Source: an optimization exercise on an open RTL-to-GDS flow (aim: small area and a short achievable clock period). Production flows keep margins and buffers that such runs may drop. Where RTL was checked, it was by simulation tests only, not by an equivalence proof against the original. Some runs may be left out. An edit can pass the tests and still lose a function that they never use. The RTL of runs 2 to 5 was laid out without a check of its function. Power and IR drop assume default switching activity.

### design/flow/config.mk
export PLATFORM = sky130hd
export DESIGN_NAME = reg_32x32
export DESIGN_NICKNAME = reg_32x32
export VERILOG_FILES = /design/flow/design.v
export SDC_FILE = /design/flow/constraint.sdc
export NUM_CORES = 4
export LEC_CHECK = 0
export CAP_MARGIN = 20
export CORE_MARGIN = 2
export CORE_UTILIZATION = 40
export SETUP_SLACK_MARGIN = 0.3
export SLEW_MARGIN = 20
### design/flow/constraint.sdc
create_clock -name core_clock -period 9.0 [get_ports {clk}]
set_input_delay 1.8000 -clock core_clock [delete_from_list [all_inputs] [get_ports {clk}]]
set_output_delay 1.8000 -clock core_clock [all_outputs]
set_load 0.01 [all_outputs]
### design/flow/design.v
`timescale 1ns / 1ps
module reg_32x32(clk,WE,RA,RB,RW,busA,busB,busW
    );
	input clk,WE;
	input [4:0]RA,RB,RW;
	input [31:0]busW;
	output [31:0]busA,busB;
	reg[31:0] file_array[31:1];
	assign busA=(RA==0)?32'd0:file_array[RA];
	assign busB=(RB==0)?32'd0:file_array[RB];
	always@(negedge clk)
		if(WE&&(RW!=0)) file_array[RW]<=busW;
endmodule
### design/flow/run.sh
#!/bin/bash
# synth_recipe.tcl (not shown) runs the flow's synth.tcl, then flattens the netlist and writes it again
# the make line also repeats each setting of config.mk as NAME=value (left out here)
make -C /OpenROAD-flow-scripts/flow DESIGN_CONFIG=/design/flow/config.mk WORK_HOME=/design/flow/orfs CLKGATE_MAP_FILE= SYNTH_SCRIPT=/design/flow/synth_recipe.tcl finish
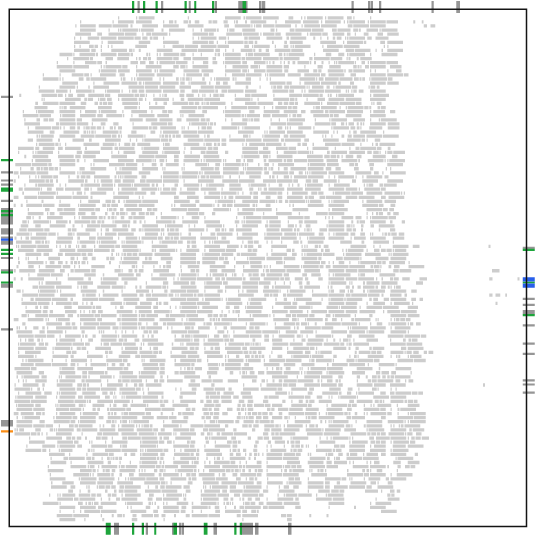
*Ports around the boundary, run 1*
(1.5 px per µm) Pins as bars across the die edge, other pins in grey.
Green stands for `busB`, pins 32, direction output, edge 12 bottom, 9 left, 8 top, 3 right. Blue stands for `RB`, pins 5, direction input, edge 4 right, 1 left. Orange stands for `clk`, pins 1, direction input, edge left.
All pins by edge: 36 left, 33 bottom, 26 top, 18 right.
IO Port Bufs: 112
die span in x: 344 µm
die height: 344 µm

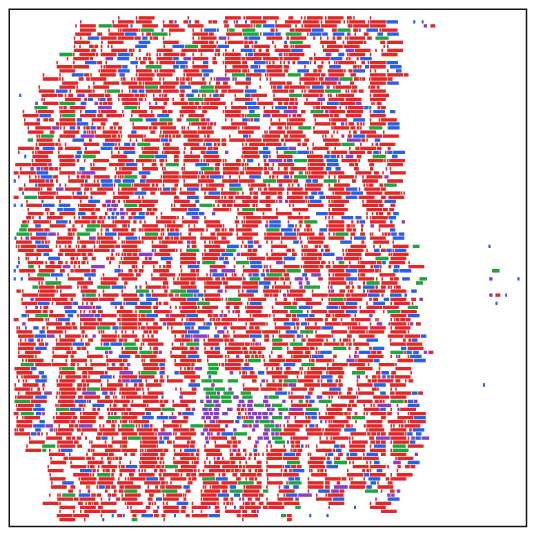
*Drive-strength map, run 1*
(1.5 px per µm)
Purple stands for drive 3 to 4, cells 221. Green stands for drive 6 and up, cells 182. Red stands for drive 1 or less, cells 3088. Blue stands for drive 2, cells 490.
Setup WS post-layout: 140 ps
post-route cell area: 58000 µm²
Non-CTS buffers: 260

==> results.tsv, run 1 <==
metric	value	unit
run status	no timing/DRC/antenna violations	
Post-synth EDFFs	992	
Finished Layout Cells	5495	
worst min-delay path startpoint	RA[2]	
multi-input logic area	16500	µm²
fin. max-slew vios	0	
crit path from	file_array[29][9]	
die area	118000	µm²
ranking of synthesized cells by area	edfxtp_1, mux4_2, mux2i_1	
placed cell count	4292	
share of cells above drive strength 1	22.4	%
CTS resizes	300	
setup violators final	0	
Setup Buffers After CTS	11	
worst hold stages	4	
site row count	124	
sw power	0.00369	W
power density cells	217	nW/µm²
Int Power	0.00888	W
CP Class	register to output port	
hold slack final	4410	ps
Endpoint, Worst Hold	busA[31]	
Async SR Flop Fraction	0	%
CP startpoint kind	register	
fin util	50.7	%
syn nets	2805	
Main synth FF type	edfxtp_1	
Worst EP required	7200	ps
sw frac	29.4	%
Detail Placement HPWL	91100	µm
crit path capture	busB[9]	
count of cell types in the netlist	39	
Reg area	29800	µm²
CTS Buffer Depth	3	
Max-Cap Viols	0	
relative slew slack	15.7	%
Post-Synth Simple-Gate Area	3.07	%
# clock sinks	992	
total congestion overflow	0	
CTS Hold Bufs	0	
Clk network pwr share	50.4	%
initial antenna violation count	12	
Crit. End Element	output port	
DRC viols	0	
part of the power in registers	41.4	%
H-tree Lvls	3	
cell taking the most area after synthesis	edfxtp_1	
Fin Setup TNS	0	ps
antenna-violating nets left	0	
final hold vios	0	
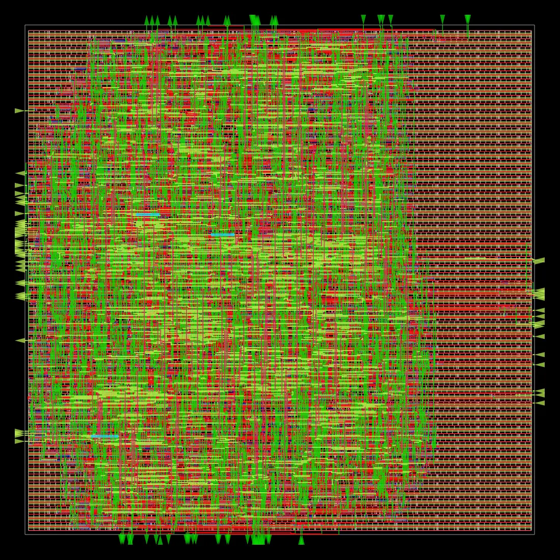
*Wires after detailed routing, run 1*
Via Count: 33691
Total Wirelength: 170000 µm
uppermost layer routed: met5
Total GRT Usage: 28.5%
Avg WL per Cell: 30.9 µm

## run 1: worst max-delay path, stage by stage, from the launching register on
cell and delay [ps]:
edfxtp_1 390, mux4_2 490, mux2_4 300, a221oi_4 300, buf_6 160, a211oi_2 40, buf_2 160
## run 1: power by group through the flow
stage | clock network [W] | registers [W] | logic [W]
3_5_place_dp | 0.000652 | 0.00527 | 0.000976
2_1_floorplan | 0.000652 | 0.00526 | 0.000522
5_1_grt | 0.00696 | 0.00520 | 0.00106
6_report | 0.00634 | 0.00521 | 0.00103
3_3_place_gp | 0.000652 | 0.00526 | 0.000965
4_1_cts | 0.00643 | 0.00521 | 0.000997
## run 1: routing by layer
metal | vias up | share of wire, % | global-route usage, %
met5 | - | 0.026 | 0
met4 | 6 | 4.2 | 15.3
met1 | 17146 | 37 | 35.4
met3 | 443 | 11 | 8.60
li1 | 13777 | - | -
met2 | 2319 | 47 | 44.9
## run 1: layout make-up
| cell class | instances | area share, % |
|---|---|---|
| antenna | 2 | 0.00862 |
| multi-input combinational | 1546 | 28.5 |
| tap | 1512 | 3.26 |
| clock buffer | 109 | 4.70 |
| sequential | 992 | 51.3 |
| timing repair buffer | 260 | 4.29 |
| clock inverter | 1074 | 7.94 |
==> run 2, diff against run 1 <==
==> design/flow/design.v (replaced) <==
`timescale 1ns / 1ps
module rf_rdsel(A, WE, RW, wen, sel);
	input [4:0] A, RW;
	input WE;
	input [31:1] wen;
	output [31:0] sel;
	genvar r;
	generate for (r = 1; r < 32; r = r + 1) begin : g
		assign sel[r] = (A == r) && !wen[r];
	end endgenerate
	assign sel[0] = WE && (RW == A) && (A != 0);
endmodule
module rf_rdbit(sel, d, y);
	input [31:0] sel, d;
	output y;
	assign y = |(sel & d);
endmodule
module reg_32x32(clk,WE,RA,RB,RW,busA,busB,busW
    );
	input clk,WE;
	input [4:0]RA,RB,RW;
	input [31:0]busW;
	output [31:0]busA,busB;
	reg [31:0] file_array [31:1];
	wire [31:1] wen;
	wire [31:0] selA, selB;
	genvar r, j;
	generate for (r = 1; r < 32; r = r + 1) begin : g
		assign wen[r] = WE && (RW == r);
		always @(posedge clk)
			if (wen[r]) file_array[r] <= busW;
	end endgenerate
	rf_rdsel sa(.A(RA), .WE(WE), .RW(RW), .wen(wen), .sel(selA));
	rf_rdsel sb(.A(RB), .WE(WE), .RW(RW), .wen(wen), .sel(selB));
	generate for (j = 0; j < 32; j = j + 1) begin : b
		wire [31:0] col;
		assign col[0] = busW[j];
		for (r = 1; r < 32; r = r + 1) begin : c
			assign col[r] = file_array[r][j];
		end
		rf_rdbit ra(.sel(selA), .d(col), .y(busA[j]));
		rf_rdbit rb(.sel(selB), .d(col), .y(busB[j]));
	end endgenerate
endmodule
--- a/design/flow/config.mk
+++ b/design/flow/config.mk
@@ -8,5 +8,6 @@
 export CAP_MARGIN = 20
 export CORE_MARGIN = 2
 export CORE_UTILIZATION = 40
-export SETUP_SLACK_MARGIN = 0.3
+export SETUP_SLACK_MARGIN = 5
 export SLEW_MARGIN = 20
+export SYNTH_HIERARCHICAL = 1
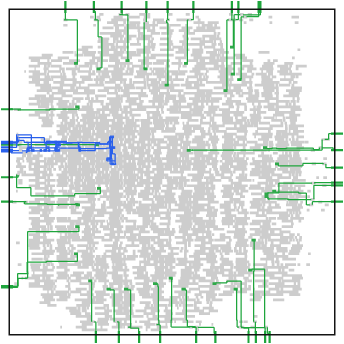
*Port wiring, run 2*
(1 px per µm)
Blue stands for `RB`, direction input, edge left, end cells 20, buffers 5, wire 646 µm. Green stands for `busB`, direction output, edge 10 bottom, 10 top, 6 right, 6 left, end cells 32, buffers 32, wire 2460 µm.
Ports: 113

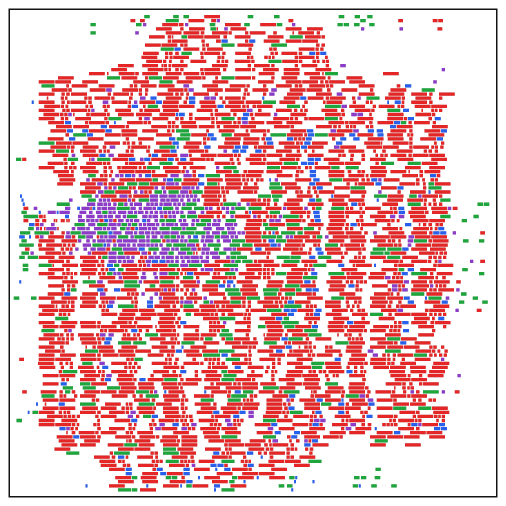
*Drive-strength map, run 2*
(1.5 px per µm)
Purple stands for drive 3 to 4, cells 434. Green stands for drive 6 and up, cells 346. Blue stands for drive 2, cells 255. Red stands for drive 1 or less, cells 2153.
Layout area overhead: 31.6%
post-route cell area: 53900 µm²

==> run 2 against run 1 <==
Still clean. Count of clock-buffer cells in the layout is 3 higher. Global-route usage is 3.9 points higher. Wire length is 4.0% higher. First-iteration DRC count is 38% higher. Highest routed layer unchanged.
==> results.tsv, run 2 <==
metric	value	unit	change
run status	no timing/DRC/antenna violations		unchanged
Buf+Inv Stages, Crit Path	6		was 2
CTS Buffer Depth	3		unchanged
Worst path max stage delay	600	ps	was 490 ps
share of cells above drive strength 1	32.5	%	was 22.4%
Async SR Flop Fraction	0	%	unchanged
final hold vios	0		unchanged
fin. max-slew vios	0		unchanged
Detail Placement HPWL	97300	µm	was 91100 µm
CTS Hold Bufs	0		unchanged
Routed met3 length	27100	µm	was 19200 µm
initial antenna violation count	9		was 12
Finished Layout Cells	4559		was 5495
Worst EP required	7200	ps	about the same
syn nets	2554		was 2805
Clock group	0.00457	W	was 0.00634 W
Fin Setup TNS	0	ps	unchanged
Crit-path slowest cell	or4b_4		was mux4_2
relative slew slack	29.7	%	was 15.7%
Via Count	33063		was 33691
Top Consumer	sequential cells		was clock
Seq. pwr	0.00517	W	was 0.00521 W
part of the power in registers	49.2	%	was 41.4%
Comb. pwr	0.000772	W	was 0.00103 W
ranking of synthesized cells by area	edfxtp_1, a22oi_1, nand4_1		was edfxtp_1, mux4_2, mux2i_1
Met1 Wirelength	59800	µm	was 63000 µm
grt peak-use layer	met2		unchanged
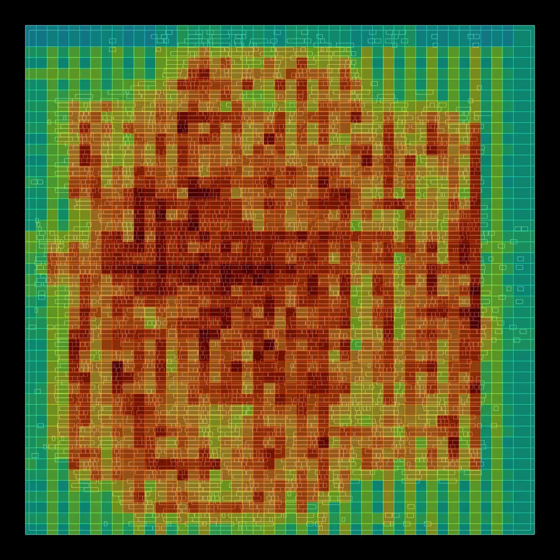
*Routing congestion map, run 2*
met1 Usage GRT: 40.1%
Total GRT Usage: 32.4%

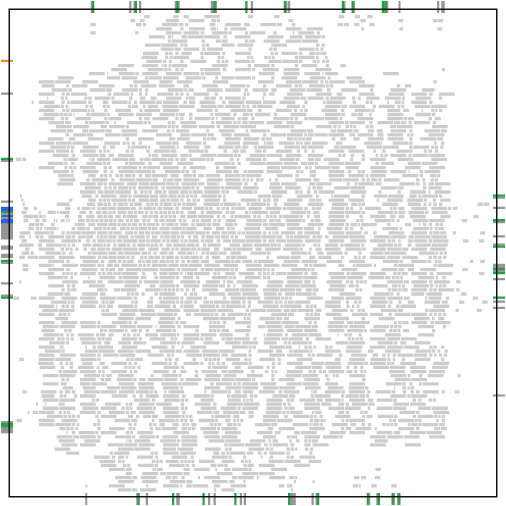
*Ports around the boundary, run 2*
(1.5 px per µm) Pins as bars across the die edge, other pins in grey.
Orange stands for `clk`, pins 1, direction input, edge left. Green stands for `busB`, pins 32, direction output, edge 10 bottom, 10 top, 6 right, 6 left. Blue stands for `RB`, pins 5, direction input, edge left.
All pins by edge: 36 left, 30 top, 29 bottom, 18 right.
die height: 324 µm
die span in x: 324 µm

-- run 2: final cells by class --
| cell class | count | area (µm²) | share of cell area (%) |
|---|---|---|---|
| Timing Repair Buffer | 510 | 5780 | 10.7 |
| Clock buffer | 112 | 2570 | 4.77 |
| Multi-Input combinational cell | 1497 | 13000 | 24.1 |
| Sequential cell | 992 | 29800 | 55.3 |
| Tap cell | 1368 | 1710 | 3.18 |
| Antenna cell | 3 | 7.51 | 0.0139 |
| Clock inverter | 77 | 1050 | 1.95 |
-- run 2: final timing paths --
path     start                end  slack, ps
min   busW[27]  file_array[1][27]       1630
max      RW[0]            busA[3]       2770
-- run 2: cells by family after synthesis --
family                    after synthesis  synth area share, %
xor gates and xnor gates                8                0.171
and+or+nand+nor                       461                 7.19
DFF                                   992                 72.7
buffers and inverters                  16                0.272
AOI/OAI and AO/OA                    1028                 19.6
-- run 2: metrics by stage --
step	utilization, %	worst slack [ps]	hold slack [ps]	total power, W
floorplan	-	2490	1900	0.00550
global placement	45.0	1030	2630	0.00587
detailed placement	45.1	939	2400	0.00588
CTS	52.1	2880	1670	0.0105
global route	53.0	2740	1650	0.0107
finish	53.0	2770	1630	0.0105
## Run 3: files that changed since run 2, shown whole
==> design/flow/design.v <==
`timescale 1ns / 1ps
module rf_inv(a, y);
	input a;
	output y;
	assign y = !a;
endmodule
module rf_nand2(a, b, y);
	input a, b;
	output y;
	assign y = !(a & b);
endmodule
module rf_nand3(a, b, c, y);
	input a, b, c;
	output y;
	assign y = !(a & b & c);
endmodule
module rf_nand4(a, b, c, d, y);
	input a, b, c, d;
	output y;
	assign y = !(a & b & c & d);
endmodule
module rf_nor2(a, b, y);
	input a, b;
	output y;
	assign y = !(a | b);
endmodule
module rf_nor3(a, b, c, y);
	input a, b, c;
	output y;
	assign y = !(a | b | c);
endmodule
module rf_xnor2(a, b, y);
	input a, b;
	output y;
	assign y = !(a ^ b);
endmodule
module rf_aoi22(s0, d0, s1, d1, y);
	input s0, d0, s1, d1;
	output y;
	assign y = !((s0 & d0) | (s1 & d1));
endmodule
module rf_aoi222(s0, d0, s1, d1, s2, d2, y);
	input s0, d0, s1, d1, s2, d2;
	output y;
	assign y = !((s0 & d0) | (s1 & d1) | (s2 & d2));
endmodule
module rf_next(q, b, we, nwe, d);
	input q, b, we, nwe;
	output d;
	assign d = (q & nwe) | (b & we);
endmodule
module rf_pdec2(a, an, yn);
	input [1:0] a, an;
	output [3:0] yn;
	genvar k;
	generate for (k = 0; k < 4; k = k + 1) begin : g
		rf_nand2 n(.a(k[0] ? a[0] : an[0]), .b(k[1] ? a[1] : an[1]), .y(yn[k]));
	end endgenerate
endmodule
module rf_pdec3(a, an, yn);
	input [2:0] a, an;
	output [7:0] yn;
	genvar k;
	generate for (k = 0; k < 8; k = k + 1) begin : g
		rf_nand3 n(.a(k[0] ? a[0] : an[0]), .b(k[1] ? a[1] : an[1]),
		           .c(k[2] ? a[2] : an[2]), .y(yn[k]));
	end endgenerate
endmodule
module rf_rdsel(A, RW, WE, wnz, we, sel);
	input [4:0] A, RW;
	input WE, wnz;
	input [31:1] we;
	output [31:0] sel;
	wire [4:0] An, eq;
	wire [3:0] lo;
	wire [7:0] hi;
	wire h1, h2;
	genvar i, r;
	generate for (i = 0; i < 5; i = i + 1) begin : b
		rf_inv inv(.a(A[i]), .y(An[i]));
		rf_xnor2 x(.a(A[i]), .b(RW[i]), .y(eq[i]));
	end endgenerate
	rf_pdec2 pl(.a(A[1:0]), .an(An[1:0]), .yn(lo));
	rf_pdec3 ph(.a(A[4:2]), .an(An[4:2]), .yn(hi));
	generate for (r = 1; r < 32; r = r + 1) begin : s
		rf_nor3 n(.a(lo[r % 4]), .b(hi[r / 4]), .c(we[r]), .y(sel[r]));
	end endgenerate
	rf_nand3 n1(.a(eq[0]), .b(eq[1]), .c(eq[2]), .y(h1));
	rf_nand4 n2(.a(eq[3]), .b(eq[4]), .c(WE), .d(wnz), .y(h2));
	rf_nor2 n3(.a(h1), .b(h2), .y(sel[0]));
endmodule
module rf_rdbit(sel, d, y);
	input [31:0] sel, d;
	output y;
	wire [10:0] g;
	wire [2:0] o;
	wire yn;
	genvar k;
	generate for (k = 0; k < 10; k = k + 1) begin : a
		rf_aoi222 x(.s0(sel[3*k]), .d0(d[3*k]), .s1(sel[3*k+1]), .d1(d[3*k+1]),
		            .s2(sel[3*k+2]), .d2(d[3*k+2]), .y(g[k]));
	end endgenerate
	rf_aoi22 x10(.s0(sel[30]), .d0(d[30]), .s1(sel[31]), .d1(d[31]), .y(g[10]));
	rf_nand4 n0(.a(g[0]), .b(g[1]), .c(g[2]), .d(g[3]), .y(o[0]));
	rf_nand4 n1(.a(g[4]), .b(g[5]), .c(g[6]), .d(g[7]), .y(o[1]));
	rf_nand3 n2(.a(g[8]), .b(g[9]), .c(g[10]), .y(o[2]));
	rf_nor3 n3(.a(o[0]), .b(o[1]), .c(o[2]), .y(yn));
	rf_inv n4(.a(yn), .y(y));
endmodule
module reg_32x32(clk,WE,RA,RB,RW,busA,busB,busW
    );
	input clk,WE;
	input [4:0]RA,RB,RW;
	input [31:0]busW;
	output [31:0]busA,busB;
	wire [4:0] RWn;
	wire WEn, z1, z2, wnz;
	wire [3:0] wlo;
	wire [7:0] whi;
	wire [31:1] we, nwe;
	wire [31:0] selA, selB;
	genvar i, r, j;
	generate for (i = 0; i < 5; i = i + 1) begin : wb
		rf_inv inv(.a(RW[i]), .y(RWn[i]));
	end endgenerate
	rf_inv wei(.a(WE), .y(WEn));
	rf_pdec2 wpl(.a(RW[1:0]), .an(RWn[1:0]), .yn(wlo));
	rf_pdec3 wph(.a(RW[4:2]), .an(RWn[4:2]), .yn(whi));
	rf_nor3 wz1(.a(RW[0]), .b(RW[1]), .c(RW[2]), .y(z1));
	rf_nor2 wz2(.a(RW[3]), .b(RW[4]), .y(z2));
	rf_nand2 wz(.a(z1), .b(z2), .y(wnz));
	generate for (r = 1; r < 32; r = r + 1) begin : g
		reg [31:0] q;
		wire [31:0] d;
		rf_nor3 w(.a(wlo[r % 4]), .b(whi[r / 4]), .c(WEn), .y(we[r]));
		rf_inv wn(.a(we[r]), .y(nwe[r]));
		for (j = 0; j < 32; j = j + 1) begin : n
			rf_next n(.q(q[j]), .b(busW[j]), .we(we[r]), .nwe(nwe[r]), .d(d[j]));
		end
		always @(posedge clk)
			q <= d;
	end endgenerate
	rf_rdsel sa(.A(RA), .RW(RW), .WE(WE), .wnz(wnz), .we(we), .sel(selA));
	rf_rdsel sb(.A(RB), .RW(RW), .WE(WE), .wnz(wnz), .we(we), .sel(selB));
	generate for (j = 0; j < 32; j = j + 1) begin : b
		wire [31:0] col;
		assign col[0] = busW[j];
		for (r = 1; r < 32; r = r + 1) begin : c
			assign col[r] = g[r].q[j];
		end
		rf_rdbit ra(.sel(selA), .d(col), .y(busA[j]));
		rf_rdbit rb(.sel(selB), .d(col), .y(busB[j]));
	end endgenerate
endmodule
==> design/flow/config.mk <==
export PLATFORM = sky130hd
export DESIGN_NAME = reg_32x32
export DESIGN_NICKNAME = reg_32x32
export VERILOG_FILES = /design/flow/design.v
export SDC_FILE = /design/flow/constraint.sdc
export NUM_CORES = 4
export LEC_CHECK = 0
export CAP_MARGIN = 20
export CORE_MARGIN = 2
export CORE_UTILIZATION = 55
export SETUP_SLACK_MARGIN = 5
export SLEW_MARGIN = 20
export SYNTH_HIERARCHICAL = 1
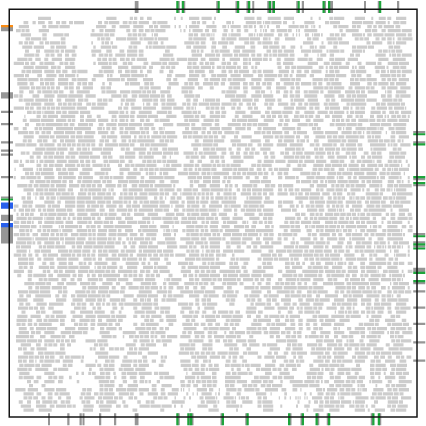
*Ports around the boundary, run 3*
(1.5 px per µm) Pins as bars across the die edge, other pins in grey.
Blue stands for `RB`, pins 5, direction input, edge left. Green stands for `busB`, pins 32, direction output, edge 11 top, 11 bottom, 9 right, 1 left. Orange stands for `clk`, pins 1, direction input, edge left.
die height: 271 µm
die span in x: 271 µm

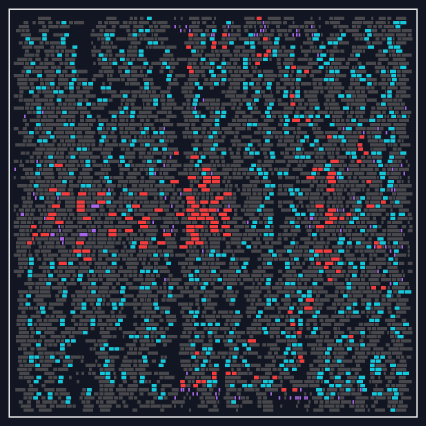
*Gate-type map, run 3*
(1.5 px per µm)
Cyan stands for inverting AOI/OAI gates, cells 704, where spread over the die. Purple stands for inverters, cells 111, where spread over the die. Red stands for NOR gates, cells 163.
multi-input combinational area share: 39.2%
Finished Layout Cells: 4875

==> run 3 against run 2 <==
Global-route usage grew 16 points. Wire length grew 7.2%. Combinational power grew 140%. Cell count grew 6.9%. Sequential cell count is the same. Critical path depth shrank 1. Power grew 18%. Sequential share of layout area shrank 16 points. First-iteration DRC count grew 93%. Hold slack lost 1100 ps. Non-clock buffer count grew 37. Die area shrank 30%. Critical path type unchanged. Largest cell class is now multi-input combinational cells.
==> results.tsv, run 3 <==
metric	value	unit	change
crit path from	RB[1]		was RW[0]
share of cells above drive strength 1	24.8	%	was 32.5%
IO Port Bufs	112		unchanged
placed cell count	4435		was 4121
Max-Cap Viols	0		unchanged
total design power	0.0124	W	was 0.0105 W
Crit-path slowest cell	a222oi_1		was or4b_4
worst min-delay path startpoint	g[4].q[18]		was busW[27]
CP Class	input port to output port		unchanged
Worst EP required	7200	ps	about the same
Post-synth EDFFs	0		was 992
ranking of synthesized cells by area	dfxtp_1, a22o_1, a222oi_1		was edfxtp_1, a22oi_1, nand4_1
fin. max-slew vios	0		unchanged
pre-CTS setup slack	997	ps	was 939 ps
initial antenna violation count	3		was 9
crit path capture	busB[17]		was busA[3]
n_diodes	0		was 3
met3 GRT Util	19.9	%	was 12.2%
Worst path max stage delay	550	ps	was 600 ps
CTS Buffer Depth	3		unchanged
syn nets	3252		was 2554
count of cell types in the netlist	11		was 24
Detail Placement HPWL	110000	µm	was 97300 µm
final hold vios	0		unchanged
Main synth FF type	dfxtp_1		was edfxtp_1
Endpoint, Worst Hold	g[4].q[18]		was file_array[1][27]
Ports	113		unchanged
H-tree Lvls	3		unchanged
grt peak-use layer	met2		unchanged
site row count	97		was 117
CP startpoint kind	input port		unchanged
DRC viols	0		unchanged
Crit. End Element	output port		unchanged
run status	no timing/DRC/antenna violations		unchanged
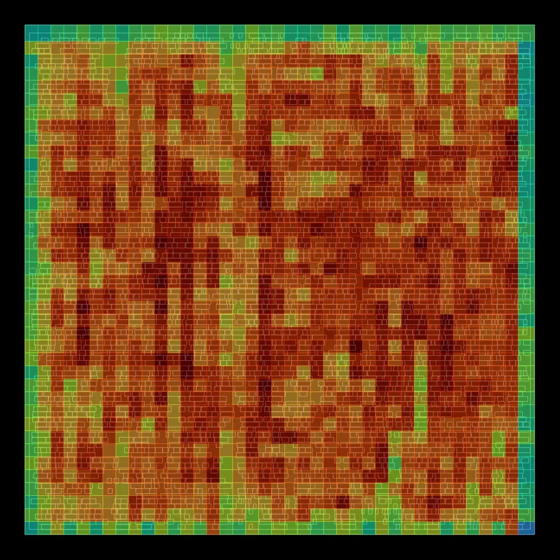
*Routing congestion map, run 3*
met1 Usage GRT: 61.9%
Avg WL per Cell: 38.8 µm

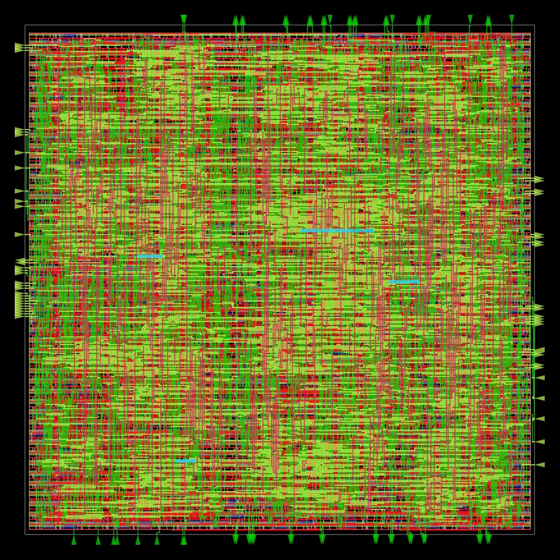
*Wires after detailed routing, run 3*
Via Count: 42055
WL met2: 77700 µm
Routed met3 length: 33400 µm
Total Wirelength: 189000 µm
Total GRT Usage: 48.4%

## run 3: repair_timing
action                                  4_1_cts  5_1_grt
buffers inserted                            153       66
resized for setup                           589       55
pin swaps                                   327      134
gates cloned                                 31        7
endpoints found under the setup margin      797       75
## run 3: layer usage
metal	part of all wire, %	up-vias
met4	7.0	8
met5	0.036	-
li1	-	16222
met2	41	4453
met1	34	20248
met3	18	1124
## run 3: area by class of cell
cell class                      instances  area, µm²
Clock buffer                          144       2980
Timing Repair Buffer                  547       5910
Fill cell                            4777      19400
Sequential cell                       992      19900
Tap cell                              940       1180
Multi-Input combinational cell       2102      19900
Clock inverter                         39        579
Inverter                              111        464
## run 3: critical path, delay by kind of cell
kind	cells	cell delay, ps
buffers and inverters	6	1010
and+or+nand+nor	4	1310
AOI/OAI and AO/OA	1	550
## run 3: power breakdown
part	switching (W)	internal, W
logic	0.000818	0.00100
clock network	0.00185	0.00270
registers	0.000751	0.00527
total	0.00342	0.00897
## run 3: cells by family (layout without fill, tap and decap cells)
logic type,count (synthesis),after routing,share of synthesized area [%]
AO/OA/AOI/OAI,1696,1696,40.6
flip-flops,992,992,50.7
AND/OR/NAND/NOR,394,396,7.42
buffers and inverters,111,841,1.06
XOR/XNOR,10,10,0.224
==> run 4, diff against run 3 <==
--- a/design/flow/config.mk
+++ b/design/flow/config.mk
@@ -8,6 +8,7 @@
 export CAP_MARGIN = 20
 export CORE_MARGIN = 2
 export CORE_UTILIZATION = 55
+export CTS_BUF_LIST = sky130_fd_sc_hd__clkbuf_8
 export SETUP_SLACK_MARGIN = 5
 export SLEW_MARGIN = 20
 export SYNTH_HIERARCHICAL = 1
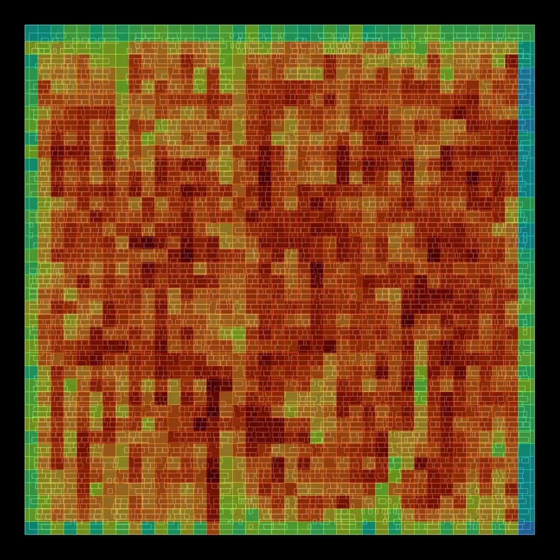
*Routing congestion map, run 4*
fin util: 72.9%
met1 Usage GRT: 61.6%
met3 GRT Util: 20.1%
grt peak-use layer: met2
Avg WL per Cell: 37.5 µm

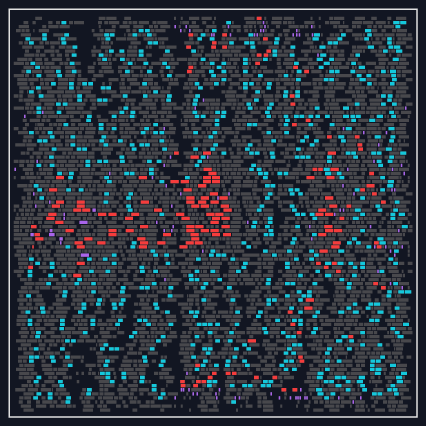
*Gate-type map, run 4*
(1.5 px per µm)
Red stands for NOR gates, cells 163. Cyan stands for inverting AOI/OAI gates, cells 704, where spread over the die. Purple stands for inverters, cells 111, where spread over the die.
multi-input combinational area share: 39.0%
Finished Layout Cells: 5032

==> run 4 against run 3 <==
Clock skew did not move. Sequential cell count did not move. Area after synthesis did not move. Critical path depth rose by 3. Non-clock buffer count rose by 45. Cell count rose by 3.2%. Wire length fell by 0.29%. Design area rose by 0.58%. Combinational power barely moved.
==> results.tsv, run 4 <==
metric	value	unit	change
cell taking the most area after synthesis	dfxtp_1		unchanged
fin. max-slew vios	0		unchanged
Worst EP required	7200	ps	about the same
count of cell types in the netlist	11		unchanged
CTS resizes	594		was 589
Worst path max stage delay	610	ps	was 550 ps
initial antenna violation count	2		was 3
Top Consumer	sequential cells		unchanged
Int Power	0.00846	W	was 0.00897 W
xor/xnor share of the synthesized area	0.224	%	unchanged
Async SR Flop Fraction	0	%	unchanged
CP startpoint kind	input port		unchanged
fill count	4748		was 4777
CTS Hold Bufs	0		unchanged
die area	73400	µm²	unchanged
Fin Setup TNS	0	ps	unchanged
placed cell count	4435		unchanged
final hold vios	0		unchanged
IO Port Bufs	112		unchanged
syn nets	3252		unchanged
ranking of synthesized cells by area	dfxtp_1, a22o_1, a222oi_1		unchanged
Clk network pwr share	34.3	%	was 36.7%
logic gate share of total power	15.3	%	was 14.7%
part of the power in registers	50.4	%	was 48.6%
largest family of logic cells by synthesized area	compound AO/OA/AOI/OAI gates		unchanged
mux cell area share after synthesis	0	%	unchanged
Crit. End Element	output port		unchanged
Ports	113		unchanged
setup violators final	0		unchanged
site row count	97		unchanged
Via Count	42290		was 42055
Clock group	0.00410	W	was 0.00454 W
crit path capture	busB[31]		was busB[17]
worst min-delay path startpoint	g[13].q[1]		was g[4].q[18]
die height	271	µm	unchanged
H-tree Lvls	4		was 3
sw power	0.00348	W	was 0.00342 W
worst hold stages	1		unchanged
Total Wirelength	189000	µm	about the same
sw frac	29.2	%	was 27.6%
Synth Area in Compound Gates	40.6	%	unchanged
crit path from	WE		was RB[1]
Post-Synth Simple-Gate Area	7.42	%	unchanged
power density cells	233	nW/µm²	was 243 nW/µm²
run status	no timing/DRC/antenna violations		unchanged
CP Cell Sequence	buf_8 > clkinvlp_4 > buf_12 > buf_8 > nor3_4 > buf_12 > nor3_4 > buf_4 > buf_8 > a222oi_1 > nand4_1 > nor3_2 > inv_1 > buf_2		was clkdlybuf4s15_2 > inv_2 > nand2_8 > nor3_4 > buf_4 > buf_6 > a222oi_1 > nand4_1 > nor3_2 > inv_1 > buf_2
total congestion overflow	0		unchanged
share of cells above drive strength 1	26.5	%	was 24.8%
CP Class	input port to output port		unchanged
most frequent CP cell	buf_8		
Crit-path slowest cell	a222oi_1		unchanged
reg2reg end	g[31].q[20]		was g[14].q[2]
Main synth FF type	dfxtp_1		unchanged
CTS Buffer Depth	3		unchanged
DRC viols	0		unchanged
post-synthesis adder-cell area fraction	0	%	unchanged
Seq. pwr	0.00602	W	about the same
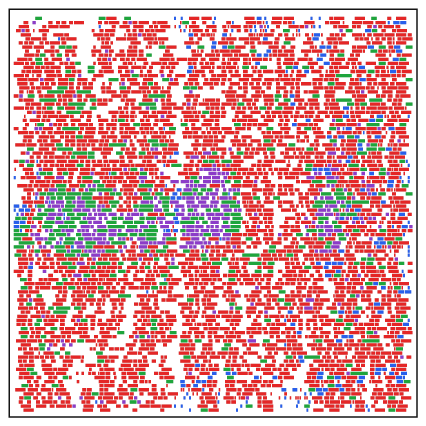
*Drive-strength map, run 4*
(1.5 px per µm)
Purple stands for drive 3 to 4, cells 405. Green stands for drive 6 and up, cells 436. Blue stands for drive 2, cells 243. Red stands for drive 1 or less, cells 3007.
Layout area overhead: 30.7%
Setup WS post-layout: 2470 ps
post-route cell area: 51200 µm²

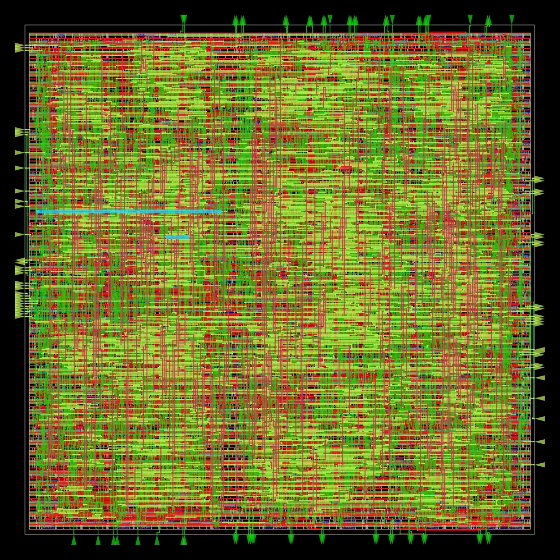
*Wires after detailed routing, run 4*
WL met2: 77300 µm
Total GRT Usage: 48.1%

run 4: cell type report:
type | count | area [µm²] | share of cell area, %
tap | 940 | 1180 | 2.30
clock inverter | 96 | 636 | 1.24
antenna | 1 | 2.50 | 0.00489
clock buffer | 198 | 2730 | 5.32
multi-input combinational | 2102 | 20000 | 39.0
timing repair buffer | 592 | 6390 | 12.5
sequential | 992 | 19900 | 38.8
inverter | 111 | 463 | 0.904
run 4: per-stage QoR:
step / util, % / hold slack, ps / worst slack [ps] / power [W]
detailed placement: 61.9 / 494 / 997 / 0.00776
global placement: 61.7 / 486 / 897 / 0.00762
CTS: 71.1 / 509 / 2820 / 0.0117
global route: 72.9 / 522 / 2510 / 0.0123
floorplan: - / 475 / 2330 / 0.00699
finish: 72.9 / 510 / 2470 / 0.0119
run 4: critical path: cells and delay by family:
kind	cells	cell delay [ps]
AOI/OAI and AO/OA	1	610
buffers and inverters	9	1150
and+or+nand+nor	4	1160
run 4: per-layer routing:
layer	GRT usage (%)	share of wire, %
met1	61.6	34
met2	69.8	41
met3	20.1	18
met4	23.2	7.0
met5	0.987	0.056
==> run 5, diff against run 4 <==
--- a/design/flow/design.v
+++ b/design/flow/design.v
@@ -33,16 +33,6 @@
 	input a, b;
 	output y;
 	assign y = !(a ^ b);
-endmodule
-module rf_aoi22(s0, d0, s1, d1, y);
-	input s0, d0, s1, d1;
-	output y;
-	assign y = !((s0 & d0) | (s1 & d1));
-endmodule
-module rf_aoi222(s0, d0, s1, d1, s2, d2, y);
-	input s0, d0, s1, d1, s2, d2;
-	output y;
-	assign y = !((s0 & d0) | (s1 & d1) | (s2 & d2));
 endmodule
 module rf_next(q, b, we, nwe, d);
 	input q, b, we, nwe;
@@ -89,23 +79,23 @@
 	rf_nand4 n2(.a(eq[3]), .b(eq[4]), .c(WE), .d(wnz), .y(h2));
 	rf_nor2 n3(.a(h1), .b(h2), .y(sel[0]));
 endmodule
+module rf_or8(s, d, y);
+	input [7:0] s, d;
+	output y;
+	assign y = |(s & d);
+endmodule
 module rf_rdbit(sel, d, y);
 	input [31:0] sel, d;
 	output y;
-	wire [10:0] g;
-	wire [2:0] o;
-	wire yn;
+	wire [3:0] o;
+	wire [1:0] p;
 	genvar k;
-	generate for (k = 0; k < 10; k = k + 1) begin : a
-		rf_aoi222 x(.s0(sel[3*k]), .d0(d[3*k]), .s1(sel[3*k+1]), .d1(d[3*k+1]),
-		            .s2(sel[3*k+2]), .d2(d[3*k+2]), .y(g[k]));
+	generate for (k = 0; k < 4; k = k + 1) begin : n
+		rf_or8 x(.s(sel[8*k+7:8*k]), .d(d[8*k+7:8*k]), .y(o[k]));
 	end endgenerate
-	rf_aoi22 x10(.s0(sel[30]), .d0(d[30]), .s1(sel[31]), .d1(d[31]), .y(g[10]));
-	rf_nand4 n0(.a(g[0]), .b(g[1]), .c(g[2]), .d(g[3]), .y(o[0]));
-	rf_nand4 n1(.a(g[4]), .b(g[5]), .c(g[6]), .d(g[7]), .y(o[1]));
-	rf_nand3 n2(.a(g[8]), .b(g[9]), .c(g[10]), .y(o[2]));
-	rf_nor3 n3(.a(o[0]), .b(o[1]), .c(o[2]), .y(yn));
-	rf_inv n4(.a(yn), .y(y));
+	rf_nor2 r0(.a(o[0]), .b(o[1]), .y(p[0]));
+	rf_nor2 r1(.a(o[2]), .b(o[3]), .y(p[1]));
+	rf_nand2 f(.a(p[0]), .b(p[1]), .y(y));
 endmodule
 module reg_32x32(clk,WE,RA,RB,RW,busA,busB,busW
     );
==> design/flow/config.mk (replaced) <==
export PLATFORM = sky130hd
export DESIGN_NAME = reg_32x32
export DESIGN_NICKNAME = reg_32x32
export VERILOG_FILES = /design/flow/design.v
export SDC_FILE = /design/flow/constraint.sdc
export NUM_CORES = 4
export LEC_CHECK = 0
export CAP_MARGIN = 10
export CORE_MARGIN = 2
export CORE_UTILIZATION = 45
export SETUP_SLACK_MARGIN = 3.5
export SLEW_MARGIN = 10
export SYNTH_HIERARCHICAL = 1
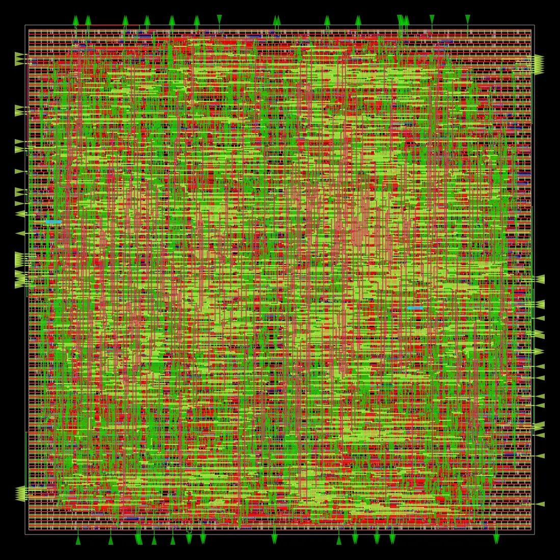
*Wires after detailed routing, run 5*
Total Wirelength: 207000 µm
WL met2: 86500 µm

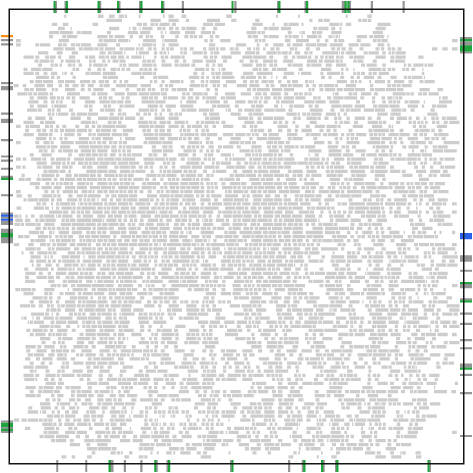
*Ports around the boundary, run 5*
(1.5 px per µm) Pins as bars across the die edge, other pins in grey.
Green stands for `busB`, pins 32, direction output, edge 11 top, 8 bottom, 7 right, 6 left. Orange stands for `clk`, pins 1, direction input, edge left. Blue stands for `RB`, pins 5, direction input, edge 3 right, 2 left.
All pins by edge: 35 left, 30 right, 26 top, 22 bottom.
die height: 302 µm
die span in x: 302 µm

==> run 5 against run 4 <==
Wire length up 9.5%. Die area up 24%. Largest power group unchanged. Count of clock-buffer cells in the layout fell by 44. Combinational power grew 5%. Register-to-register slack lost 30 ps. Critical endpoint is now busA[25]. Design area increased by 6.9%. Still clean on timing, DRC and antenna. Critical path type unchanged. Area after synthesis grew 2.0%.
==> results.tsv, run 5 <==
metric	value	unit	change
Via Count	43262		was 42290
placed cell count	5118		was 4435
Main synth FF type	dfxtp_1		unchanged
critical path depth	16		was 14
Reg area	19900	µm²	unchanged
n_diodes	2		was 1
relative slew slack	15.8	%	was 18.1%
#MultiIn Comb	2617		was 2102
multi-input logic area	22500	µm²	was 20000 µm²
Avg WL per Cell	36.6	µm	was 37.5 µm
Setup Buffers After CTS	231		was 170
Crit. End Element	output port		unchanged
Ports	113		unchanged
antenna-violating nets left	0		unchanged
run status	no timing/DRC/antenna violations		unchanged
Setup WS post-layout	2910	ps	was 2470 ps
min Tclk post-route	6090	ps	was 6530 ps
Detail Placement HPWL	113000	µm	was 110000 µm
Max-Cap Viols	0		unchanged
initial antenna violation count	4		was 2
fin util	62.0	%	was 72.9%
total design power	0.0125	W	was 0.0119 W
pre-CTS setup slack	1180	ps	was 997 ps
total congestion overflow	0		unchanged
Fin Setup TNS	0	ps	unchanged
critical path's top delay family	buffers and inverters		was simple AND/OR/NAND/NOR gates
die area	91200	µm²	was 73400 µm²
Crit-path slowest cell	nand4_1		was a222oi_1
# clk buffers	154		was 198
fill count	6955		was 4748
CP Cell Sequence	buf_6 > inv_4 > nand2_8 > nor3_4 > buf_6 > buf_12 > nor3_4 > buf_12 > buf_12 > buf_4 > buf_6 > a22oi_2 > nand4_1 > nor2_2 > nand2_1 > buf_2		was buf_8 > clkinvlp_4 > buf_12 > buf_8 > nor3_4 > buf_12 > nor3_4 > buf_4 > buf_8 > a222oi_1 > nand4_1 > nor3_2 > inv_1 > buf_2
Async SR Flop Fraction	0	%	unchanged
fin. max-slew vios	0		unchanged
IO Port Bufs	112		unchanged
Worst path max stage delay	320	ps	was 610 ps
power density cells	229	nW/µm²	was 233 nW/µm²
Clock Network Area Fraction	6.54	%	was 6.56%
share of cells above drive strength 1	27.4	%	was 26.5%
ranking of synthesized cells by area	dfxtp_1, a22o_1, a22oi_1		was dfxtp_1, a22o_1, a222oi_1
worst hold stages	1		unchanged
syn nets	3700		was 3252
DRC viols	0		unchanged
cell taking the most area after synthesis	dfxtp_1		unchanged
CTS Buffer Depth	3		unchanged
Finished Layout Cells	5655		was 5032
CP Class	input port to output port		unchanged
CP startpoint kind	input port		unchanged
Buf+Inv Stages, Crit Path	9		unchanged
sequential cell area share	36.3	%	was 38.8%
sequential cell count	992		unchanged
site row count	109		was 97
CTS resizes	909		was 594
Largest cell class	multi-input combinational cells		unchanged
tap cells	1165		was 940
H-tree Lvls	3		was 4
Worst-Skew Late Latency	690	ps	was 800 ps
multi-input combinational area share	41.1	%	was 39.0%
Non-CTS inverters	47		was 111
final hold vios	0		unchanged
Worst EP required	7200	ps	about the same
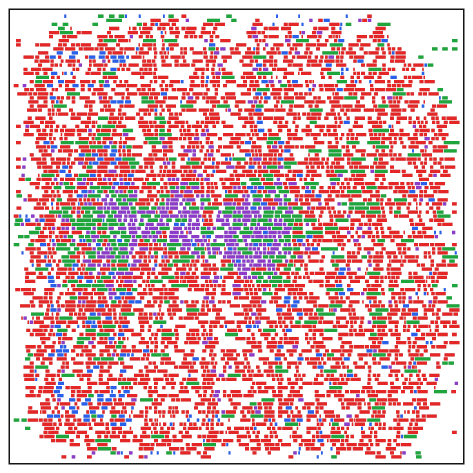
*Drive-strength map, run 5*
(1.5 px per µm)
Blue stands for drive 2, cells 315. Green stands for drive 6 and up, cells 430. Purple stands for drive 3 to 4, cells 486. Red stands for drive 1 or less, cells 3257.
Non-CTS buffers: 637
post-route cell area: 54700 µm²
Layout area overhead: 37.0%

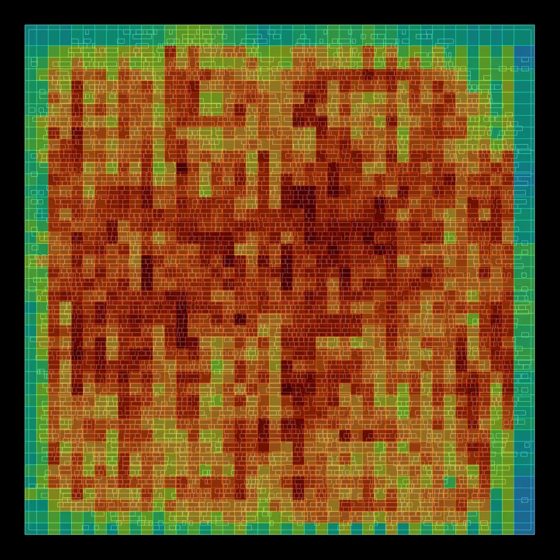
*Routing congestion map, run 5*
GR met2 Demand/Resource: 64.0%
met3 GRT Util: 13.9%
Total GRT Usage: 43.1%

## run 5: changes by cell type in the layout (fill, tap and decap cells not counted), moves of 33 or more
cell       change
clkbuf_8     -175
buf_6         +47
nor2_2        +33
nand3_1       -59
a22oi_2      +112
nor2_4        +53
nor2_1        +44
nand4_1      +128
a222oi_1     -640
inv_1        -117
nor3_2        -61
clkbuf_16    +115
a22oi_1      +848
## run 5: path summary, 6_finish.rpt
kind	to	start
hold / removal	g[17].q[8]	g[17].q[8]
setup reg to reg	g[13].q[27]	g[13].q[27]
setup / recovery	busA[25]	RW[1]
hold reg to reg	g[17].q[8]	g[17].q[8]
## run 5: kinds of logic after synthesis
group	count (synthesis)	synth area share, %
DFF	992	49.7
buffers and inverters	47	0.441
xor gates and xnor gates	10	0.219
and+or+nand+nor	586	8.67
AOI/OAI and AO/OA	2016	41.0
## run 5: routing by layer
layer | GRT usage [%] | share of wire [%]
met3 | 13.9 | 15
met4 | 22.1 | 7.1
met1 | 56.1 | 37
met2 | 64.0 | 42
met5 | 0.466 | 0.0068
## run 5: where the power goes
part           switching, W  internal (W)
logic              0.000863       0.00106
clock network       0.00190       0.00266
registers          0.000760       0.00527
total               0.00353       0.00899
==> run 6, diff against run 5 <==
--- a/design/flow/design.v
+++ b/design/flow/design.v
@@ -33,11 +33,6 @@
 	input a, b;
 	output y;
 	assign y = !(a ^ b);
-endmodule
-module rf_next(q, b, we, nwe, d);
-	input q, b, we, nwe;
-	output d;
-	assign d = (q & nwe) | (b & we);
 endmodule
 module rf_pdec2(a, an, yn);
 	input [1:0] a, an;
@@ -107,7 +102,7 @@
 	wire WEn, z1, z2, wnz;
 	wire [3:0] wlo;
 	wire [7:0] whi;
-	wire [31:1] we, nwe;
+	wire [31:1] we;
 	wire [31:0] selA, selB;
 	genvar i, r, j;
 	generate for (i = 0; i < 5; i = i + 1) begin : wb
@@ -119,16 +114,12 @@
 	rf_nor3 wz1(.a(RW[0]), .b(RW[1]), .c(RW[2]), .y(z1));
 	rf_nor2 wz2(.a(RW[3]), .b(RW[4]), .y(z2));
 	rf_nand2 wz(.a(z1), .b(z2), .y(wnz));
+	reg [31:0] file_array [31:1];
+	always @(posedge clk)
+		if (WE && (RW != 0)) file_array[RW] <= busW;
 	generate for (r = 1; r < 32; r = r + 1) begin : g
-		reg [31:0] q;
-		wire [31:0] d;
+		wire [31:0] q = file_array[r];
 		rf_nor3 w(.a(wlo[r % 4]), .b(whi[r / 4]), .c(WEn), .y(we[r]));
-		rf_inv wn(.a(we[r]), .y(nwe[r]));
-		for (j = 0; j < 32; j = j + 1) begin : n
-			rf_next n(.q(q[j]), .b(busW[j]), .we(we[r]), .nwe(nwe[r]), .d(d[j]));
-		end
-		always @(posedge clk)
-			q <= d;
 	end endgenerate
 	rf_rdsel sa(.A(RA), .RW(RW), .WE(WE), .wnz(wnz), .we(we), .sel(selA));
 	rf_rdsel sb(.A(RB), .RW(RW), .WE(WE), .wnz(wnz), .we(we), .sel(selB));
--- a/design/flow/config.mk
+++ b/design/flow/config.mk
@@ -8,6 +8,9 @@
 export CAP_MARGIN = 10
 export CORE_MARGIN = 2
 export CORE_UTILIZATION = 45
-export SETUP_SLACK_MARGIN = 3.5
+export CTS_BUF_LIST = sky130_fd_sc_hd__clkbuf_4 sky130_fd_sc_hd__clkbuf_8 sky130_fd_sc_hd__clkbuf_16
+export CTS_CLUSTER_DIAMETER = 100
+export CTS_CLUSTER_SIZE = 25
+export SETUP_SLACK_MARGIN = 3.0
 export SLEW_MARGIN = 10
 export SYNTH_HIERARCHICAL = 1
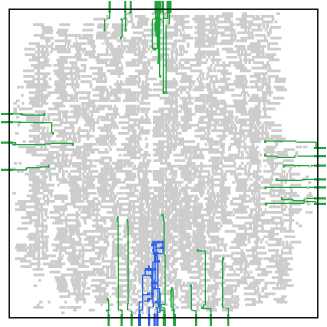
*Port wiring, run 6*
(1 px per µm)
Blue stands for `RB`, direction input, edge bottom, end cells 20, buffers 5, wire 415 µm. Green stands for `busB`, direction output, edge 11 top, 10 bottom, 7 right, 4 left, end cells 32, buffers 32, wire 1600 µm.

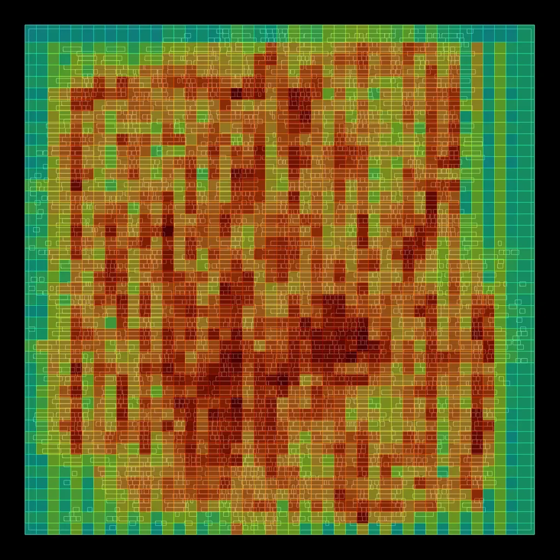
*Routing congestion map, run 6*
fin util: 55.2%
Avg WL per Cell: 36.3 µm

==> run 6 against run 5 <==
Critical path depth fell by 4. Wire length fell by 23%. Worst setup slack got worse by 130 ps. Design area fell by 7.8%. Count of clock-buffer cells in the layout fell by 105. Largest power group unchanged.
==> results.tsv, run 6 <==
metric	value	unit	change
hold slack final	2000	ps	was 510 ps
# clock sinks	992		unchanged
post-route cell area	50500	µm²	was 54700 µm²
fill count	7157		was 6955
fin. max-slew vios	0		unchanged
relative slew slack	24.1	%	was 15.8%
CP Cell Sequence	buf_4 > inv_2 > nand2_8 > nor3_4 > buf_4 > nor3_4 > buf_12 > a22oi_1 > nand4_1 > nor2_4 > nand2_1 > clkdlybuf4s50_1		was buf_6 > inv_4 > nand2_8 > nor3_4 > buf_6 > buf_12 > nor3_4 > buf_12 > buf_12 > buf_4 > buf_6 > a22oi_2 > nand4_1 > nor2_2 > nand2_1 > buf_2
Total GRT Usage	32.7	%	was 43.1%
site row count	111		was 109
Setup Buffers After CTS	155		was 231
die area	94300	µm²	was 91200 µm²
Setup WS post-layout	2780	ps	was 2910 ps
Post-synth EDFFs	992		was 0
final hold vios	0		unchanged
CP Class	input port to output port		unchanged
Main synth FF type	edfxtp_1		was dfxtp_1
Ports	113		unchanged
Detail Placement HPWL	92000	µm	was 113000 µm
IO Port Bufs	112		unchanged
Finished Layout Cells	4384		was 5655
min Tclk post-route	6220	ps	was 6090 ps
Crit. End Element	output port		unchanged
syn nets	2723		was 3700
Crit-path slowest cell	clkdlybuf4s50_1		was nand4_1
Worst EP required	7200	ps	about the same
cell taking the most area after synthesis	edfxtp_1		was dfxtp_1
pre-CTS setup slack	1380	ps	was 1180 ps
share of cells above drive strength 1	23.1	%	was 27.4%
total design power	0.00837	W	was 0.0125 W
total congestion overflow	0		unchanged
CTS Buffer Depth	3		unchanged
H-tree Lvls	2		was 3
Worst path max stage delay	480	ps	was 320 ps
power density cells	166	nW/µm²	was 229 nW/µm²
largest family of logic cells by synthesized area	compound AO/OA/AOI/OAI gates		unchanged
run status	no timing/DRC/antenna violations		unchanged
Buf+Inv Stages, Crit Path	5		was 9
initial antenna violation count	4		unchanged
post-synthesis adder-cell area fraction	0	%	unchanged
Total Wirelength	159000	µm	was 207000 µm
xor/xnor share of the synthesized area	0.212	%	was 0.219%
Async SR Flop Fraction	0	%	unchanged
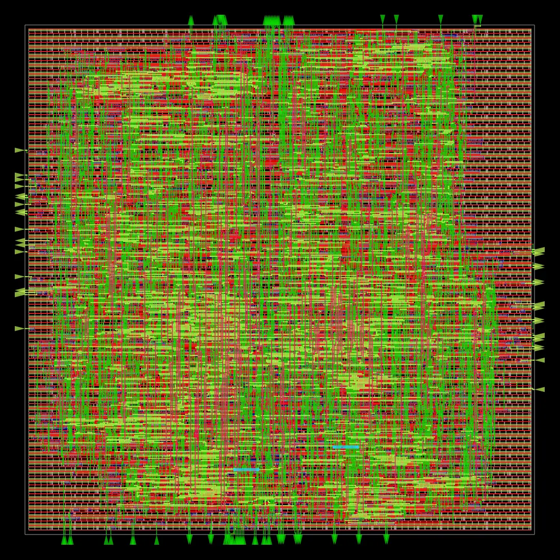
*Wires after detailed routing, run 6*
Met1 Wirelength: 57000 µm
Via Count: 32360

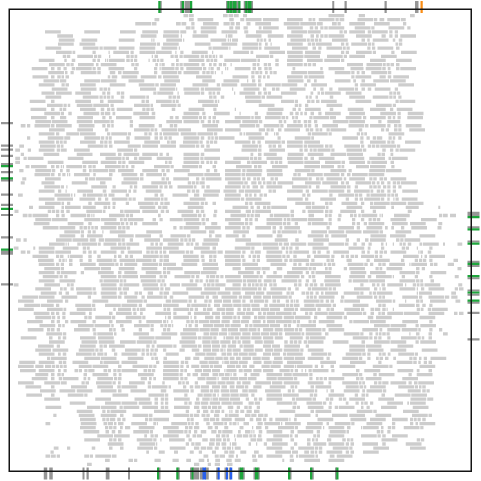
*Ports around the boundary, run 6*
(1.5 px per µm) Pins as bars across the die edge, other pins in grey.
Blue stands for `RB`, pins 5, direction input, edge bottom. Orange stands for `clk`, pins 1, direction input, edge top. Green stands for `busB`, pins 32, direction output, edge 11 top, 10 bottom, 7 right, 4 left.
All pins by edge: 45 bottom, 31 top, 19 right, 18 left.
die span in x: 307 µm
die height: 307 µm

## run 6: cell types whose count changed in the layout (fill, tap and decap cells not counted), sizes merged, moves of 24 or more
cell and change:
a22o -992, clkinv -24, edfxtp +992, nor2 +31, clkbuf -106, buf -225, inv -30, dlygate4sd2 +25
dfxtp -992
## run 6: layer usage
layer  vias up  routed length [µm]  global-route usage [%]
li1      12810                   -                       -
met1     16199               57000                    43.7
met2      2739               72100                    51.1
met3       608               20400                    7.27
met4         4                9520                    15.7
met5         -                  27                       0
## run 6: path summary, 6_finish.rpt
kind	end	slack, ps	cells past startpoint
setup / recovery	busA[29]	2780	12
hold / removal	file_array[14][19]	2000	2
## run 6: layout make-up
type                    count  area [µm²]  area share [%]
multi-input cells        1665       13200            26.2
clock inverters             5        68.8           0.136
flip-flops and latches    992       29800            59.0
repair buffers            469        4590            9.10
well taps                1186        1480            2.94
diodes                      2        5.00         0.00992
inverters                  16        83.8           0.166
clock buffers              49        1230            2.43
## run 6: report_power, final
part | switching, W | internal (W) | leakage, nW
sequential | 0.0000271 | 0.00513 | 8.94
clock | 0.00143 | 0.00101 | 0.638
combinational | 0.000523 | 0.000249 | 5.96
total | 0.00198 | 0.00639 | 15.5
==> run 7, diff against run 6 <==
==> design/flow/flow/run.sh (new file) <==
#!/bin/bash
set -euo pipefail
export BUFFER_PORTS_ARGS="-buffer_cell sky130_fd_sc_hd__buf_2"
export CTS_ARGS="-sink_clustering_enable -repair_clock_nets -dont_use_dummy_load -buf_list {sky130_fd_sc_hd__clkbuf_4 sky130_fd_sc_hd__clkbuf_8 sky130_fd_sc_hd__clkbuf_16} -sink_clustering_size 25 -sink_clustering_max_diameter 100"
bash standard.sh > flow.log 2>&1
==> design/flow/standard.sh (new file) <==
#!/bin/bash
# synth_recipe.tcl (not shown) runs the flow's synth.tcl, then flattens the netlist and writes it again
# the make line also repeats each setting of config.mk as NAME=value (left out here)
make -C /OpenROAD-flow-scripts/flow DESIGN_CONFIG=/design/flow/config.mk WORK_HOME=/design/flow/orfs CLKGATE_MAP_FILE= SYNTH_SCRIPT=/design/flow/synth_recipe.tcl "${@:-finish}"
==> design/flow/config.mk (replaced) <==
export PLATFORM = sky130hd
export DESIGN_NAME = reg_32x32
export DESIGN_NICKNAME = reg_32x32
export VERILOG_FILES = /design/flow/design.v
export SDC_FILE = /design/flow/constraint.sdc
export NUM_CORES = 4
export LEC_CHECK = 0
export CAP_MARGIN = 10
export CORE_MARGIN = 2
export CORE_UTILIZATION = 45
export SETUP_SLACK_MARGIN = 3.3
export SLEW_MARGIN = 10
export SYNTH_HIERARCHICAL = 1
removed: design/flow/run.sh
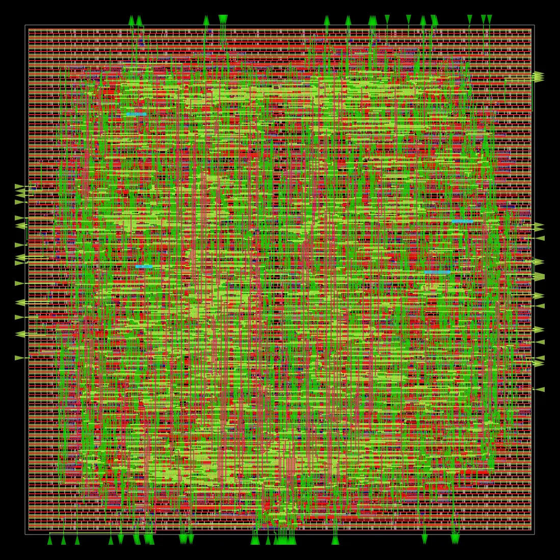
*Wires after detailed routing, run 7*
Total GRT Usage: 31.8%
Via Count: 31931
Avg WL per Cell: 38.4 µm
Total Wirelength: 162000 µm

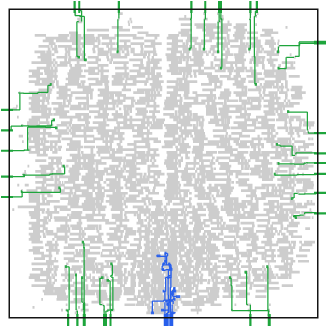
*Port wiring, run 7*
(1 px per µm)
Green stands for `busB`, direction output, edge 10 bottom, 9 top, 8 right, 5 left, end cells 32, buffers 32, wire 1650 µm. Blue stands for `RB`, direction input, edge bottom, end cells 20, buffers 5, wire 358 µm.

==> run 7 against run 6 <==
Still clean on timing, DRC and antenna. Via count shrank 1.3%. Combinational power shrank 1%. Sequential power is essentially flat. Hold slack lost 320 ps. Global-route usage shrank 0.97 points. Critical path depth grew 1. Critical path type unchanged. Highest routed layer unchanged.
==> results.tsv, run 7 <==
metric	value	unit	change
CP startpoint kind	input port		unchanged
power density cells	167	nW/µm²	was 166 nW/µm²
worst hold stages	2		unchanged
CTS Buffer Depth	3		unchanged
CP Class	input port to output port		unchanged
sw power	0.00195	W	was 0.00198 W
largest family of logic cells by synthesized area	compound AO/OA/AOI/OAI gates		unchanged
run status	no timing/DRC/antenna violations		unchanged
sw frac	23.7	%	was 23.6%
Crit. End Element	output port		unchanged
logic gate share of total power	9.3	%	was 9.2%
Detail Placement HPWL	85400	µm	was 92000 µm
setup violators final	0		unchanged
CTS resizes	294		was 381
relative slew slack	28.9	%	was 24.1%
WL met2	73900	µm	was 72100 µm
GR met2 Demand/Resource	49.7	%	was 51.1%
xor/xnor share of the synthesized area	0.212	%	unchanged
antenna-violating nets left	0		unchanged
Ports	113		unchanged
grt peak-use layer	met2		unchanged
H-tree Lvls	2		unchanged
worst min-delay path startpoint	busW[19]		unchanged
crit path capture	busA[6]		was busA[29]
share of cells above drive strength 1	23.0	%	was 23.1%
DRC viols	0		unchanged
met3 GRT Util	7.96	%	was 7.27%
Clock group	0.00230	W	was 0.00244 W
total congestion overflow	0		unchanged
Max-Cap Viols	0		unchanged
die height	307	µm	unchanged
die span in x	307	µm	unchanged
count of cell types in the netlist	15		unchanged
CTS Hold Bufs	0		unchanged
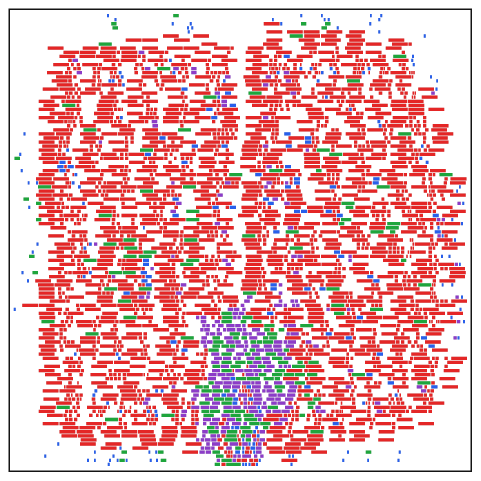
*Drive-strength map, run 7*
(1.5 px per µm)
Green stands for drive 6 and up, cells 185. Red stands for drive 1 or less, cells 2331. Blue stands for drive 2, cells 224. Purple stands for drive 3 to 4, cells 287.
post-route cell area: 49300 µm²
Layout area overhead: 19.4%
Setup WS post-layout: 3130 ps

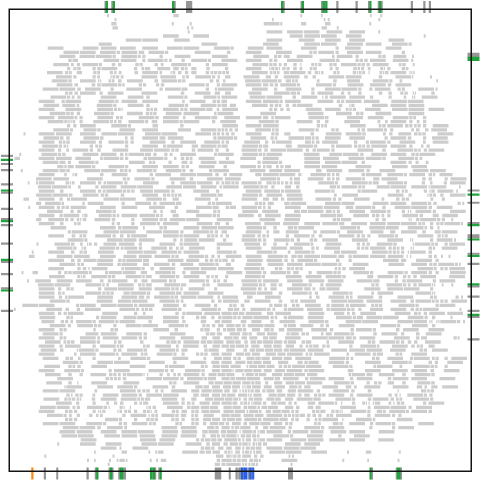
*Ports around the boundary, run 7*
(1.5 px per µm) Pins as bars across the die edge, other pins in grey.
Orange stands for `clk`, pins 1, direction input, edge bottom. Blue stands for `RB`, pins 5, direction input, edge bottom. Green stands for `busB`, pins 32, direction output, edge 10 bottom, 9 top, 8 right, 5 left.

-- run 7: stage by stage --
step	instances	util (%)	total power [W]
5_1_grt	4213	54.0	0.00841
3_3_place_gp	4079	49.0	0.00585
6_report	4214	54.0	0.00823
2_1_floorplan	2674	-	0.00551
3_5_place_dp	4079	49.0	0.00586
4_1_cts	4143	51.8	0.00813
-- run 7: logic make-up (layout without fill, tap and decap cells) --
logic type / count (synthesis) / in the layout
AND/OR/NAND/NOR: 629 / 630
other: 0 / 1
flip-flops: 992 / 992
XOR/XNOR: 10 / 10
AO/OA/AOI/OAI: 1024 / 1024
buffers and inverters: 19 / 371
-- run 7: critical path: cells and delay by family --
| kind | cells | cell delay (ps) |
|---|---|---|
| AND/OR/NAND/NOR | 6 | 1240 |
| AO/OA/AOI/OAI | 1 | 190 |
| buffers and inverters | 6 | 830 |
-- run 7: cell type report --
type                    count  area [µm²]
diodes                      1        2.50
clock buffers              46        1150
fillers                  7265       42100
inverters                  16        95.1
multi-input cells        1664       13400
flip-flops and latches    992       29800
well taps                1186        1480
repair buffers            308        3360
repair inverters            1        7.51
==> run 8, diff against run 7 <==
--- a/design/flow/design.v
+++ b/design/flow/design.v
@@ -51,6 +51,16 @@
 		           .c(k[2] ? a[2] : an[2]), .y(yn[k]));
 	end endgenerate
 endmodule
+module rf_pdec3e(e, a, an, yn);
+	input e;
+	input [2:0] a, an;
+	output [7:0] yn;
+	genvar k;
+	generate for (k = 0; k < 8; k = k + 1) begin : g
+		rf_nand4 n(.a(e), .b(k[0] ? a[0] : an[0]), .c(k[1] ? a[1] : an[1]),
+		           .d(k[2] ? a[2] : an[2]), .y(yn[k]));
+	end endgenerate
+endmodule
 module rf_rdsel(A, RW, WE, wnz, we, sel);
 	input [4:0] A, RW;
 	input WE, wnz;
@@ -99,7 +109,7 @@
 	input [31:0]busW;
 	output [31:0]busA,busB;
 	wire [4:0] RWn;
-	wire WEn, z1, z2, wnz;
+	wire z1, z2, wnz;
 	wire [3:0] wlo;
 	wire [7:0] whi;
 	wire [31:1] we;
@@ -108,9 +118,8 @@
 	generate for (i = 0; i < 5; i = i + 1) begin : wb
 		rf_inv inv(.a(RW[i]), .y(RWn[i]));
 	end endgenerate
-	rf_inv wei(.a(WE), .y(WEn));
 	rf_pdec2 wpl(.a(RW[1:0]), .an(RWn[1:0]), .yn(wlo));
-	rf_pdec3 wph(.a(RW[4:2]), .an(RWn[4:2]), .yn(whi));
+	rf_pdec3e wph(.e(WE), .a(RW[4:2]), .an(RWn[4:2]), .yn(whi));
 	rf_nor3 wz1(.a(RW[0]), .b(RW[1]), .c(RW[2]), .y(z1));
 	rf_nor2 wz2(.a(RW[3]), .b(RW[4]), .y(z2));
 	rf_nand2 wz(.a(z1), .b(z2), .y(wnz));
@@ -119,7 +128,7 @@
 		if (WE && (RW != 0)) file_array[RW] <= busW;
 	generate for (r = 1; r < 32; r = r + 1) begin : g
 		wire [31:0] q = file_array[r];
-		rf_nor3 w(.a(wlo[r % 4]), .b(whi[r / 4]), .c(WEn), .y(we[r]));
+		rf_nor2 w(.a(wlo[r % 4]), .b(whi[r / 4]), .y(we[r]));
 	end endgenerate
 	rf_rdsel sa(.A(RA), .RW(RW), .WE(WE), .wnz(wnz), .we(we), .sel(selA));
 	rf_rdsel sb(.A(RB), .RW(RW), .WE(WE), .wnz(wnz), .we(we), .sel(selB));
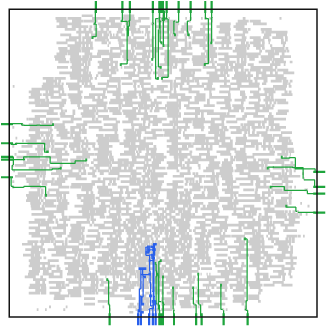
*Port wiring, run 8*
(1 px per µm)
Blue stands for `RB`, direction input, edge bottom, end cells 20, buffers 5, wire 397 µm. Green stands for `busB`, direction output, edge 13 top, 10 bottom, 5 left, 4 right, end cells 32, buffers 32, wire 1560 µm.

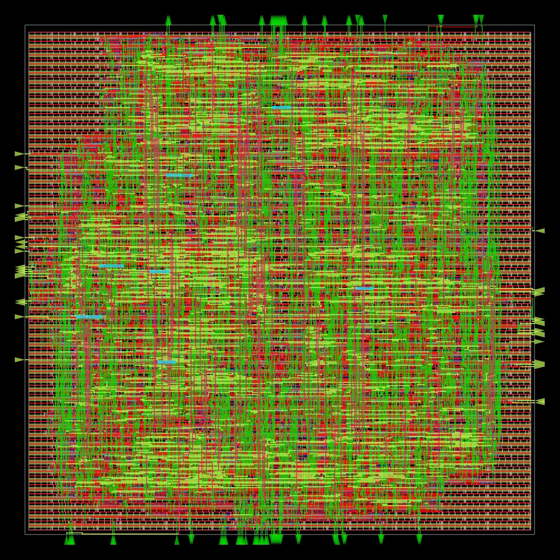
*Wires after detailed routing, run 8*
WL met2: 72500 µm
Avg WL per Cell: 37.3 µm
Met1 Wirelength: 55700 µm

==> run 8 against run 7 <==
Design area decreased by 2.6%. Via count shrank 2.2%. Critical path depth decreased by 2. Combinational power decreased by about 10%. Sequential share of layout area grew 1.6 points. First-iteration DRC count grew 1.5%. Clock power about the same. Sequential power about the same. Utilization fell by 0.74 points. Critical path type unchanged. Largest cell class unchanged. Largest power group unchanged. Highest routed layer unchanged.
==> results.tsv, run 8 <==
metric	value	unit	change
Finished Layout Cells	4193		was 4214
total design power	0.00812	W	was 0.00823 W
run status	no timing/DRC/antenna violations		unchanged
CP Class	input port to output port		unchanged
Layout area overhead	16.9	%	was 19.4%
Endpoint, Worst Hold	file_array[16][17]		was file_array[16][19]
logic gate share of total power	8.5	%	was 9.3%
total congestion overflow	0		unchanged
Worst EP required	7200	ps	about the same
worst min-delay path startpoint	busW[17]		was busW[19]
part of the power in registers	63.5	%	was 62.7%
fin. max-slew vios	0		unchanged
Synth Area in Compound Gates	18.7	%	was 18.6%
DRC viols	0		unchanged
site row count	110		was 111
CTS Buffer Depth	3		unchanged
hold slack final	1720	ps	was 1680 ps
power density cells	169	nW/µm²	was 167 nW/µm²
Via Count	31217		was 31931
Post-Synth Simple-Gate Area	8.50	%	was 8.91%
CTS resizes	248		was 294
Total Wirelength	156000	µm	was 162000 µm
Routed met3 length	20200	µm	was 21700 µm
worst hold stages	1		was 2
die area	93800	µm²	was 94300 µm²
uppermost layer routed	met5		unchanged
Post-synth EDFFs	992		unchanged
# clock sinks	992		unchanged
CP startpoint kind	input port		unchanged
IO Port Bufs	112		unchanged
Main synth FF type	edfxtp_1		unchanged
Ports	113		unchanged
share of cells above drive strength 1	20.5	%	was 23.0%
placed cell count	4059		was 4079
post-synthesis adder-cell area fraction	0	%	unchanged
largest family of logic cells by synthesized area	compound AO/OA/AOI/OAI gates		unchanged
mux cell area share after synthesis	0	%	unchanged
Clock group	0.00228	W	was 0.00230 W
H-tree Lvls	2		unchanged
syn nets	2722		was 2723
grt peak-use layer	met2		unchanged
die span in x	306	µm	was 307 µm
Seq. pwr	0.00516	W	about the same
Detail Placement HPWL	86800	µm	was 85400 µm
Setup Buffers After CTS	67		was 16
CTS Hold Bufs	0		unchanged
die height	306	µm	was 307 µm
Max-Cap Viols	0		unchanged
antenna-violating nets left	0		unchanged
pre-CTS setup slack	2470	ps	was 2230 ps
Top Consumer	sequential cells		unchanged
Crit. End Element	output port		unchanged
final hold vios	0		unchanged
Clk network pwr share	28.0	%	about the same
Async SR Flop Fraction	0	%	unchanged
xor/xnor share of the synthesized area	0.213	%	was 0.212%
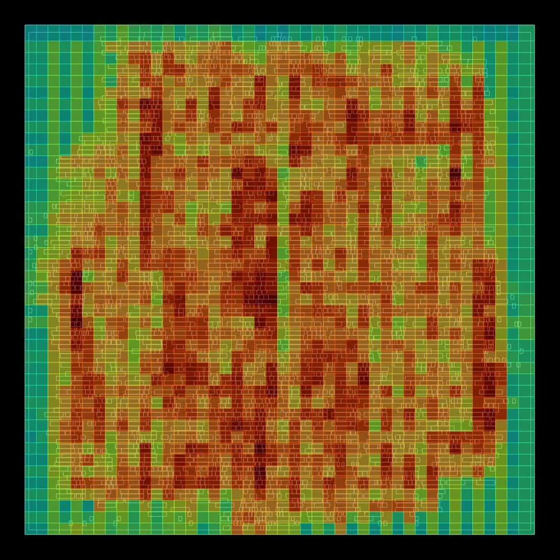
*Routing congestion map, run 8*
fin util: 53.2%
GR met2 Demand/Resource: 51.1%
Total GRT Usage: 32.0%
met3 GRT Util: 7.60%
met1 Usage GRT: 42.1%

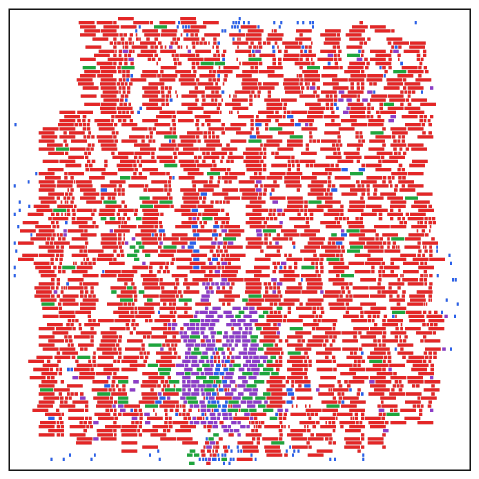
*Drive-strength map, run 8*
(1.5 px per µm)
Red stands for drive 1 or less, cells 2395. Blue stands for drive 2, cells 195. Purple stands for drive 3 to 4, cells 287. Green stands for drive 6 and up, cells 136.
post-route cell area: 48100 µm²
Setup WS post-layout: 3240 ps

[run 8: cell count changes after synthesis]
cell,delta
nor3_2,-31
inv_1,-1
nor2_1,+31
nand4_1,+8
nand3_1,-8
[run 8: worst max path at each step]
stage / cells past startpoint / slack (ps) / endpoint / from
2_1_floorplan: 7 / 3580 / busA[0] / RA[4]
3_3_place_gp: 10 / 2570 / busA[13] / RA[1]
3_5_place_dp: 10 / 2470 / busA[13] / RA[0]
4_1_cts: 13 / 3250 / busA[13] / RW[4]
5_1_grt: 10 / 3250 / busA[13] / RA[2]
6_report: 11 / 3240 / busB[4] / RW[1]
[run 8: cell type report]
| cell class | count | area (µm²) |
|---|---|---|
| repair buffers | 297 | 2670 |
| flip-flops and latches | 992 | 29800 |
| well taps | 1176 | 1470 |
| diodes | 4 | 10.0 |
| fillers | 7238 | 42200 |
| clock buffers | 46 | 1150 |
| multi-input cells | 1663 | 12900 |
| inverters | 15 | 68.8 |
[run 8: worst max-delay path: stages]
cell	delay, ps
clkbuf_4	240
inv_4	100
nand2_8	150
nor2_4	80
nor3_4	510
clkbuf_16	300
a22oi_1	100
nand4_1	250
nor2_4	100
nand2_1	150
buf_2	160
==> run 9, diff against run 8 <==
--- a/design/flow/config.mk
+++ b/design/flow/config.mk
@@ -8,6 +8,6 @@
 export CAP_MARGIN = 10
 export CORE_MARGIN = 2
 export CORE_UTILIZATION = 45
-export SETUP_SLACK_MARGIN = 3.3
+export SETUP_SLACK_MARGIN = 3.1
 export SLEW_MARGIN = 10
 export SYNTH_HIERARCHICAL = 1
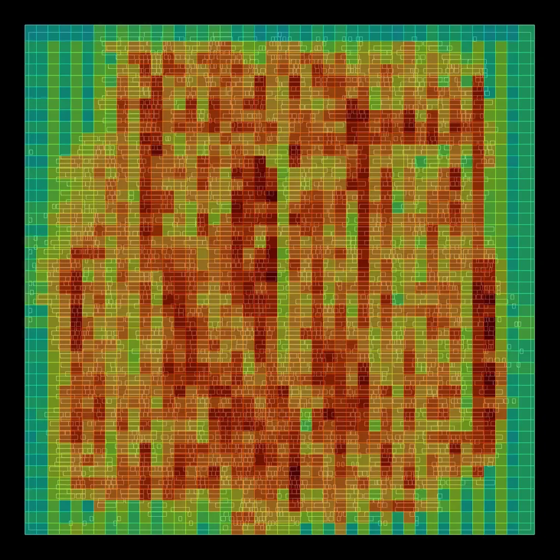
*Routing congestion map, run 9*
met1 Usage GRT: 42.0%
met3 GRT Util: 7.58%
GR met2 Demand/Resource: 50.7%

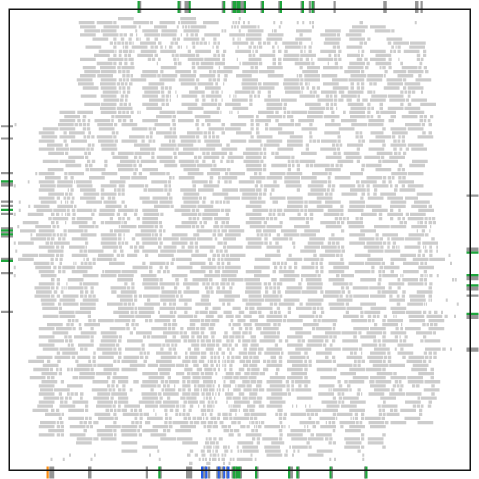
*Ports around the boundary, run 9*
(1.5 px per µm) Pins as bars across the die edge, other pins in grey.
Orange stands for `clk`, pins 1, direction input, edge bottom. Blue stands for `RB`, pins 5, direction input, edge bottom. Green stands for `busB`, pins 32, direction output, edge 13 top, 10 bottom, 5 left, 4 right.
All pins by edge: 43 bottom, 35 top, 19 left, 16 right.
die height: 306 µm
die span in x: 306 µm

==> run 9 against run 8 <==
Still clean. Combinational power is 4.5% lower. Wire length is 2.0% lower. Clock power hardly changed. Count of clock-buffer cells in the layout stayed put. Utilization is 0.96 points lower. Power is 0.40% lower. Cell count is 0.41% lower. Critical endpoint is now busB[22].
==> results.tsv, run 9 <==
metric	value	unit	change
Reg area	29800	µm²	unchanged
CTS Buffer Depth	3		unchanged
Async SR Flop Fraction	0	%	unchanged
site row count	110		unchanged
Main synth FF type	edfxtp_1		unchanged
IO Port Bufs	112		unchanged
Crit. End Element	output port		unchanged
count of cell types in the netlist	15		unchanged
min Tclk post-route	5880	ps	was 5760 ps
Post-Synth Simple-Gate Area	8.50	%	unchanged
largest family of logic cells by synthesized area	compound AO/OA/AOI/OAI gates		unchanged
Buf+Inv Stages, Crit Path	4		unchanged
Crit-path slowest cell	buf_4		was nor3_4
post-synthesis adder-cell area fraction	0	%	unchanged
mux cell area share after synthesis	0	%	unchanged
Avg WL per Cell	36.7	µm	was 37.3 µm
Clk network pwr share	28.1	%	was 28.0%
power density cells	171	nW/µm²	was 169 nW/µm²
total congestion overflow	0		unchanged
relative slew slack	34.7	%	was 34.5%
Synth Area in Compound Gates	18.7	%	unchanged
multi-input logic area	12500	µm²	was 12900 µm²
antenna-violating nets left	0		unchanged
DRC viols	0		unchanged
die area	93800	µm²	unchanged
run status	no timing/DRC/antenna violations		unchanged
fin. max-slew vios	0		unchanged
# clock sinks	992		unchanged
Worst path max stage delay	310	ps	was 510 ps
Total GRT Usage	31.9	%	was 32.0%
Seq. pwr	0.00516	W	about the same
Post-synth EDFFs	992		unchanged
Worst EP required	7200	ps	about the same
ranking of synthesized cells by area	edfxtp_1, a22oi_1, nand4_1		unchanged
part of the power in registers	63.8	%	was 63.5%
fill count	7331		was 7238
Top Consumer	sequential cells		unchanged
cell taking the most area after synthesis	edfxtp_1		unchanged
logic gate share of total power	8.1	%	was 8.5%
H-tree Lvls	2		unchanged
critical path's top delay family	simple AND/OR/NAND/NOR gates		unchanged
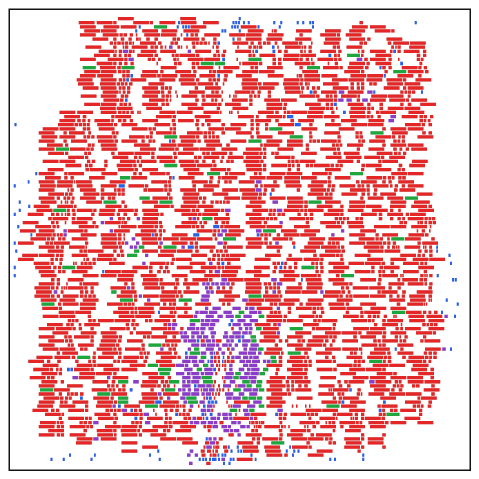
*Drive-strength map, run 9*
(1.5 px per µm)
Purple stands for drive 3 to 4, cells 280. Blue stands for drive 2, cells 169. Red stands for drive 1 or less, cells 2451. Green stands for drive 6 and up, cells 96.
post-route cell area: 47200 µm²
Non-CTS buffers: 280
Setup WS post-layout: 3120 ps
Layout area overhead: 14.8%

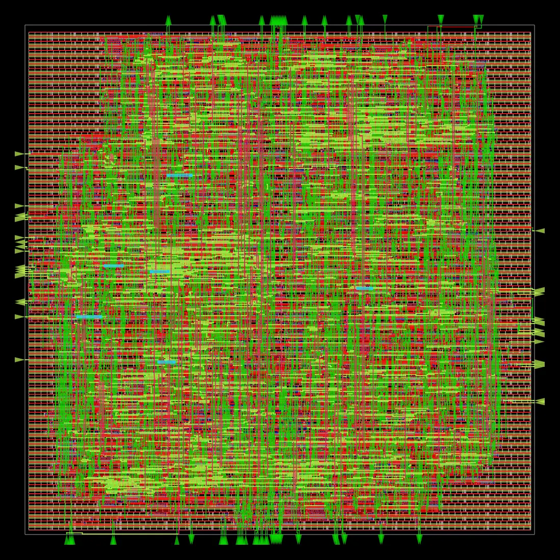
*Wires after detailed routing, run 9*
Met1 Wirelength: 54700 µm
Via Count: 30835
Total Wirelength: 153000 µm

run 9: cell counts after synthesis:
Identical to the previous run, type by type.
run 9: per-layer routing:
metal  wire length [µm]  global-route usage [%]  vias to the layer above
met4               7670                    14.0                       12
li1                   -                       -                    12390
met3              19700                    7.58                      431
met2              71100                    50.7                     2415
met5                 65                       0                        -
met1              54700                    42.0                    15587
run 9: final timing paths:
check	start	end	cells past startpoint
hold / removal	busW[17]	file_array[16][17]	1
setup / recovery	RW[1]	busB[22]	11
run 9: final cells by class:
cell class / count / share of cell area, %
well taps: 1176 / 3.12
repair buffers: 280 / 4.65
multi-input cells: 1663 / 26.5
clock buffers: 46 / 2.44
flip-flops and latches: 992 / 63.1
inverters: 15 / 0.119
diodes: 4 / 0.0212
run 9: stage by stage:
step                setup slack [ps]  hold WS, ps  std cells  power (W)
CTS                             3070         1680       4171    0.00807
detailed placement              2470         2360       4059    0.00585
floorplan                       3580         1900       2673    0.00549
finish                          3120         1720       4176    0.00809
global route                    3090         1720       4172    0.00829
global placement                2570         2330       4059    0.00584
run 9: timing repair:
item,CTS,global route
resized for setup,149,79
hold endpoints to repair,0,0
buffers inserted,66,1
pin swaps,34,19
gates cloned,0,0
setup endpoints to repair,64,64
==> run 10, diff against run 9 <==
--- a/design/flow/config.mk
+++ b/design/flow/config.mk
@@ -11,3 +11,4 @@
 export SETUP_SLACK_MARGIN = 3.1
 export SLEW_MARGIN = 10
 export SYNTH_HIERARCHICAL = 1
+export TNS_END_PERCENT = 10
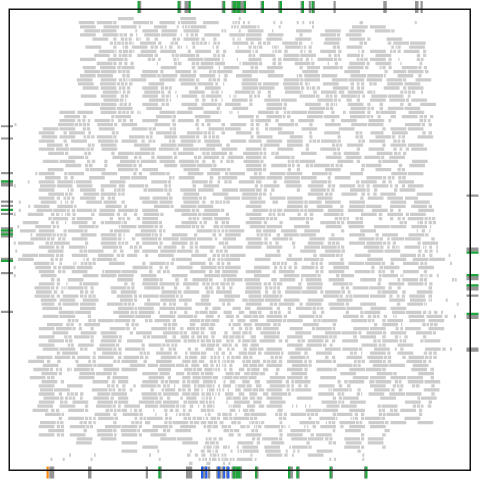
*Ports around the boundary, run 10*
(1.5 px per µm) Pins as bars across the die edge, other pins in grey.
Blue stands for `RB`, pins 5, direction input, edge bottom. Green stands for `busB`, pins 32, direction output, edge 13 top, 10 bottom, 5 left, 4 right. Orange stands for `clk`, pins 1, direction input, edge bottom.
All pins by edge: 43 bottom, 35 top, 19 left, 16 right.

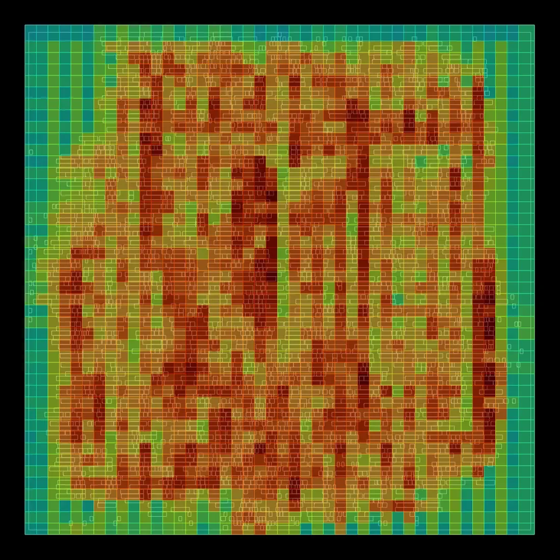
*Routing congestion map, run 10*
fin util: 52.1%
GR met2 Demand/Resource: 50.8%
Avg WL per Cell: 36.7 µm
Total GRT Usage: 31.8%
met3 GRT Util: 7.85%

==> run 10 against run 9 <==
Still clean on timing, DRC and antenna. Combinational power is 1% lower. Fmax shrank 0.73%. Clock power hardly changed. Synthesized cell count is the same. Design area is 0.38% lower. Cell count about the same. Global-route usage decreased by 0.070 points. Area after synthesis stayed put. Sequential share of layout area is 0.24 points higher. Wire length is essentially flat. Critical path type unchanged. Critical endpoint is now busB[26]. Largest cell class unchanged.
==> results.tsv, run 10 <==
metric	value	unit	change
final hold vios	0		unchanged
count of cell types in the netlist	15		unchanged
Main synth FF type	edfxtp_1		unchanged
syn nets	2722		unchanged
run status	no timing/DRC/antenna violations		unchanged
worst min-delay path startpoint	busW[20]		was busW[17]
Async SR Flop Fraction	0	%	unchanged
placed cell count	4059		unchanged
Crit. End Element	output port		unchanged
fill count	7344		was 7331
worst hold stages	1		unchanged
IO Port Bufs	112		unchanged
Via Count	30733		was 30835
CTS Hold Bufs	0		unchanged
xor/xnor share of the synthesized area	0.213	%	unchanged
cell taking the most area after synthesis	edfxtp_1		unchanged
largest family of logic cells by synthesized area	compound AO/OA/AOI/OAI gates		unchanged
relative slew slack	34.2	%	was 34.7%
CTS Buffer Depth	3		unchanged
Detail Placement HPWL	86800	µm	unchanged
fin. max-slew vios	0		unchanged
Ports	113		unchanged
initial antenna violation count	11		unchanged
sequential cell count	992		unchanged
Fin Setup TNS	0	ps	unchanged
multi-input combinational area share	26.4	%	was 26.5%
CP startpoint kind	input port		unchanged
Largest cell class	registers		unchanged
hold slack final	1710	ps	was 1720 ps
Synth Area in Compound Gates	18.7	%	unchanged
die height	306	µm	unchanged
min Tclk post-route	5920	ps	was 5880 ps
Non-CTS inverters	15		unchanged
antenna-violating nets left	0		unchanged
site row count	110		unchanged
multi-input logic area	12400	µm²	was 12500 µm²
Finished Layout Cells	4173		was 4176
total design power	0.00809	W	about the same
Worst EP required	7200	ps	about the same
#MultiIn Comb	1663		unchanged
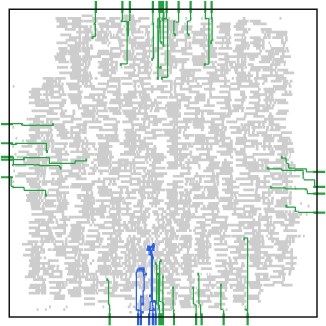
*Port wiring, run 10*
(1 px per µm)
Blue stands for `RB`, direction input, edge bottom, end cells 20, buffers 5, wire 382 µm. Green stands for `busB`, direction output, edge 13 top, 10 bottom, 5 left, 4 right, end cells 32, buffers 32, wire 1540 µm.

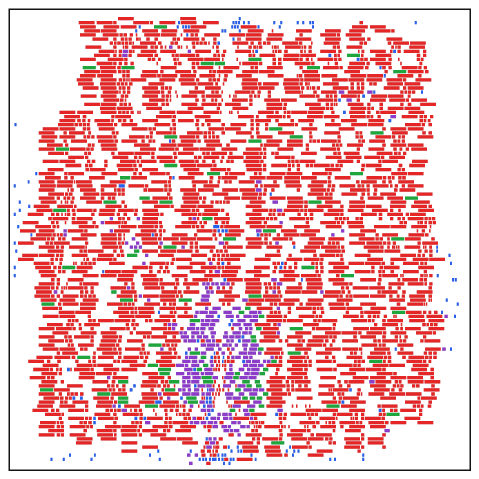
*Drive-strength map, run 10*
(1.5 px per µm)
Red stands for drive 1 or less, cells 2470. Purple stands for drive 3 to 4, cells 264. Green stands for drive 6 and up, cells 93. Blue stands for drive 2, cells 168.
Layout area overhead: 14.3%
post-route cell area: 47000 µm²
Setup WS post-layout: 3080 ps
Non-CTS buffers: 279

-- run 10: worst max-delay path by stage --
stage               start        to  slack [ps]  cells past startpoint
floorplan           RA[4]   busA[0]        3580                      7
global placement    RA[1]  busA[13]        2570                     10
detailed placement  RA[0]  busA[13]        2470                     10
CTS                 RW[3]   busB[4]        3020                     12
global route        RW[3]   busB[7]        3040                     12
finish              RW[3]  busB[26]        3080                     12
-- run 10: power by group --
group / internal [W] / switching [W] / leakage (nW)
clock: 0.000917 / 0.00136 / 0.567
sequential: 0.00513 / 0.0000259 / 8.94
combinational: 0.000167 / 0.000481 / 4.40
-- run 10: critical path, cell delays in order --
cell      delay (ps)
clkbuf_4         210
inv_2            120
nand4_1          240
nor2_4           250
nor3_4            60
buf_4            170
buf_4            220
a22oi_1          310
nand4_1          160
nor2_2           300
nand2_1          110
buf_2            150
-- run 10: repair_timing --
| action | 4_1_cts | 5_1_grt |
|---|---|---|
| pin swaps | 32 | 12 |
| resized for setup | 104 | 79 |
| setup buffers | 66 | 0 |
| setup endpoints to repair | 64 | 64 |
-- run 10: per-layer routing --
metal	global-route usage [%]	routed length (µm)
met5	0	78
met4	13.7	7630
met3	7.85	19300
met2	50.8	71400
met1	41.6	54900
==> run 11, diff against run 10 <==
--- a/design/flow/config.mk
+++ b/design/flow/config.mk
@@ -8,7 +8,7 @@
 export CAP_MARGIN = 10
 export CORE_MARGIN = 2
 export CORE_UTILIZATION = 45
-export SETUP_SLACK_MARGIN = 3.1
+export SETUP_SLACK_MARGIN = 3.3
 export SLEW_MARGIN = 10
 export SYNTH_HIERARCHICAL = 1
 export TNS_END_PERCENT = 10
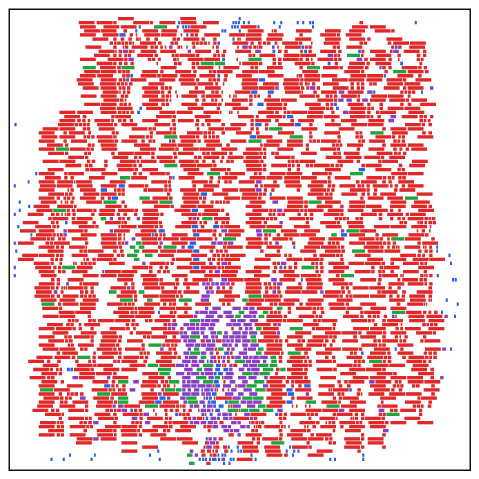
*Drive-strength map, run 11*
(1.5 px per µm)
Red stands for drive 1 or less, cells 2401. Green stands for drive 6 and up, cells 120. Blue stands for drive 2, cells 192. Purple stands for drive 3 to 4, cells 293.
post-route cell area: 47900 µm²
Non-CTS buffers: 290
Setup WS post-layout: 3240 ps
Layout area overhead: 16.4%

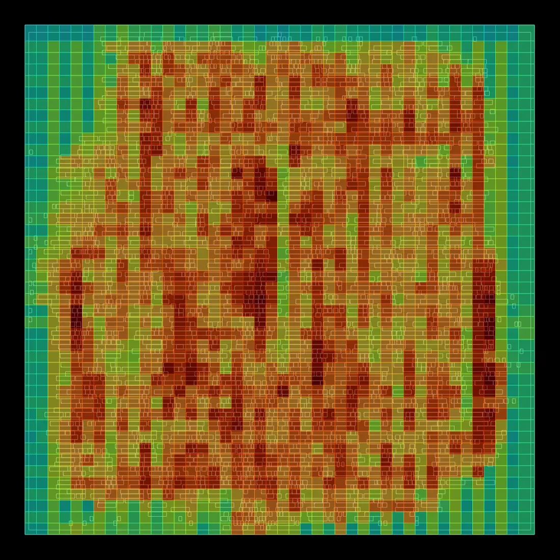
*Routing congestion map, run 11*
met3 GRT Util: 7.71%
fin util: 53.0%
GR met2 Demand/Resource: 51.1%
met1 Usage GRT: 42.0%
Total GRT Usage: 32.0%

==> run 11 against run 10 <==
Sequential share of layout area fell by 1.1 points. Count of clock-buffer cells in the layout did not move. Area after synthesis did not move. Power rose by 0.41%. Synthesized cell count did not move. Critical path type unchanged.
==> results.tsv, run 11 <==
metric	value	unit	change
run status	no timing/DRC/antenna violations		unchanged
CP Cell Sequence	buf_4 > inv_2 > nand2_4 > nor2_4 > nor3_4 > buf_4 > buf_4 > a22oi_1 > nand4_1 > nor2_1 > nand2_1 > buf_2		was clkbuf_4 > inv_2 > nand4_1 > nor2_4 > nor3_4 > buf_4 > buf_4 > a22oi_1 > nand4_1 > nor2_2 > nand2_1 > buf_2
Int Power	0.00623	W	was 0.00622 W
Seq. pwr	0.00516	W	about the same
Total Wirelength	155000	µm	was 153000 µm
power density cells	170	nW/µm²	was 172 nW/µm²
Buf+Inv Stages, Crit Path	5		unchanged
placed cell count	4059		unchanged
hold slack final	1720	ps	was 1710 ps
Worst EP required	7200	ps	about the same
antenna-violating nets left	0		unchanged
Comb. pwr	0.000681	W	was 0.000648 W
Crit. End Element	output port		unchanged
IO Port Bufs	112		unchanged
DRC viols	0		unchanged
# clock sinks	992		unchanged
count of cell types in the netlist	15		unchanged
Async SR Flop Fraction	0	%	unchanged
Clk network pwr share	28.1	%	was 28.2%
final hold vios	0		unchanged
ranking of synthesized cells by area	edfxtp_1, a22oi_1, nand4_1		unchanged
initial antenna violation count	11		unchanged
CTS Hold Bufs	0		unchanged
CTS resizes	214		was 104
relative slew slack	34.2	%	about the same
die area	93800	µm²	unchanged
most frequent CP cell	buf_4		
H-tree Lvls	2		unchanged
critical path's top delay family	simple AND/OR/NAND/NOR gates		unchanged
sw frac	23.2	%	was 23.1%
site row count	110		unchanged
syn nets	2722		unchanged
Top Consumer	sequential cells		unchanged
fin. max-slew vios	0		unchanged
Crit-path slowest cell	nor2_1		was a22oi_1
die span in x	306	µm	unchanged
crit path capture	busB[23]		was busB[26]
Endpoint, Worst Hold	file_array[12][20]		unchanged
CP startpoint kind	input port		unchanged
Clock group	0.00228	W	about the same
CP Class	input port to output port		unchanged
min Tclk post-route	5760	ps	was 5920 ps
logic gate share of total power	8.4	%	was 8.0%
CTS Buffer Depth	3		unchanged
die height	306	µm	unchanged
critical path depth	12		unchanged
worst hold stages	1		unchanged
total congestion overflow	0		unchanged
share of cells above drive strength 1	20.1	%	was 17.5%
Worst path max stage delay	290	ps	was 310 ps
setup violators final	0		unchanged
Finished Layout Cells	4185		was 4173
Detail Placement HPWL	86800	µm	unchanged
uppermost layer routed	met5		unchanged
crit path from	RW[0]		was RW[3]
cell taking the most area after synthesis	edfxtp_1		unchanged
Fin Setup TNS	0	ps	unchanged
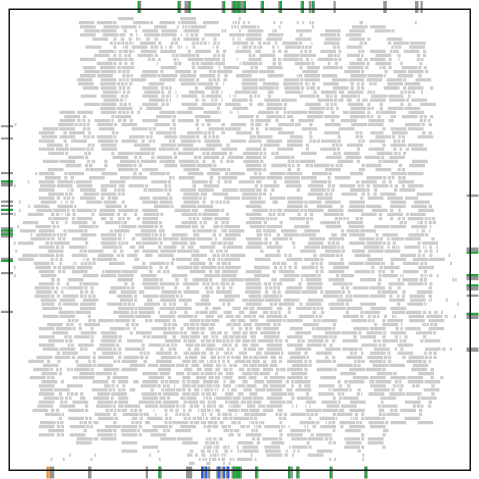
*Ports around the boundary, run 11*
(1.5 px per µm) Pins as bars across the die edge, other pins in grey.
Green stands for `busB`, pins 32, direction output, edge 13 top, 10 bottom, 5 left, 4 right. Orange stands for `clk`, pins 1, direction input, edge bottom. Blue stands for `RB`, pins 5, direction input, edge bottom.

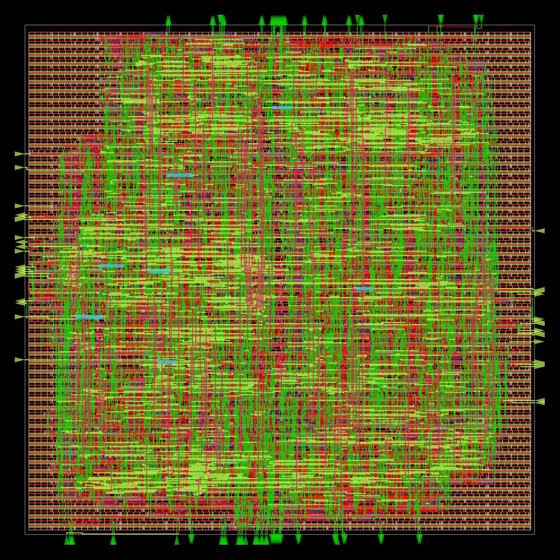
*Wires after detailed routing, run 11*
Met1 Wirelength: 55400 µm
WL met2: 71700 µm
Via Count: 31153
Avg WL per Cell: 37.1 µm

[run 11: changes by cell type in the layout (fill, tap and decap cells not counted), sizes merged]
| cell | before | now |
|---|---|---|
| buf | 276 | 288 |
| clkbuf | 49 | 48 |
| diode | 2 | 3 |
[run 11: modules after synthesis (local to each module, per instance), a selection]
module | cell area, µm² | times used
rf_or8 | 36.3 | 256
rf_nand3 | 5.00 | 18
reg_32x32 | 30000 | 1
rf_nor2 | 3.75 | 162
rf_xnor2 | 8.76 | 10
rf_inv | 3.75 | 15
rf_nor3 | 10.0 | 63
rf_nand2 | 3.75 | 77
rf_nand4 | 6.26 | 10
[run 11: kinds of logic (layout without fill, tap and decap cells)]
family                    count (synthesis)  count (layout)  synth area share (%)
AOI/OAI and AO/OA                      1024            1024                  18.7
and+or+nand+nor                         629             629                  8.50
DFF                                     992             992                  72.4
xor gates and xnor gates                 10              10                 0.213
buffers and inverters                    18             351                 0.164
other                                     0               3                     0
[run 11: area by class of cell]
type	count	area (µm²)
Antenna cell	3	7.51
Tap cell	1176	1470
Timing Repair Buffer	290	2540
Clock buffer	46	1150
Inverter	15	63.8
Fill cell	7273	42400
Multi-Input combinational cell	1663	12900
Sequential cell	992	29800
==> run 12, diff against run 11 <==
--- a/design/flow/design.v
+++ b/design/flow/design.v
@@ -77,8 +77,11 @@
 	end endgenerate
 	rf_pdec2 pl(.a(A[1:0]), .an(An[1:0]), .yn(lo));
 	rf_pdec3 ph(.a(A[4:2]), .an(An[4:2]), .yn(hi));
+	wire [31:1] s1, s2;
 	generate for (r = 1; r < 32; r = r + 1) begin : s
-		rf_nor3 n(.a(lo[r % 4]), .b(hi[r / 4]), .c(we[r]), .y(sel[r]));
+		rf_nor3 n(.a(lo[r % 4]), .b(hi[r / 4]), .c(we[r]), .y(s1[r]));
+		rf_inv i1(.a(s1[r]), .y(s2[r]));
+		rf_inv i2(.a(s2[r]), .y(sel[r]));
 	end endgenerate
 	rf_nand3 n1(.a(eq[0]), .b(eq[1]), .c(eq[2]), .y(h1));
 	rf_nand4 n2(.a(eq[3]), .b(eq[4]), .c(WE), .d(wnz), .y(h2));
--- a/design/flow/config.mk
+++ b/design/flow/config.mk
@@ -11,4 +11,3 @@
 export SETUP_SLACK_MARGIN = 3.3
 export SLEW_MARGIN = 10
 export SYNTH_HIERARCHICAL = 1
-export TNS_END_PERCENT = 10
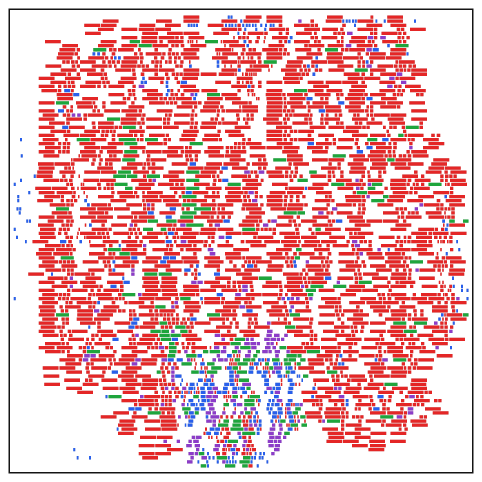
*Drive-strength map, run 12*
(1.5 px per µm)
Green stands for drive 6 and up, cells 175. Red stands for drive 1 or less, cells 2425. Blue stands for drive 2, cells 333. Purple stands for drive 3 to 4, cells 216.
Non-CTS buffers: 309
Setup WS post-layout: 3150 ps
post-route cell area: 48900 µm²
Layout area overhead: 17.6%

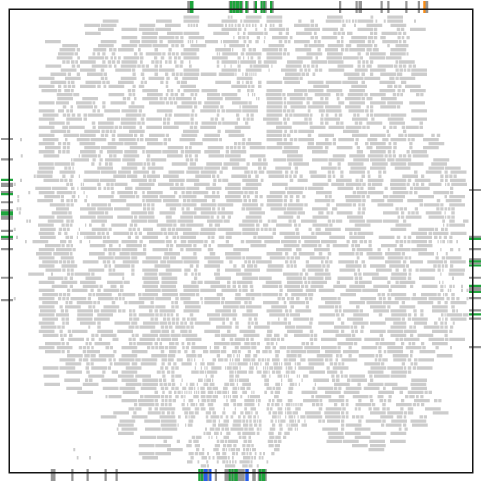
*Ports around the boundary, run 12*
(1.5 px per µm) Pins as bars across the die edge, other pins in grey.
Green stands for `busB`, pins 32, direction output, edge 12 top, 9 bottom, 6 right, 5 left. Blue stands for `RB`, pins 5, direction input, edge bottom. Orange stands for `clk`, pins 1, direction input, edge top.
All pins by edge: 41 bottom, 35 top, 19 left, 18 right.
die span in x: 308 µm
die height: 308 µm

==> run 12 against run 11 <==
Cell count up 3.6%. Sequential power about the same. Count of clock-buffer cells in the layout fell by 1. Synthesized cell count rose by 4.6%.
==> results.tsv, run 12 <==
metric	value	unit	change
run status	no timing/DRC/antenna violations		unchanged
share of cells above drive strength 1	23.0	%	was 20.1%
multi-input logic area	12600	µm²	was 12900 µm²
sw frac	23.6	%	was 23.2%
non-clk buf share	6.57	%	was 5.30%
met1 Usage GRT	42.5	%	was 42.0%
Clock Network Area Fraction	2.30	%	was 2.40%
total design power	0.00816	W	was 0.00812 W
GR met2 Demand/Resource	51.2	%	was 51.1%
CTS Buffer Depth	3		unchanged
power density cells	167	nW/µm²	was 170 nW/µm²
Detail Placement HPWL	88900	µm	was 86800 µm
multi-input combinational area share	25.7	%	was 26.9%
fin util	53.4	%	was 53.0%
Met1 Wirelength	57400	µm	was 55400 µm
Reg area	29800	µm²	unchanged
sequential cell area share	60.9	%	was 62.2%
Max-Cap Viols	0		unchanged
min Tclk post-route	5850	ps	was 5760 ps
grt peak-use layer	met2		unchanged
Synth Area in Compound Gates	18.5	%	was 18.7%
pre-CTS setup slack	2560	ps	was 2470 ps
fill count	7408		was 7273
H-tree Lvls	2		unchanged
die area	94900	µm²	was 93800 µm²
post-synthesis adder-cell area fraction	0	%	unchanged
n_diodes	2		was 3
uppermost layer routed	met5		unchanged
Worst EP required	7200	ps	about the same
Crit. End Element	output port		unchanged
Post-synth EDFFs	992		unchanged
syn nets	2846		was 2722
setup violators final	0		unchanged
hold slack final	1710	ps	was 1720 ps
Avg WL per Cell	37.2	µm	was 37.1 µm
logic gate share of total power	8.7	%	was 8.4%
mux cell area share after synthesis	0	%	unchanged
relative slew slack	27.9	%	was 34.2%
Ports	113		unchanged
CTS resizes	303		was 214
#MultiIn Comb	1663		unchanged
site row count	111		was 110
fin. max-slew vios	0		unchanged
tap cells	1186		was 1176
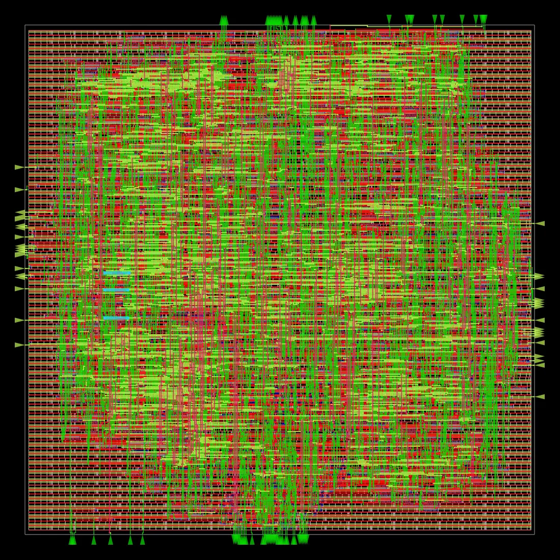
*Wires after detailed routing, run 12*
Total GRT Usage: 32.5%
Total Wirelength: 162000 µm
WL met2: 74600 µm

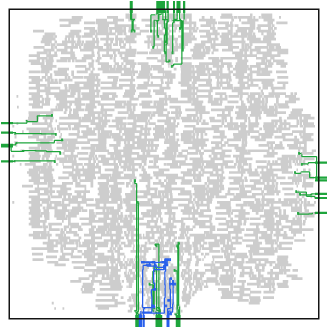
*Port wiring, run 12*
(1 px per µm)
Blue stands for `RB`, direction input, edge bottom, end cells 20, buffers 5, wire 423 µm. Green stands for `busB`, direction output, edge 12 top, 9 bottom, 6 right, 5 left, end cells 32, buffers 32, wire 1560 µm.

run 12: changes by cell type after synthesis, sizes merged:
cell | before | now
inv | 15 | 139
run 12: power by group through the flow:
stage               logic [W]  clock network (W)  registers, W
floorplan            0.000232                  0       0.00526
global placement     0.000572                  0       0.00526
detailed placement   0.000580                  0       0.00527
CTS                  0.000635            0.00229       0.00516
global route         0.000729            0.00242       0.00517
finish               0.000709            0.00229       0.00516
run 12: critical path, cell delays in order:
cell and delay (ps):
buf_12 120, inv_8 50, nand4_1 110, buf_6 160, nor2_4 120, nor3_2 50
inv_1 100, clkinvlp_4 100, buf_12 150, buf_4 160, a22oi_2 160, nand4_1 360
nor2_2 300, nand2_1 120, buf_2 160
run 12: kinds of logic (layout without fill, tap and decap cells):
| kind of cell | count (synthesis) | after routing |
|---|---|---|
| AO/OA/AOI/OAI | 1024 | 1024 |
| other | 0 | 2 |
| flip-flops | 992 | 992 |
| buffers and inverters | 142 | 494 |
| AND/OR/NAND/NOR | 629 | 629 |
| XOR/XNOR | 10 | 10 |
run 12: final timing paths:
kind	startpoint	end	slack (ps)
max	RW[4]	busA[5]	3150
min	busW[22]	file_array[16][22]	1710
==> run 13, diff against run 12 <==
--- a/design/flow/design.v
+++ b/design/flow/design.v
@@ -77,11 +77,8 @@
 	end endgenerate
 	rf_pdec2 pl(.a(A[1:0]), .an(An[1:0]), .yn(lo));
 	rf_pdec3 ph(.a(A[4:2]), .an(An[4:2]), .yn(hi));
-	wire [31:1] s1, s2;
 	generate for (r = 1; r < 32; r = r + 1) begin : s
-		rf_nor3 n(.a(lo[r % 4]), .b(hi[r / 4]), .c(we[r]), .y(s1[r]));
-		rf_inv i1(.a(s1[r]), .y(s2[r]));
-		rf_inv i2(.a(s2[r]), .y(sel[r]));
+		rf_nor3 n(.a(lo[r % 4]), .b(hi[r / 4]), .c(we[r]), .y(sel[r]));
 	end endgenerate
 	rf_nand3 n1(.a(eq[0]), .b(eq[1]), .c(eq[2]), .y(h1));
 	rf_nand4 n2(.a(eq[3]), .b(eq[4]), .c(WE), .d(wnz), .y(h2));
==> design/flow/run.sh (new file) <==
#!/bin/bash
# synth_recipe.tcl (not shown) runs the flow's synth.tcl, then flattens the netlist and writes it again
# the make line also repeats each setting of config.mk as NAME=value (left out here)
make -C /OpenROAD-flow-scripts/flow DESIGN_CONFIG=/design/flow/config.mk WORK_HOME=/design/flow/orfs CLKGATE_MAP_FILE= SYNTH_SCRIPT=/design/flow/synth_recipe.tcl finish
--- a/design/flow/config.mk
+++ b/design/flow/config.mk
@@ -8,6 +8,9 @@
 export CAP_MARGIN = 10
 export CORE_MARGIN = 2
 export CORE_UTILIZATION = 45
+export CTS_BUF_LIST = sky130_fd_sc_hd__clkbuf_4 sky130_fd_sc_hd__clkbuf_8 sky130_fd_sc_hd__clkbuf_16
+export CTS_CLUSTER_DIAMETER = 100
+export CTS_CLUSTER_SIZE = 25
 export SETUP_SLACK_MARGIN = 3.3
 export SLEW_MARGIN = 10
 export SYNTH_HIERARCHICAL = 1
removed: design/flow/flow/run.sh
removed: design/flow/standard.sh
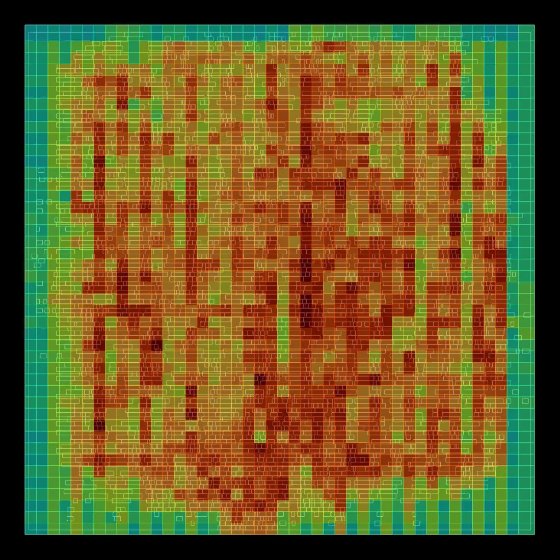
*Routing congestion map, run 13*
GR met2 Demand/Resource: 52.2%
fin util: 55.5%
Avg WL per Cell: 37.1 µm
met1 Usage GRT: 42.0%

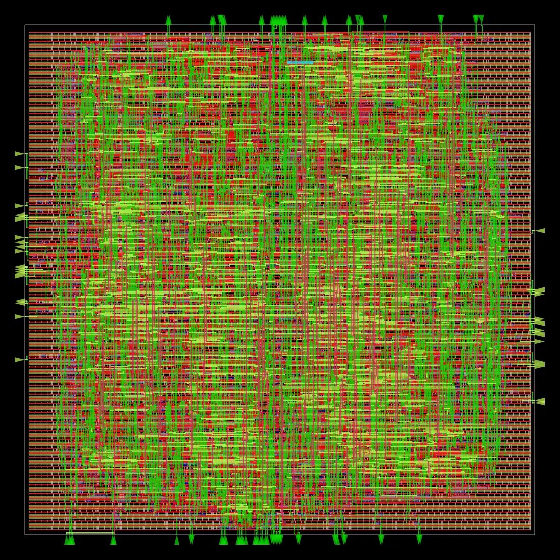
*Wires after detailed routing, run 13*
Total GRT Usage: 32.4%
Routed met3 length: 18800 µm
WL met2: 73900 µm

==> run 13 against run 12 <==
Worst setup slack worse by 41 ps. Largest power group unchanged. Global-route usage is 0.096 points lower. Clock power hardly changed. Wire length is 2.5% lower.
==> results.tsv, run 13 <==
metric	value	unit	change
min Tclk post-route	5890	ps	was 5850 ps
largest family of logic cells by synthesized area	compound AO/OA/AOI/OAI gates		unchanged
run status	no timing/DRC/antenna violations		unchanged
count of cell types in the netlist	15		unchanged
# clk buffers	47		was 45
final hold vios	0		unchanged
crit path from	RB[3]		was RW[4]
IO Port Bufs	112		unchanged
fin. max-slew vios	0		unchanged
ranking of synthesized cells by area	edfxtp_1, a22oi_1, nand4_1		unchanged
Clock group	0.00232	W	was 0.00229 W
grt peak-use layer	met2		unchanged
die area	93800	µm²	was 94900 µm²
Main synth FF type	edfxtp_1		unchanged
fill count	7040		was 7408
n_diodes	0		was 2
Clk network pwr share	28.1	%	about the same
CTS Buffer Depth	3		unchanged
sw frac	23.5	%	was 23.6%
multi-input logic area	13500	µm²	was 12600 µm²
Clock Network Area Fraction	2.39	%	was 2.30%
total design power	0.00826	W	was 0.00816 W
Post-Synth Simple-Gate Area	8.50	%	was 8.41%
crit path capture	busB[5]		was busA[5]
Detail Placement HPWL	83900	µm	was 88900 µm
total congestion overflow	0		unchanged
Top Consumer	sequential cells		unchanged
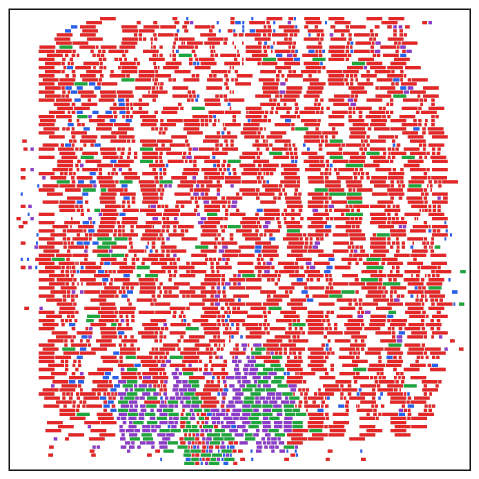
*Drive-strength map, run 13*
(1.5 px per µm)
Green stands for drive 6 and up, cells 180. Blue stands for drive 2, cells 201. Purple stands for drive 3 to 4, cells 328. Red stands for drive 1 or less, cells 2359.
Setup WS post-layout: 3110 ps
Layout area overhead: 21.8%
post-route cell area: 50100 µm²
Non-CTS buffers: 346

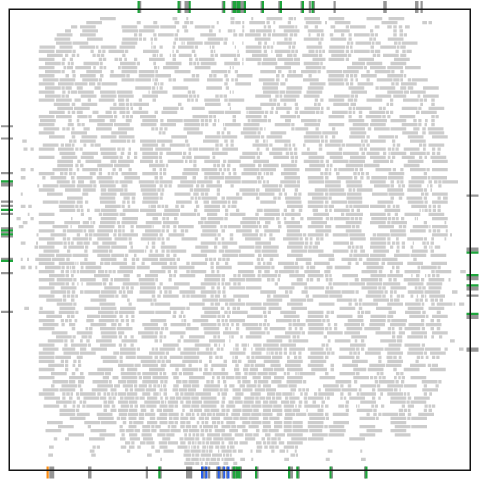
*Ports around the boundary, run 13*
(1.5 px per µm) Pins as bars across the die edge, other pins in grey.
Orange stands for `clk`, pins 1, direction input, edge bottom. Green stands for `busB`, pins 32, direction output, edge 13 top, 10 bottom, 5 left, 4 right. Blue stands for `RB`, pins 5, direction input, edge bottom.
die span in x: 306 µm
die height: 306 µm

-- run 13: metrics by stage --
| step | setup WS [ps] | utilization, % | hold WS (ps) | cells |
|---|---|---|---|---|
| 6_report | 3110 | 55.5 | 1740 | 4244 |
| 5_1_grt | 3140 | 55.5 | 1740 | 4244 |
| 4_1_cts | 3190 | 54.6 | 1980 | 4211 |
| 3_5_place_dp | 1790 | 50.2 | 2660 | 4086 |
| 3_3_place_gp | 1840 | 50.2 | 2650 | 4086 |
| 2_1_floorplan | 3580 | - | 1900 | 2673 |
-- run 13: worst min path at each step --
| stage | from | end | slack, ps | cells past startpoint |
|---|---|---|---|---|
| finish | busW[6] | file_array[29][6] | 1740 | 1 |
| global route | busW[6] | file_array[18][6] | 1740 | 1 |
| CTS | busW[23] | file_array[24][23] | 1980 | 2 |
| detailed placement | busW[4] | file_array[24][4] | 2660 | 2 |
| global placement | busW[13] | file_array[9][13] | 2650 | 2 |
| floorplan | busW[0] | file_array[10][0] | 1900 | 0 |
-- run 13: timing repair --
item,in CTS,in global routing
pin swaps,177,129
endpoints found under the setup margin,64,63
cloned,13,7
hold buffers,0,0
buffers inserted,62,25
resized for setup,693,173
## Run 14: files that changed since run 13, shown whole
removed: design/flow/run.sh
==> design/flow/design.v <==
`timescale 1ns / 1ps
module rf_inv(a, y);
	input a;
	output y;
	assign y = !a;
endmodule
module rf_nand2(a, b, y);
	input a, b;
	output y;
	assign y = !(a & b);
endmodule
module rf_nand3(a, b, c, y);
	input a, b, c;
	output y;
	assign y = !(a & b & c);
endmodule
module rf_nand4(a, b, c, d, y);
	input a, b, c, d;
	output y;
	assign y = !(a & b & c & d);
endmodule
module rf_nor2(a, b, y);
	input a, b;
	output y;
	assign y = !(a | b);
endmodule
module rf_nor3(a, b, c, y);
	input a, b, c;
	output y;
	assign y = !(a | b | c);
endmodule
module rf_nor4(a, b, c, d, y);
	input a, b, c, d;
	output y;
	assign y = !(a | b | c | d);
endmodule
module rf_xnor2(a, b, y);
	input a, b;
	output y;
	assign y = !(a ^ b);
endmodule
module rf_pdec2(a, an, y);
	input [1:0] a, an;
	output [3:0] y;
	genvar k;
	generate for (k = 0; k < 4; k = k + 1) begin : g
		rf_nor2 n(.a(k[0] ? an[0] : a[0]), .b(k[1] ? an[1] : a[1]), .y(y[k]));
	end endgenerate
endmodule
module rf_pdec3(a, an, y);
	input [2:0] a, an;
	output [7:0] y;
	genvar k;
	generate for (k = 0; k < 8; k = k + 1) begin : g
		rf_nor3 n(.a(k[0] ? an[0] : a[0]), .b(k[1] ? an[1] : a[1]),
		          .c(k[2] ? an[2] : a[2]), .y(y[k]));
	end endgenerate
endmodule
module rf_rdsel(A, RW, WE, wnz, nwe, sel);
	input [4:0] A, RW;
	input WE, wnz;
	input [31:1] nwe;
	output [31:0] sel;
	wire [4:0] An, eq;
	wire [3:0] lo;
	wire [7:0] hi;
	wire [31:1] seln;
	wire h1, h2;
	genvar i, r;
	generate for (i = 0; i < 5; i = i + 1) begin : b
		rf_inv inv(.a(A[i]), .y(An[i]));
		rf_xnor2 x(.a(A[i]), .b(RW[i]), .y(eq[i]));
	end endgenerate
	rf_pdec2 pl(.a(A[1:0]), .an(An[1:0]), .y(lo));
	rf_pdec3 ph(.a(A[4:2]), .an(An[4:2]), .y(hi));
	generate for (r = 1; r < 32; r = r + 1) begin : s
		rf_nand3 n(.a(lo[r % 4]), .b(hi[r / 4]), .c(nwe[r]), .y(seln[r]));
		rf_inv d(.a(seln[r]), .y(sel[r]));
	end endgenerate
	rf_nand3 n1(.a(eq[0]), .b(eq[1]), .c(eq[2]), .y(h1));
	rf_nand4 n2(.a(eq[3]), .b(eq[4]), .c(WE), .d(wnz), .y(h2));
	rf_nor2 n3(.a(h1), .b(h2), .y(sel[0]));
endmodule
module rf_or8(s, d, y);
	input [7:0] s, d;
	output y;
	assign y = |(s & d);
endmodule
module rf_rdbit(sel, d, y);
	input [31:0] sel, d;
	output y;
	wire [3:0] o;
	wire [1:0] p;
	genvar k;
	generate for (k = 0; k < 4; k = k + 1) begin : n
		rf_or8 x(.s(sel[8*k+7:8*k]), .d(d[8*k+7:8*k]), .y(o[k]));
	end endgenerate
	rf_nor2 r0(.a(o[0]), .b(o[1]), .y(p[0]));
	rf_nor2 r1(.a(o[2]), .b(o[3]), .y(p[1]));
	rf_nand2 f(.a(p[0]), .b(p[1]), .y(y));
endmodule
module reg_32x32(clk,WE,RA,RB,RW,busA,busB,busW
    );
	input clk,WE;
	input [4:0]RA,RB,RW;
	input [31:0]busW;
	output [31:0]busA,busB;
	wire [4:0] RWn;
	wire WEn, z1, z2, wnz;
	wire [3:0] wlo;
	wire [7:0] whi;
	wire [31:1] nwe;
	wire [31:0] selA, selB;
	genvar i, r, j;
	generate for (i = 0; i < 5; i = i + 1) begin : wb
		rf_inv inv(.a(RW[i]), .y(RWn[i]));
	end endgenerate
	rf_inv wei(.a(WE), .y(WEn));
	rf_pdec2 wpl(.a(RW[1:0]), .an(RWn[1:0]), .y(wlo));
	generate for (i = 0; i < 8; i = i + 1) begin : wh
		rf_nor4 n(.a(WEn), .b(i[0] ? RWn[2] : RW[2]), .c(i[1] ? RWn[3] : RW[3]),
		          .d(i[2] ? RWn[4] : RW[4]), .y(whi[i]));
	end endgenerate
	rf_nor3 wz1(.a(RW[0]), .b(RW[1]), .c(RW[2]), .y(z1));
	rf_nor2 wz2(.a(RW[3]), .b(RW[4]), .y(z2));
	rf_nand2 wz(.a(z1), .b(z2), .y(wnz));
	reg [31:0] file_array [31:1];
	always @(posedge clk)
		if (WE && (RW != 0)) file_array[RW] <= busW;
	generate for (r = 1; r < 32; r = r + 1) begin : g
		wire [31:0] q = file_array[r];
		rf_nand2 w(.a(wlo[r % 4]), .b(whi[r / 4]), .y(nwe[r]));
	end endgenerate
	rf_rdsel sa(.A(RA), .RW(RW), .WE(WE), .wnz(wnz), .nwe(nwe), .sel(selA));
	rf_rdsel sb(.A(RB), .RW(RW), .WE(WE), .wnz(wnz), .nwe(nwe), .sel(selB));
	generate for (j = 0; j < 32; j = j + 1) begin : b
		wire [31:0] col;
		assign col[0] = busW[j];
		for (r = 1; r < 32; r = r + 1) begin : c
			assign col[r] = g[r].q[j];
		end
		rf_rdbit ra(.sel(selA), .d(col), .y(busA[j]));
		rf_rdbit rb(.sel(selB), .d(col), .y(busB[j]));
	end endgenerate
endmodule
==> design/flow/flow/run.sh <==
#!/bin/bash
set -euo pipefail
export BUFFER_PORTS_ARGS="-buffer_cell sky130_fd_sc_hd__buf_2"
export CTS_ARGS="-sink_clustering_enable -repair_clock_nets -dont_use_dummy_load -buf_list {sky130_fd_sc_hd__clkbuf_4 sky130_fd_sc_hd__clkbuf_8 sky130_fd_sc_hd__clkbuf_16} -sink_clustering_size 25 -sink_clustering_max_diameter 100"
bash standard.sh > flow.log 2>&1
==> design/flow/standard.sh <==
#!/bin/bash
# synth_recipe.tcl (not shown) runs the flow's synth.tcl, then flattens the netlist and writes it again
# the make line also repeats each setting of config.mk as NAME=value (left out here)
make -C /OpenROAD-flow-scripts/flow DESIGN_CONFIG=/design/flow/config.mk WORK_HOME=/design/flow/orfs CLKGATE_MAP_FILE= SYNTH_SCRIPT=/design/flow/synth_recipe.tcl "${@:-finish}"
==> design/flow/config.mk <==
export PLATFORM = sky130hd
export DESIGN_NAME = reg_32x32
export DESIGN_NICKNAME = reg_32x32
export VERILOG_FILES = /design/flow/design.v
export SDC_FILE = /design/flow/constraint.sdc
export NUM_CORES = 4
export LEC_CHECK = 0
export CAP_MARGIN = 10
export CORE_MARGIN = 2
export CORE_UTILIZATION = 45
export SETUP_SLACK_MARGIN = 3.3
export SLEW_MARGIN = 10
export SYNTH_HIERARCHICAL = 1
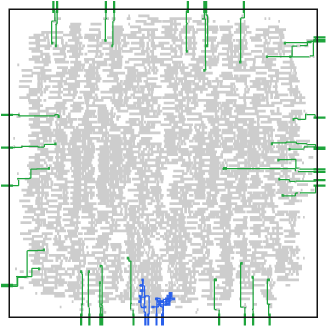
*Port wiring, run 14*
(1 px per µm)
Green stands for `busB`, direction output, edge 10 right, 9 bottom, 8 top, 5 left, end cells 32, buffers 32, wire 1490 µm. Blue stands for `RB`, direction input, edge bottom, end cells 20, buffers 5, wire 248 µm.

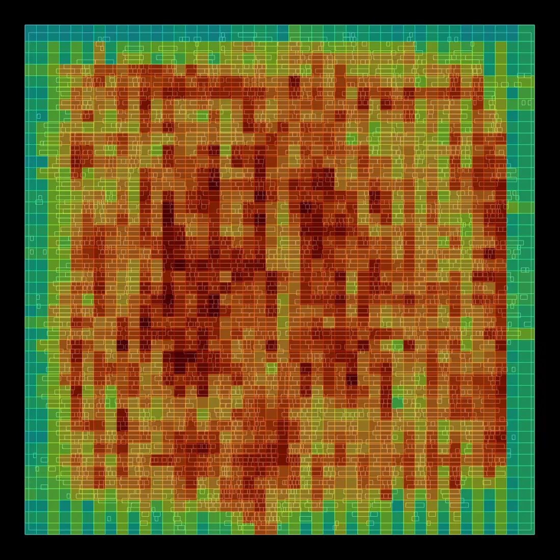
*Routing congestion map, run 14*
GR met2 Demand/Resource: 54.2%
Avg WL per Cell: 39.8 µm
Total GRT Usage: 35.2%

==> run 14 against run 13 <==
Still clean. First-iteration DRC count increased by 25%. Sequential power hardly changed. Cell count is 1.4% higher. Fmax decreased by 1.1%. Wire length increased by 8.7%. Sequential cell count stayed put. Critical path depth up 2. Sequential share of layout area is 1.7 points lower. Via count increased by 4.7%. Hold slack worse by 36 ps. Critical path type unchanged.
==> results.tsv, run 14 <==
metric	value	unit	change
post-route cell area	51600	µm²	was 50100 µm²
Met1 Wirelength	58300	µm	was 56100 µm
Async SR Flop Fraction	0	%	unchanged
relative slew slack	26.7	%	was 14.8%
share of cells above drive strength 1	30.6	%	was 23.1%
uppermost layer routed	met5		unchanged
mux cell area share after synthesis	0	%	unchanged
CTS Buffer Depth	3		unchanged
run status	no timing/DRC/antenna violations		unchanged
critical path's top delay family	simple AND/OR/NAND/NOR gates		unchanged
Finished Layout Cells	4305		was 4244
largest family of logic cells by synthesized area	compound AO/OA/AOI/OAI gates		unchanged
worst hold stages	1		unchanged
final hold vios	0		unchanged
IO Port Bufs	112		unchanged
hold slack final	1700	ps	was 1740 ps
total congestion overflow	0		unchanged
# clock sinks	992		unchanged
syn nets	2785		was 2722
xor/xnor share of the synthesized area	0.213	%	about the same
met1 Usage GRT	44.6	%	was 42.0%
n_diodes	0		unchanged
antenna-violating nets left	0		unchanged
CTS Hold Bufs	0		unchanged
cell taking the most area after synthesis	edfxtp_1		unchanged
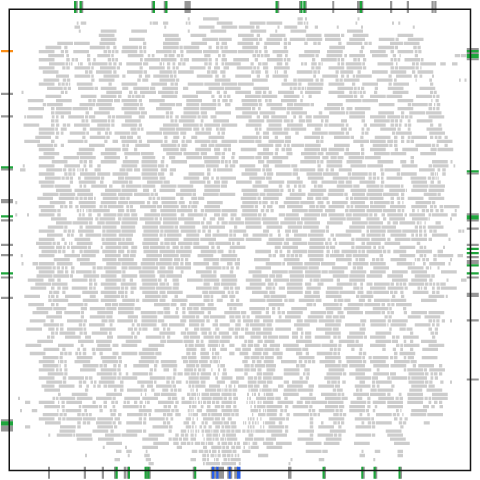
*Ports around the boundary, run 14*
(1.5 px per µm) Pins as bars across the die edge, other pins in grey.
Green stands for `busB`, pins 32, direction output, edge 10 right, 9 bottom, 8 top, 5 left. Blue stands for `RB`, pins 5, direction input, edge bottom. Orange stands for `clk`, pins 1, direction input, edge left.
die height: 307 µm
die span in x: 307 µm

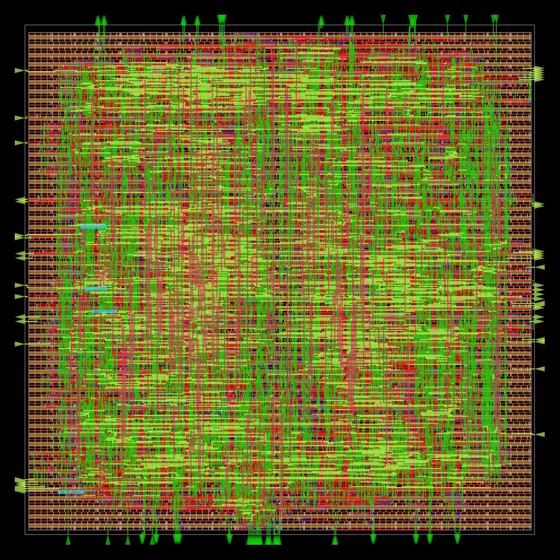
*Wires after detailed routing, run 14*
Routed met3 length: 24900 µm
Via Count: 32595
Total Wirelength: 171000 µm
WL met2: 76900 µm

==> run 14: cell types whose count changed after synthesis, sizes merged <==
cell / previous run / this run
nand3: 18 / 64
inv: 15 / 78
nand2: 78 / 97
nor2: 193 / 174
nor3: 63 / 17
nand4: 267 / 259
nor4: 0 / 8
==> run 14: layout make-up <==
type                            count  area (µm²)
Fill cell                        6869       38900
Timing Repair Buffer              348        4750
Clock buffer                       46        1150
Multi-Input combinational cell   1665       13900
Sequential cell                   992       29800
Inverter                           78         483
Tap cell                         1176        1470
==> run 14: repair_timing <==
| item | 4_1_cts | 5_1_grt |
|---|---|---|
| setup buffers | 49 | 25 |
| endpoints found under the setup margin | 64 | 64 |
| gates cloned | 54 | 11 |
| resized for setup | 713 | 265 |
| pin swaps | 234 | 227 |
==> run 14: worst paths after layout <==
check / startpoint / to / slack, ps
worst max-delay path: RW[0] / busA[19] / 3040
worst min-delay path: busW[10] / file_array[3][10] / 1700
==> run 14: power breakdown <==
part	switching [W]	internal (W)	total [W]
Sequential	0.0000302	0.00514	0.00517
Clock	0.00138	0.000916	0.00229
Combinational	0.000555	0.000268	0.000823

port drivers added, routing unchanged:
In the flow no input, the clock included, has a driving cell. The finished layouts below were timed again as built, in two steps. Step 1, drivers: a clkbuf_16 drives clk and a buf_2 each remaining input, both assumed. Step 2 times the ports against the registers' clock, not the clock port: input delays grow and output delays shrink by t, the midpoint of the rising clock arrivals with the driver on. Three values: no drivers, after step 1, after step 2; two values: the first two.
run	shift t [ns]	setup slack, ns	latest minus earliest clock arrival (ns)
run 2	0.771	2.768 / 2.705 / 2.705	0.032 / 0.032
run 3	0.732	2.523 / 2.469 / 2.469	0.029 / 0.029
run 4	0.891	2.472 / 2.422 / 2.422	0.058 / 0.058
run 5	0.756	2.909 / 2.855 / 2.855	0.036 / 0.035
run 6	0.710	2.782 / 2.747 / 2.747	0.019 / 0.020
run 7	0.703	3.128 / 3.032 / 3.032	0.045 / 0.045
run 8	0.675	3.242 / 3.210 / 3.210	0.060 / 0.060
run 9	0.680	3.118 / 3.099 / 3.099	0.058 / 0.058
run 10	0.682	3.075 / 3.055 / 3.055	0.065 / 0.065
run 11	0.681	3.241 / 3.216 / 3.216	0.062 / 0.062
run 12	0.698	3.148 / 3.065 / 3.065	0.043 / 0.043
run 13	0.696	3.107 / 3.065 / 3.065	0.044 / 0.043
run 14	0.692	3.042 / 2.985 / 2.985	0.066 / 0.066
After both steps every run listed still meets setup and hold. The setup slack of run 7, which loses most, moves by -0.096 ns with the drivers and by -0.096 ns with both steps.
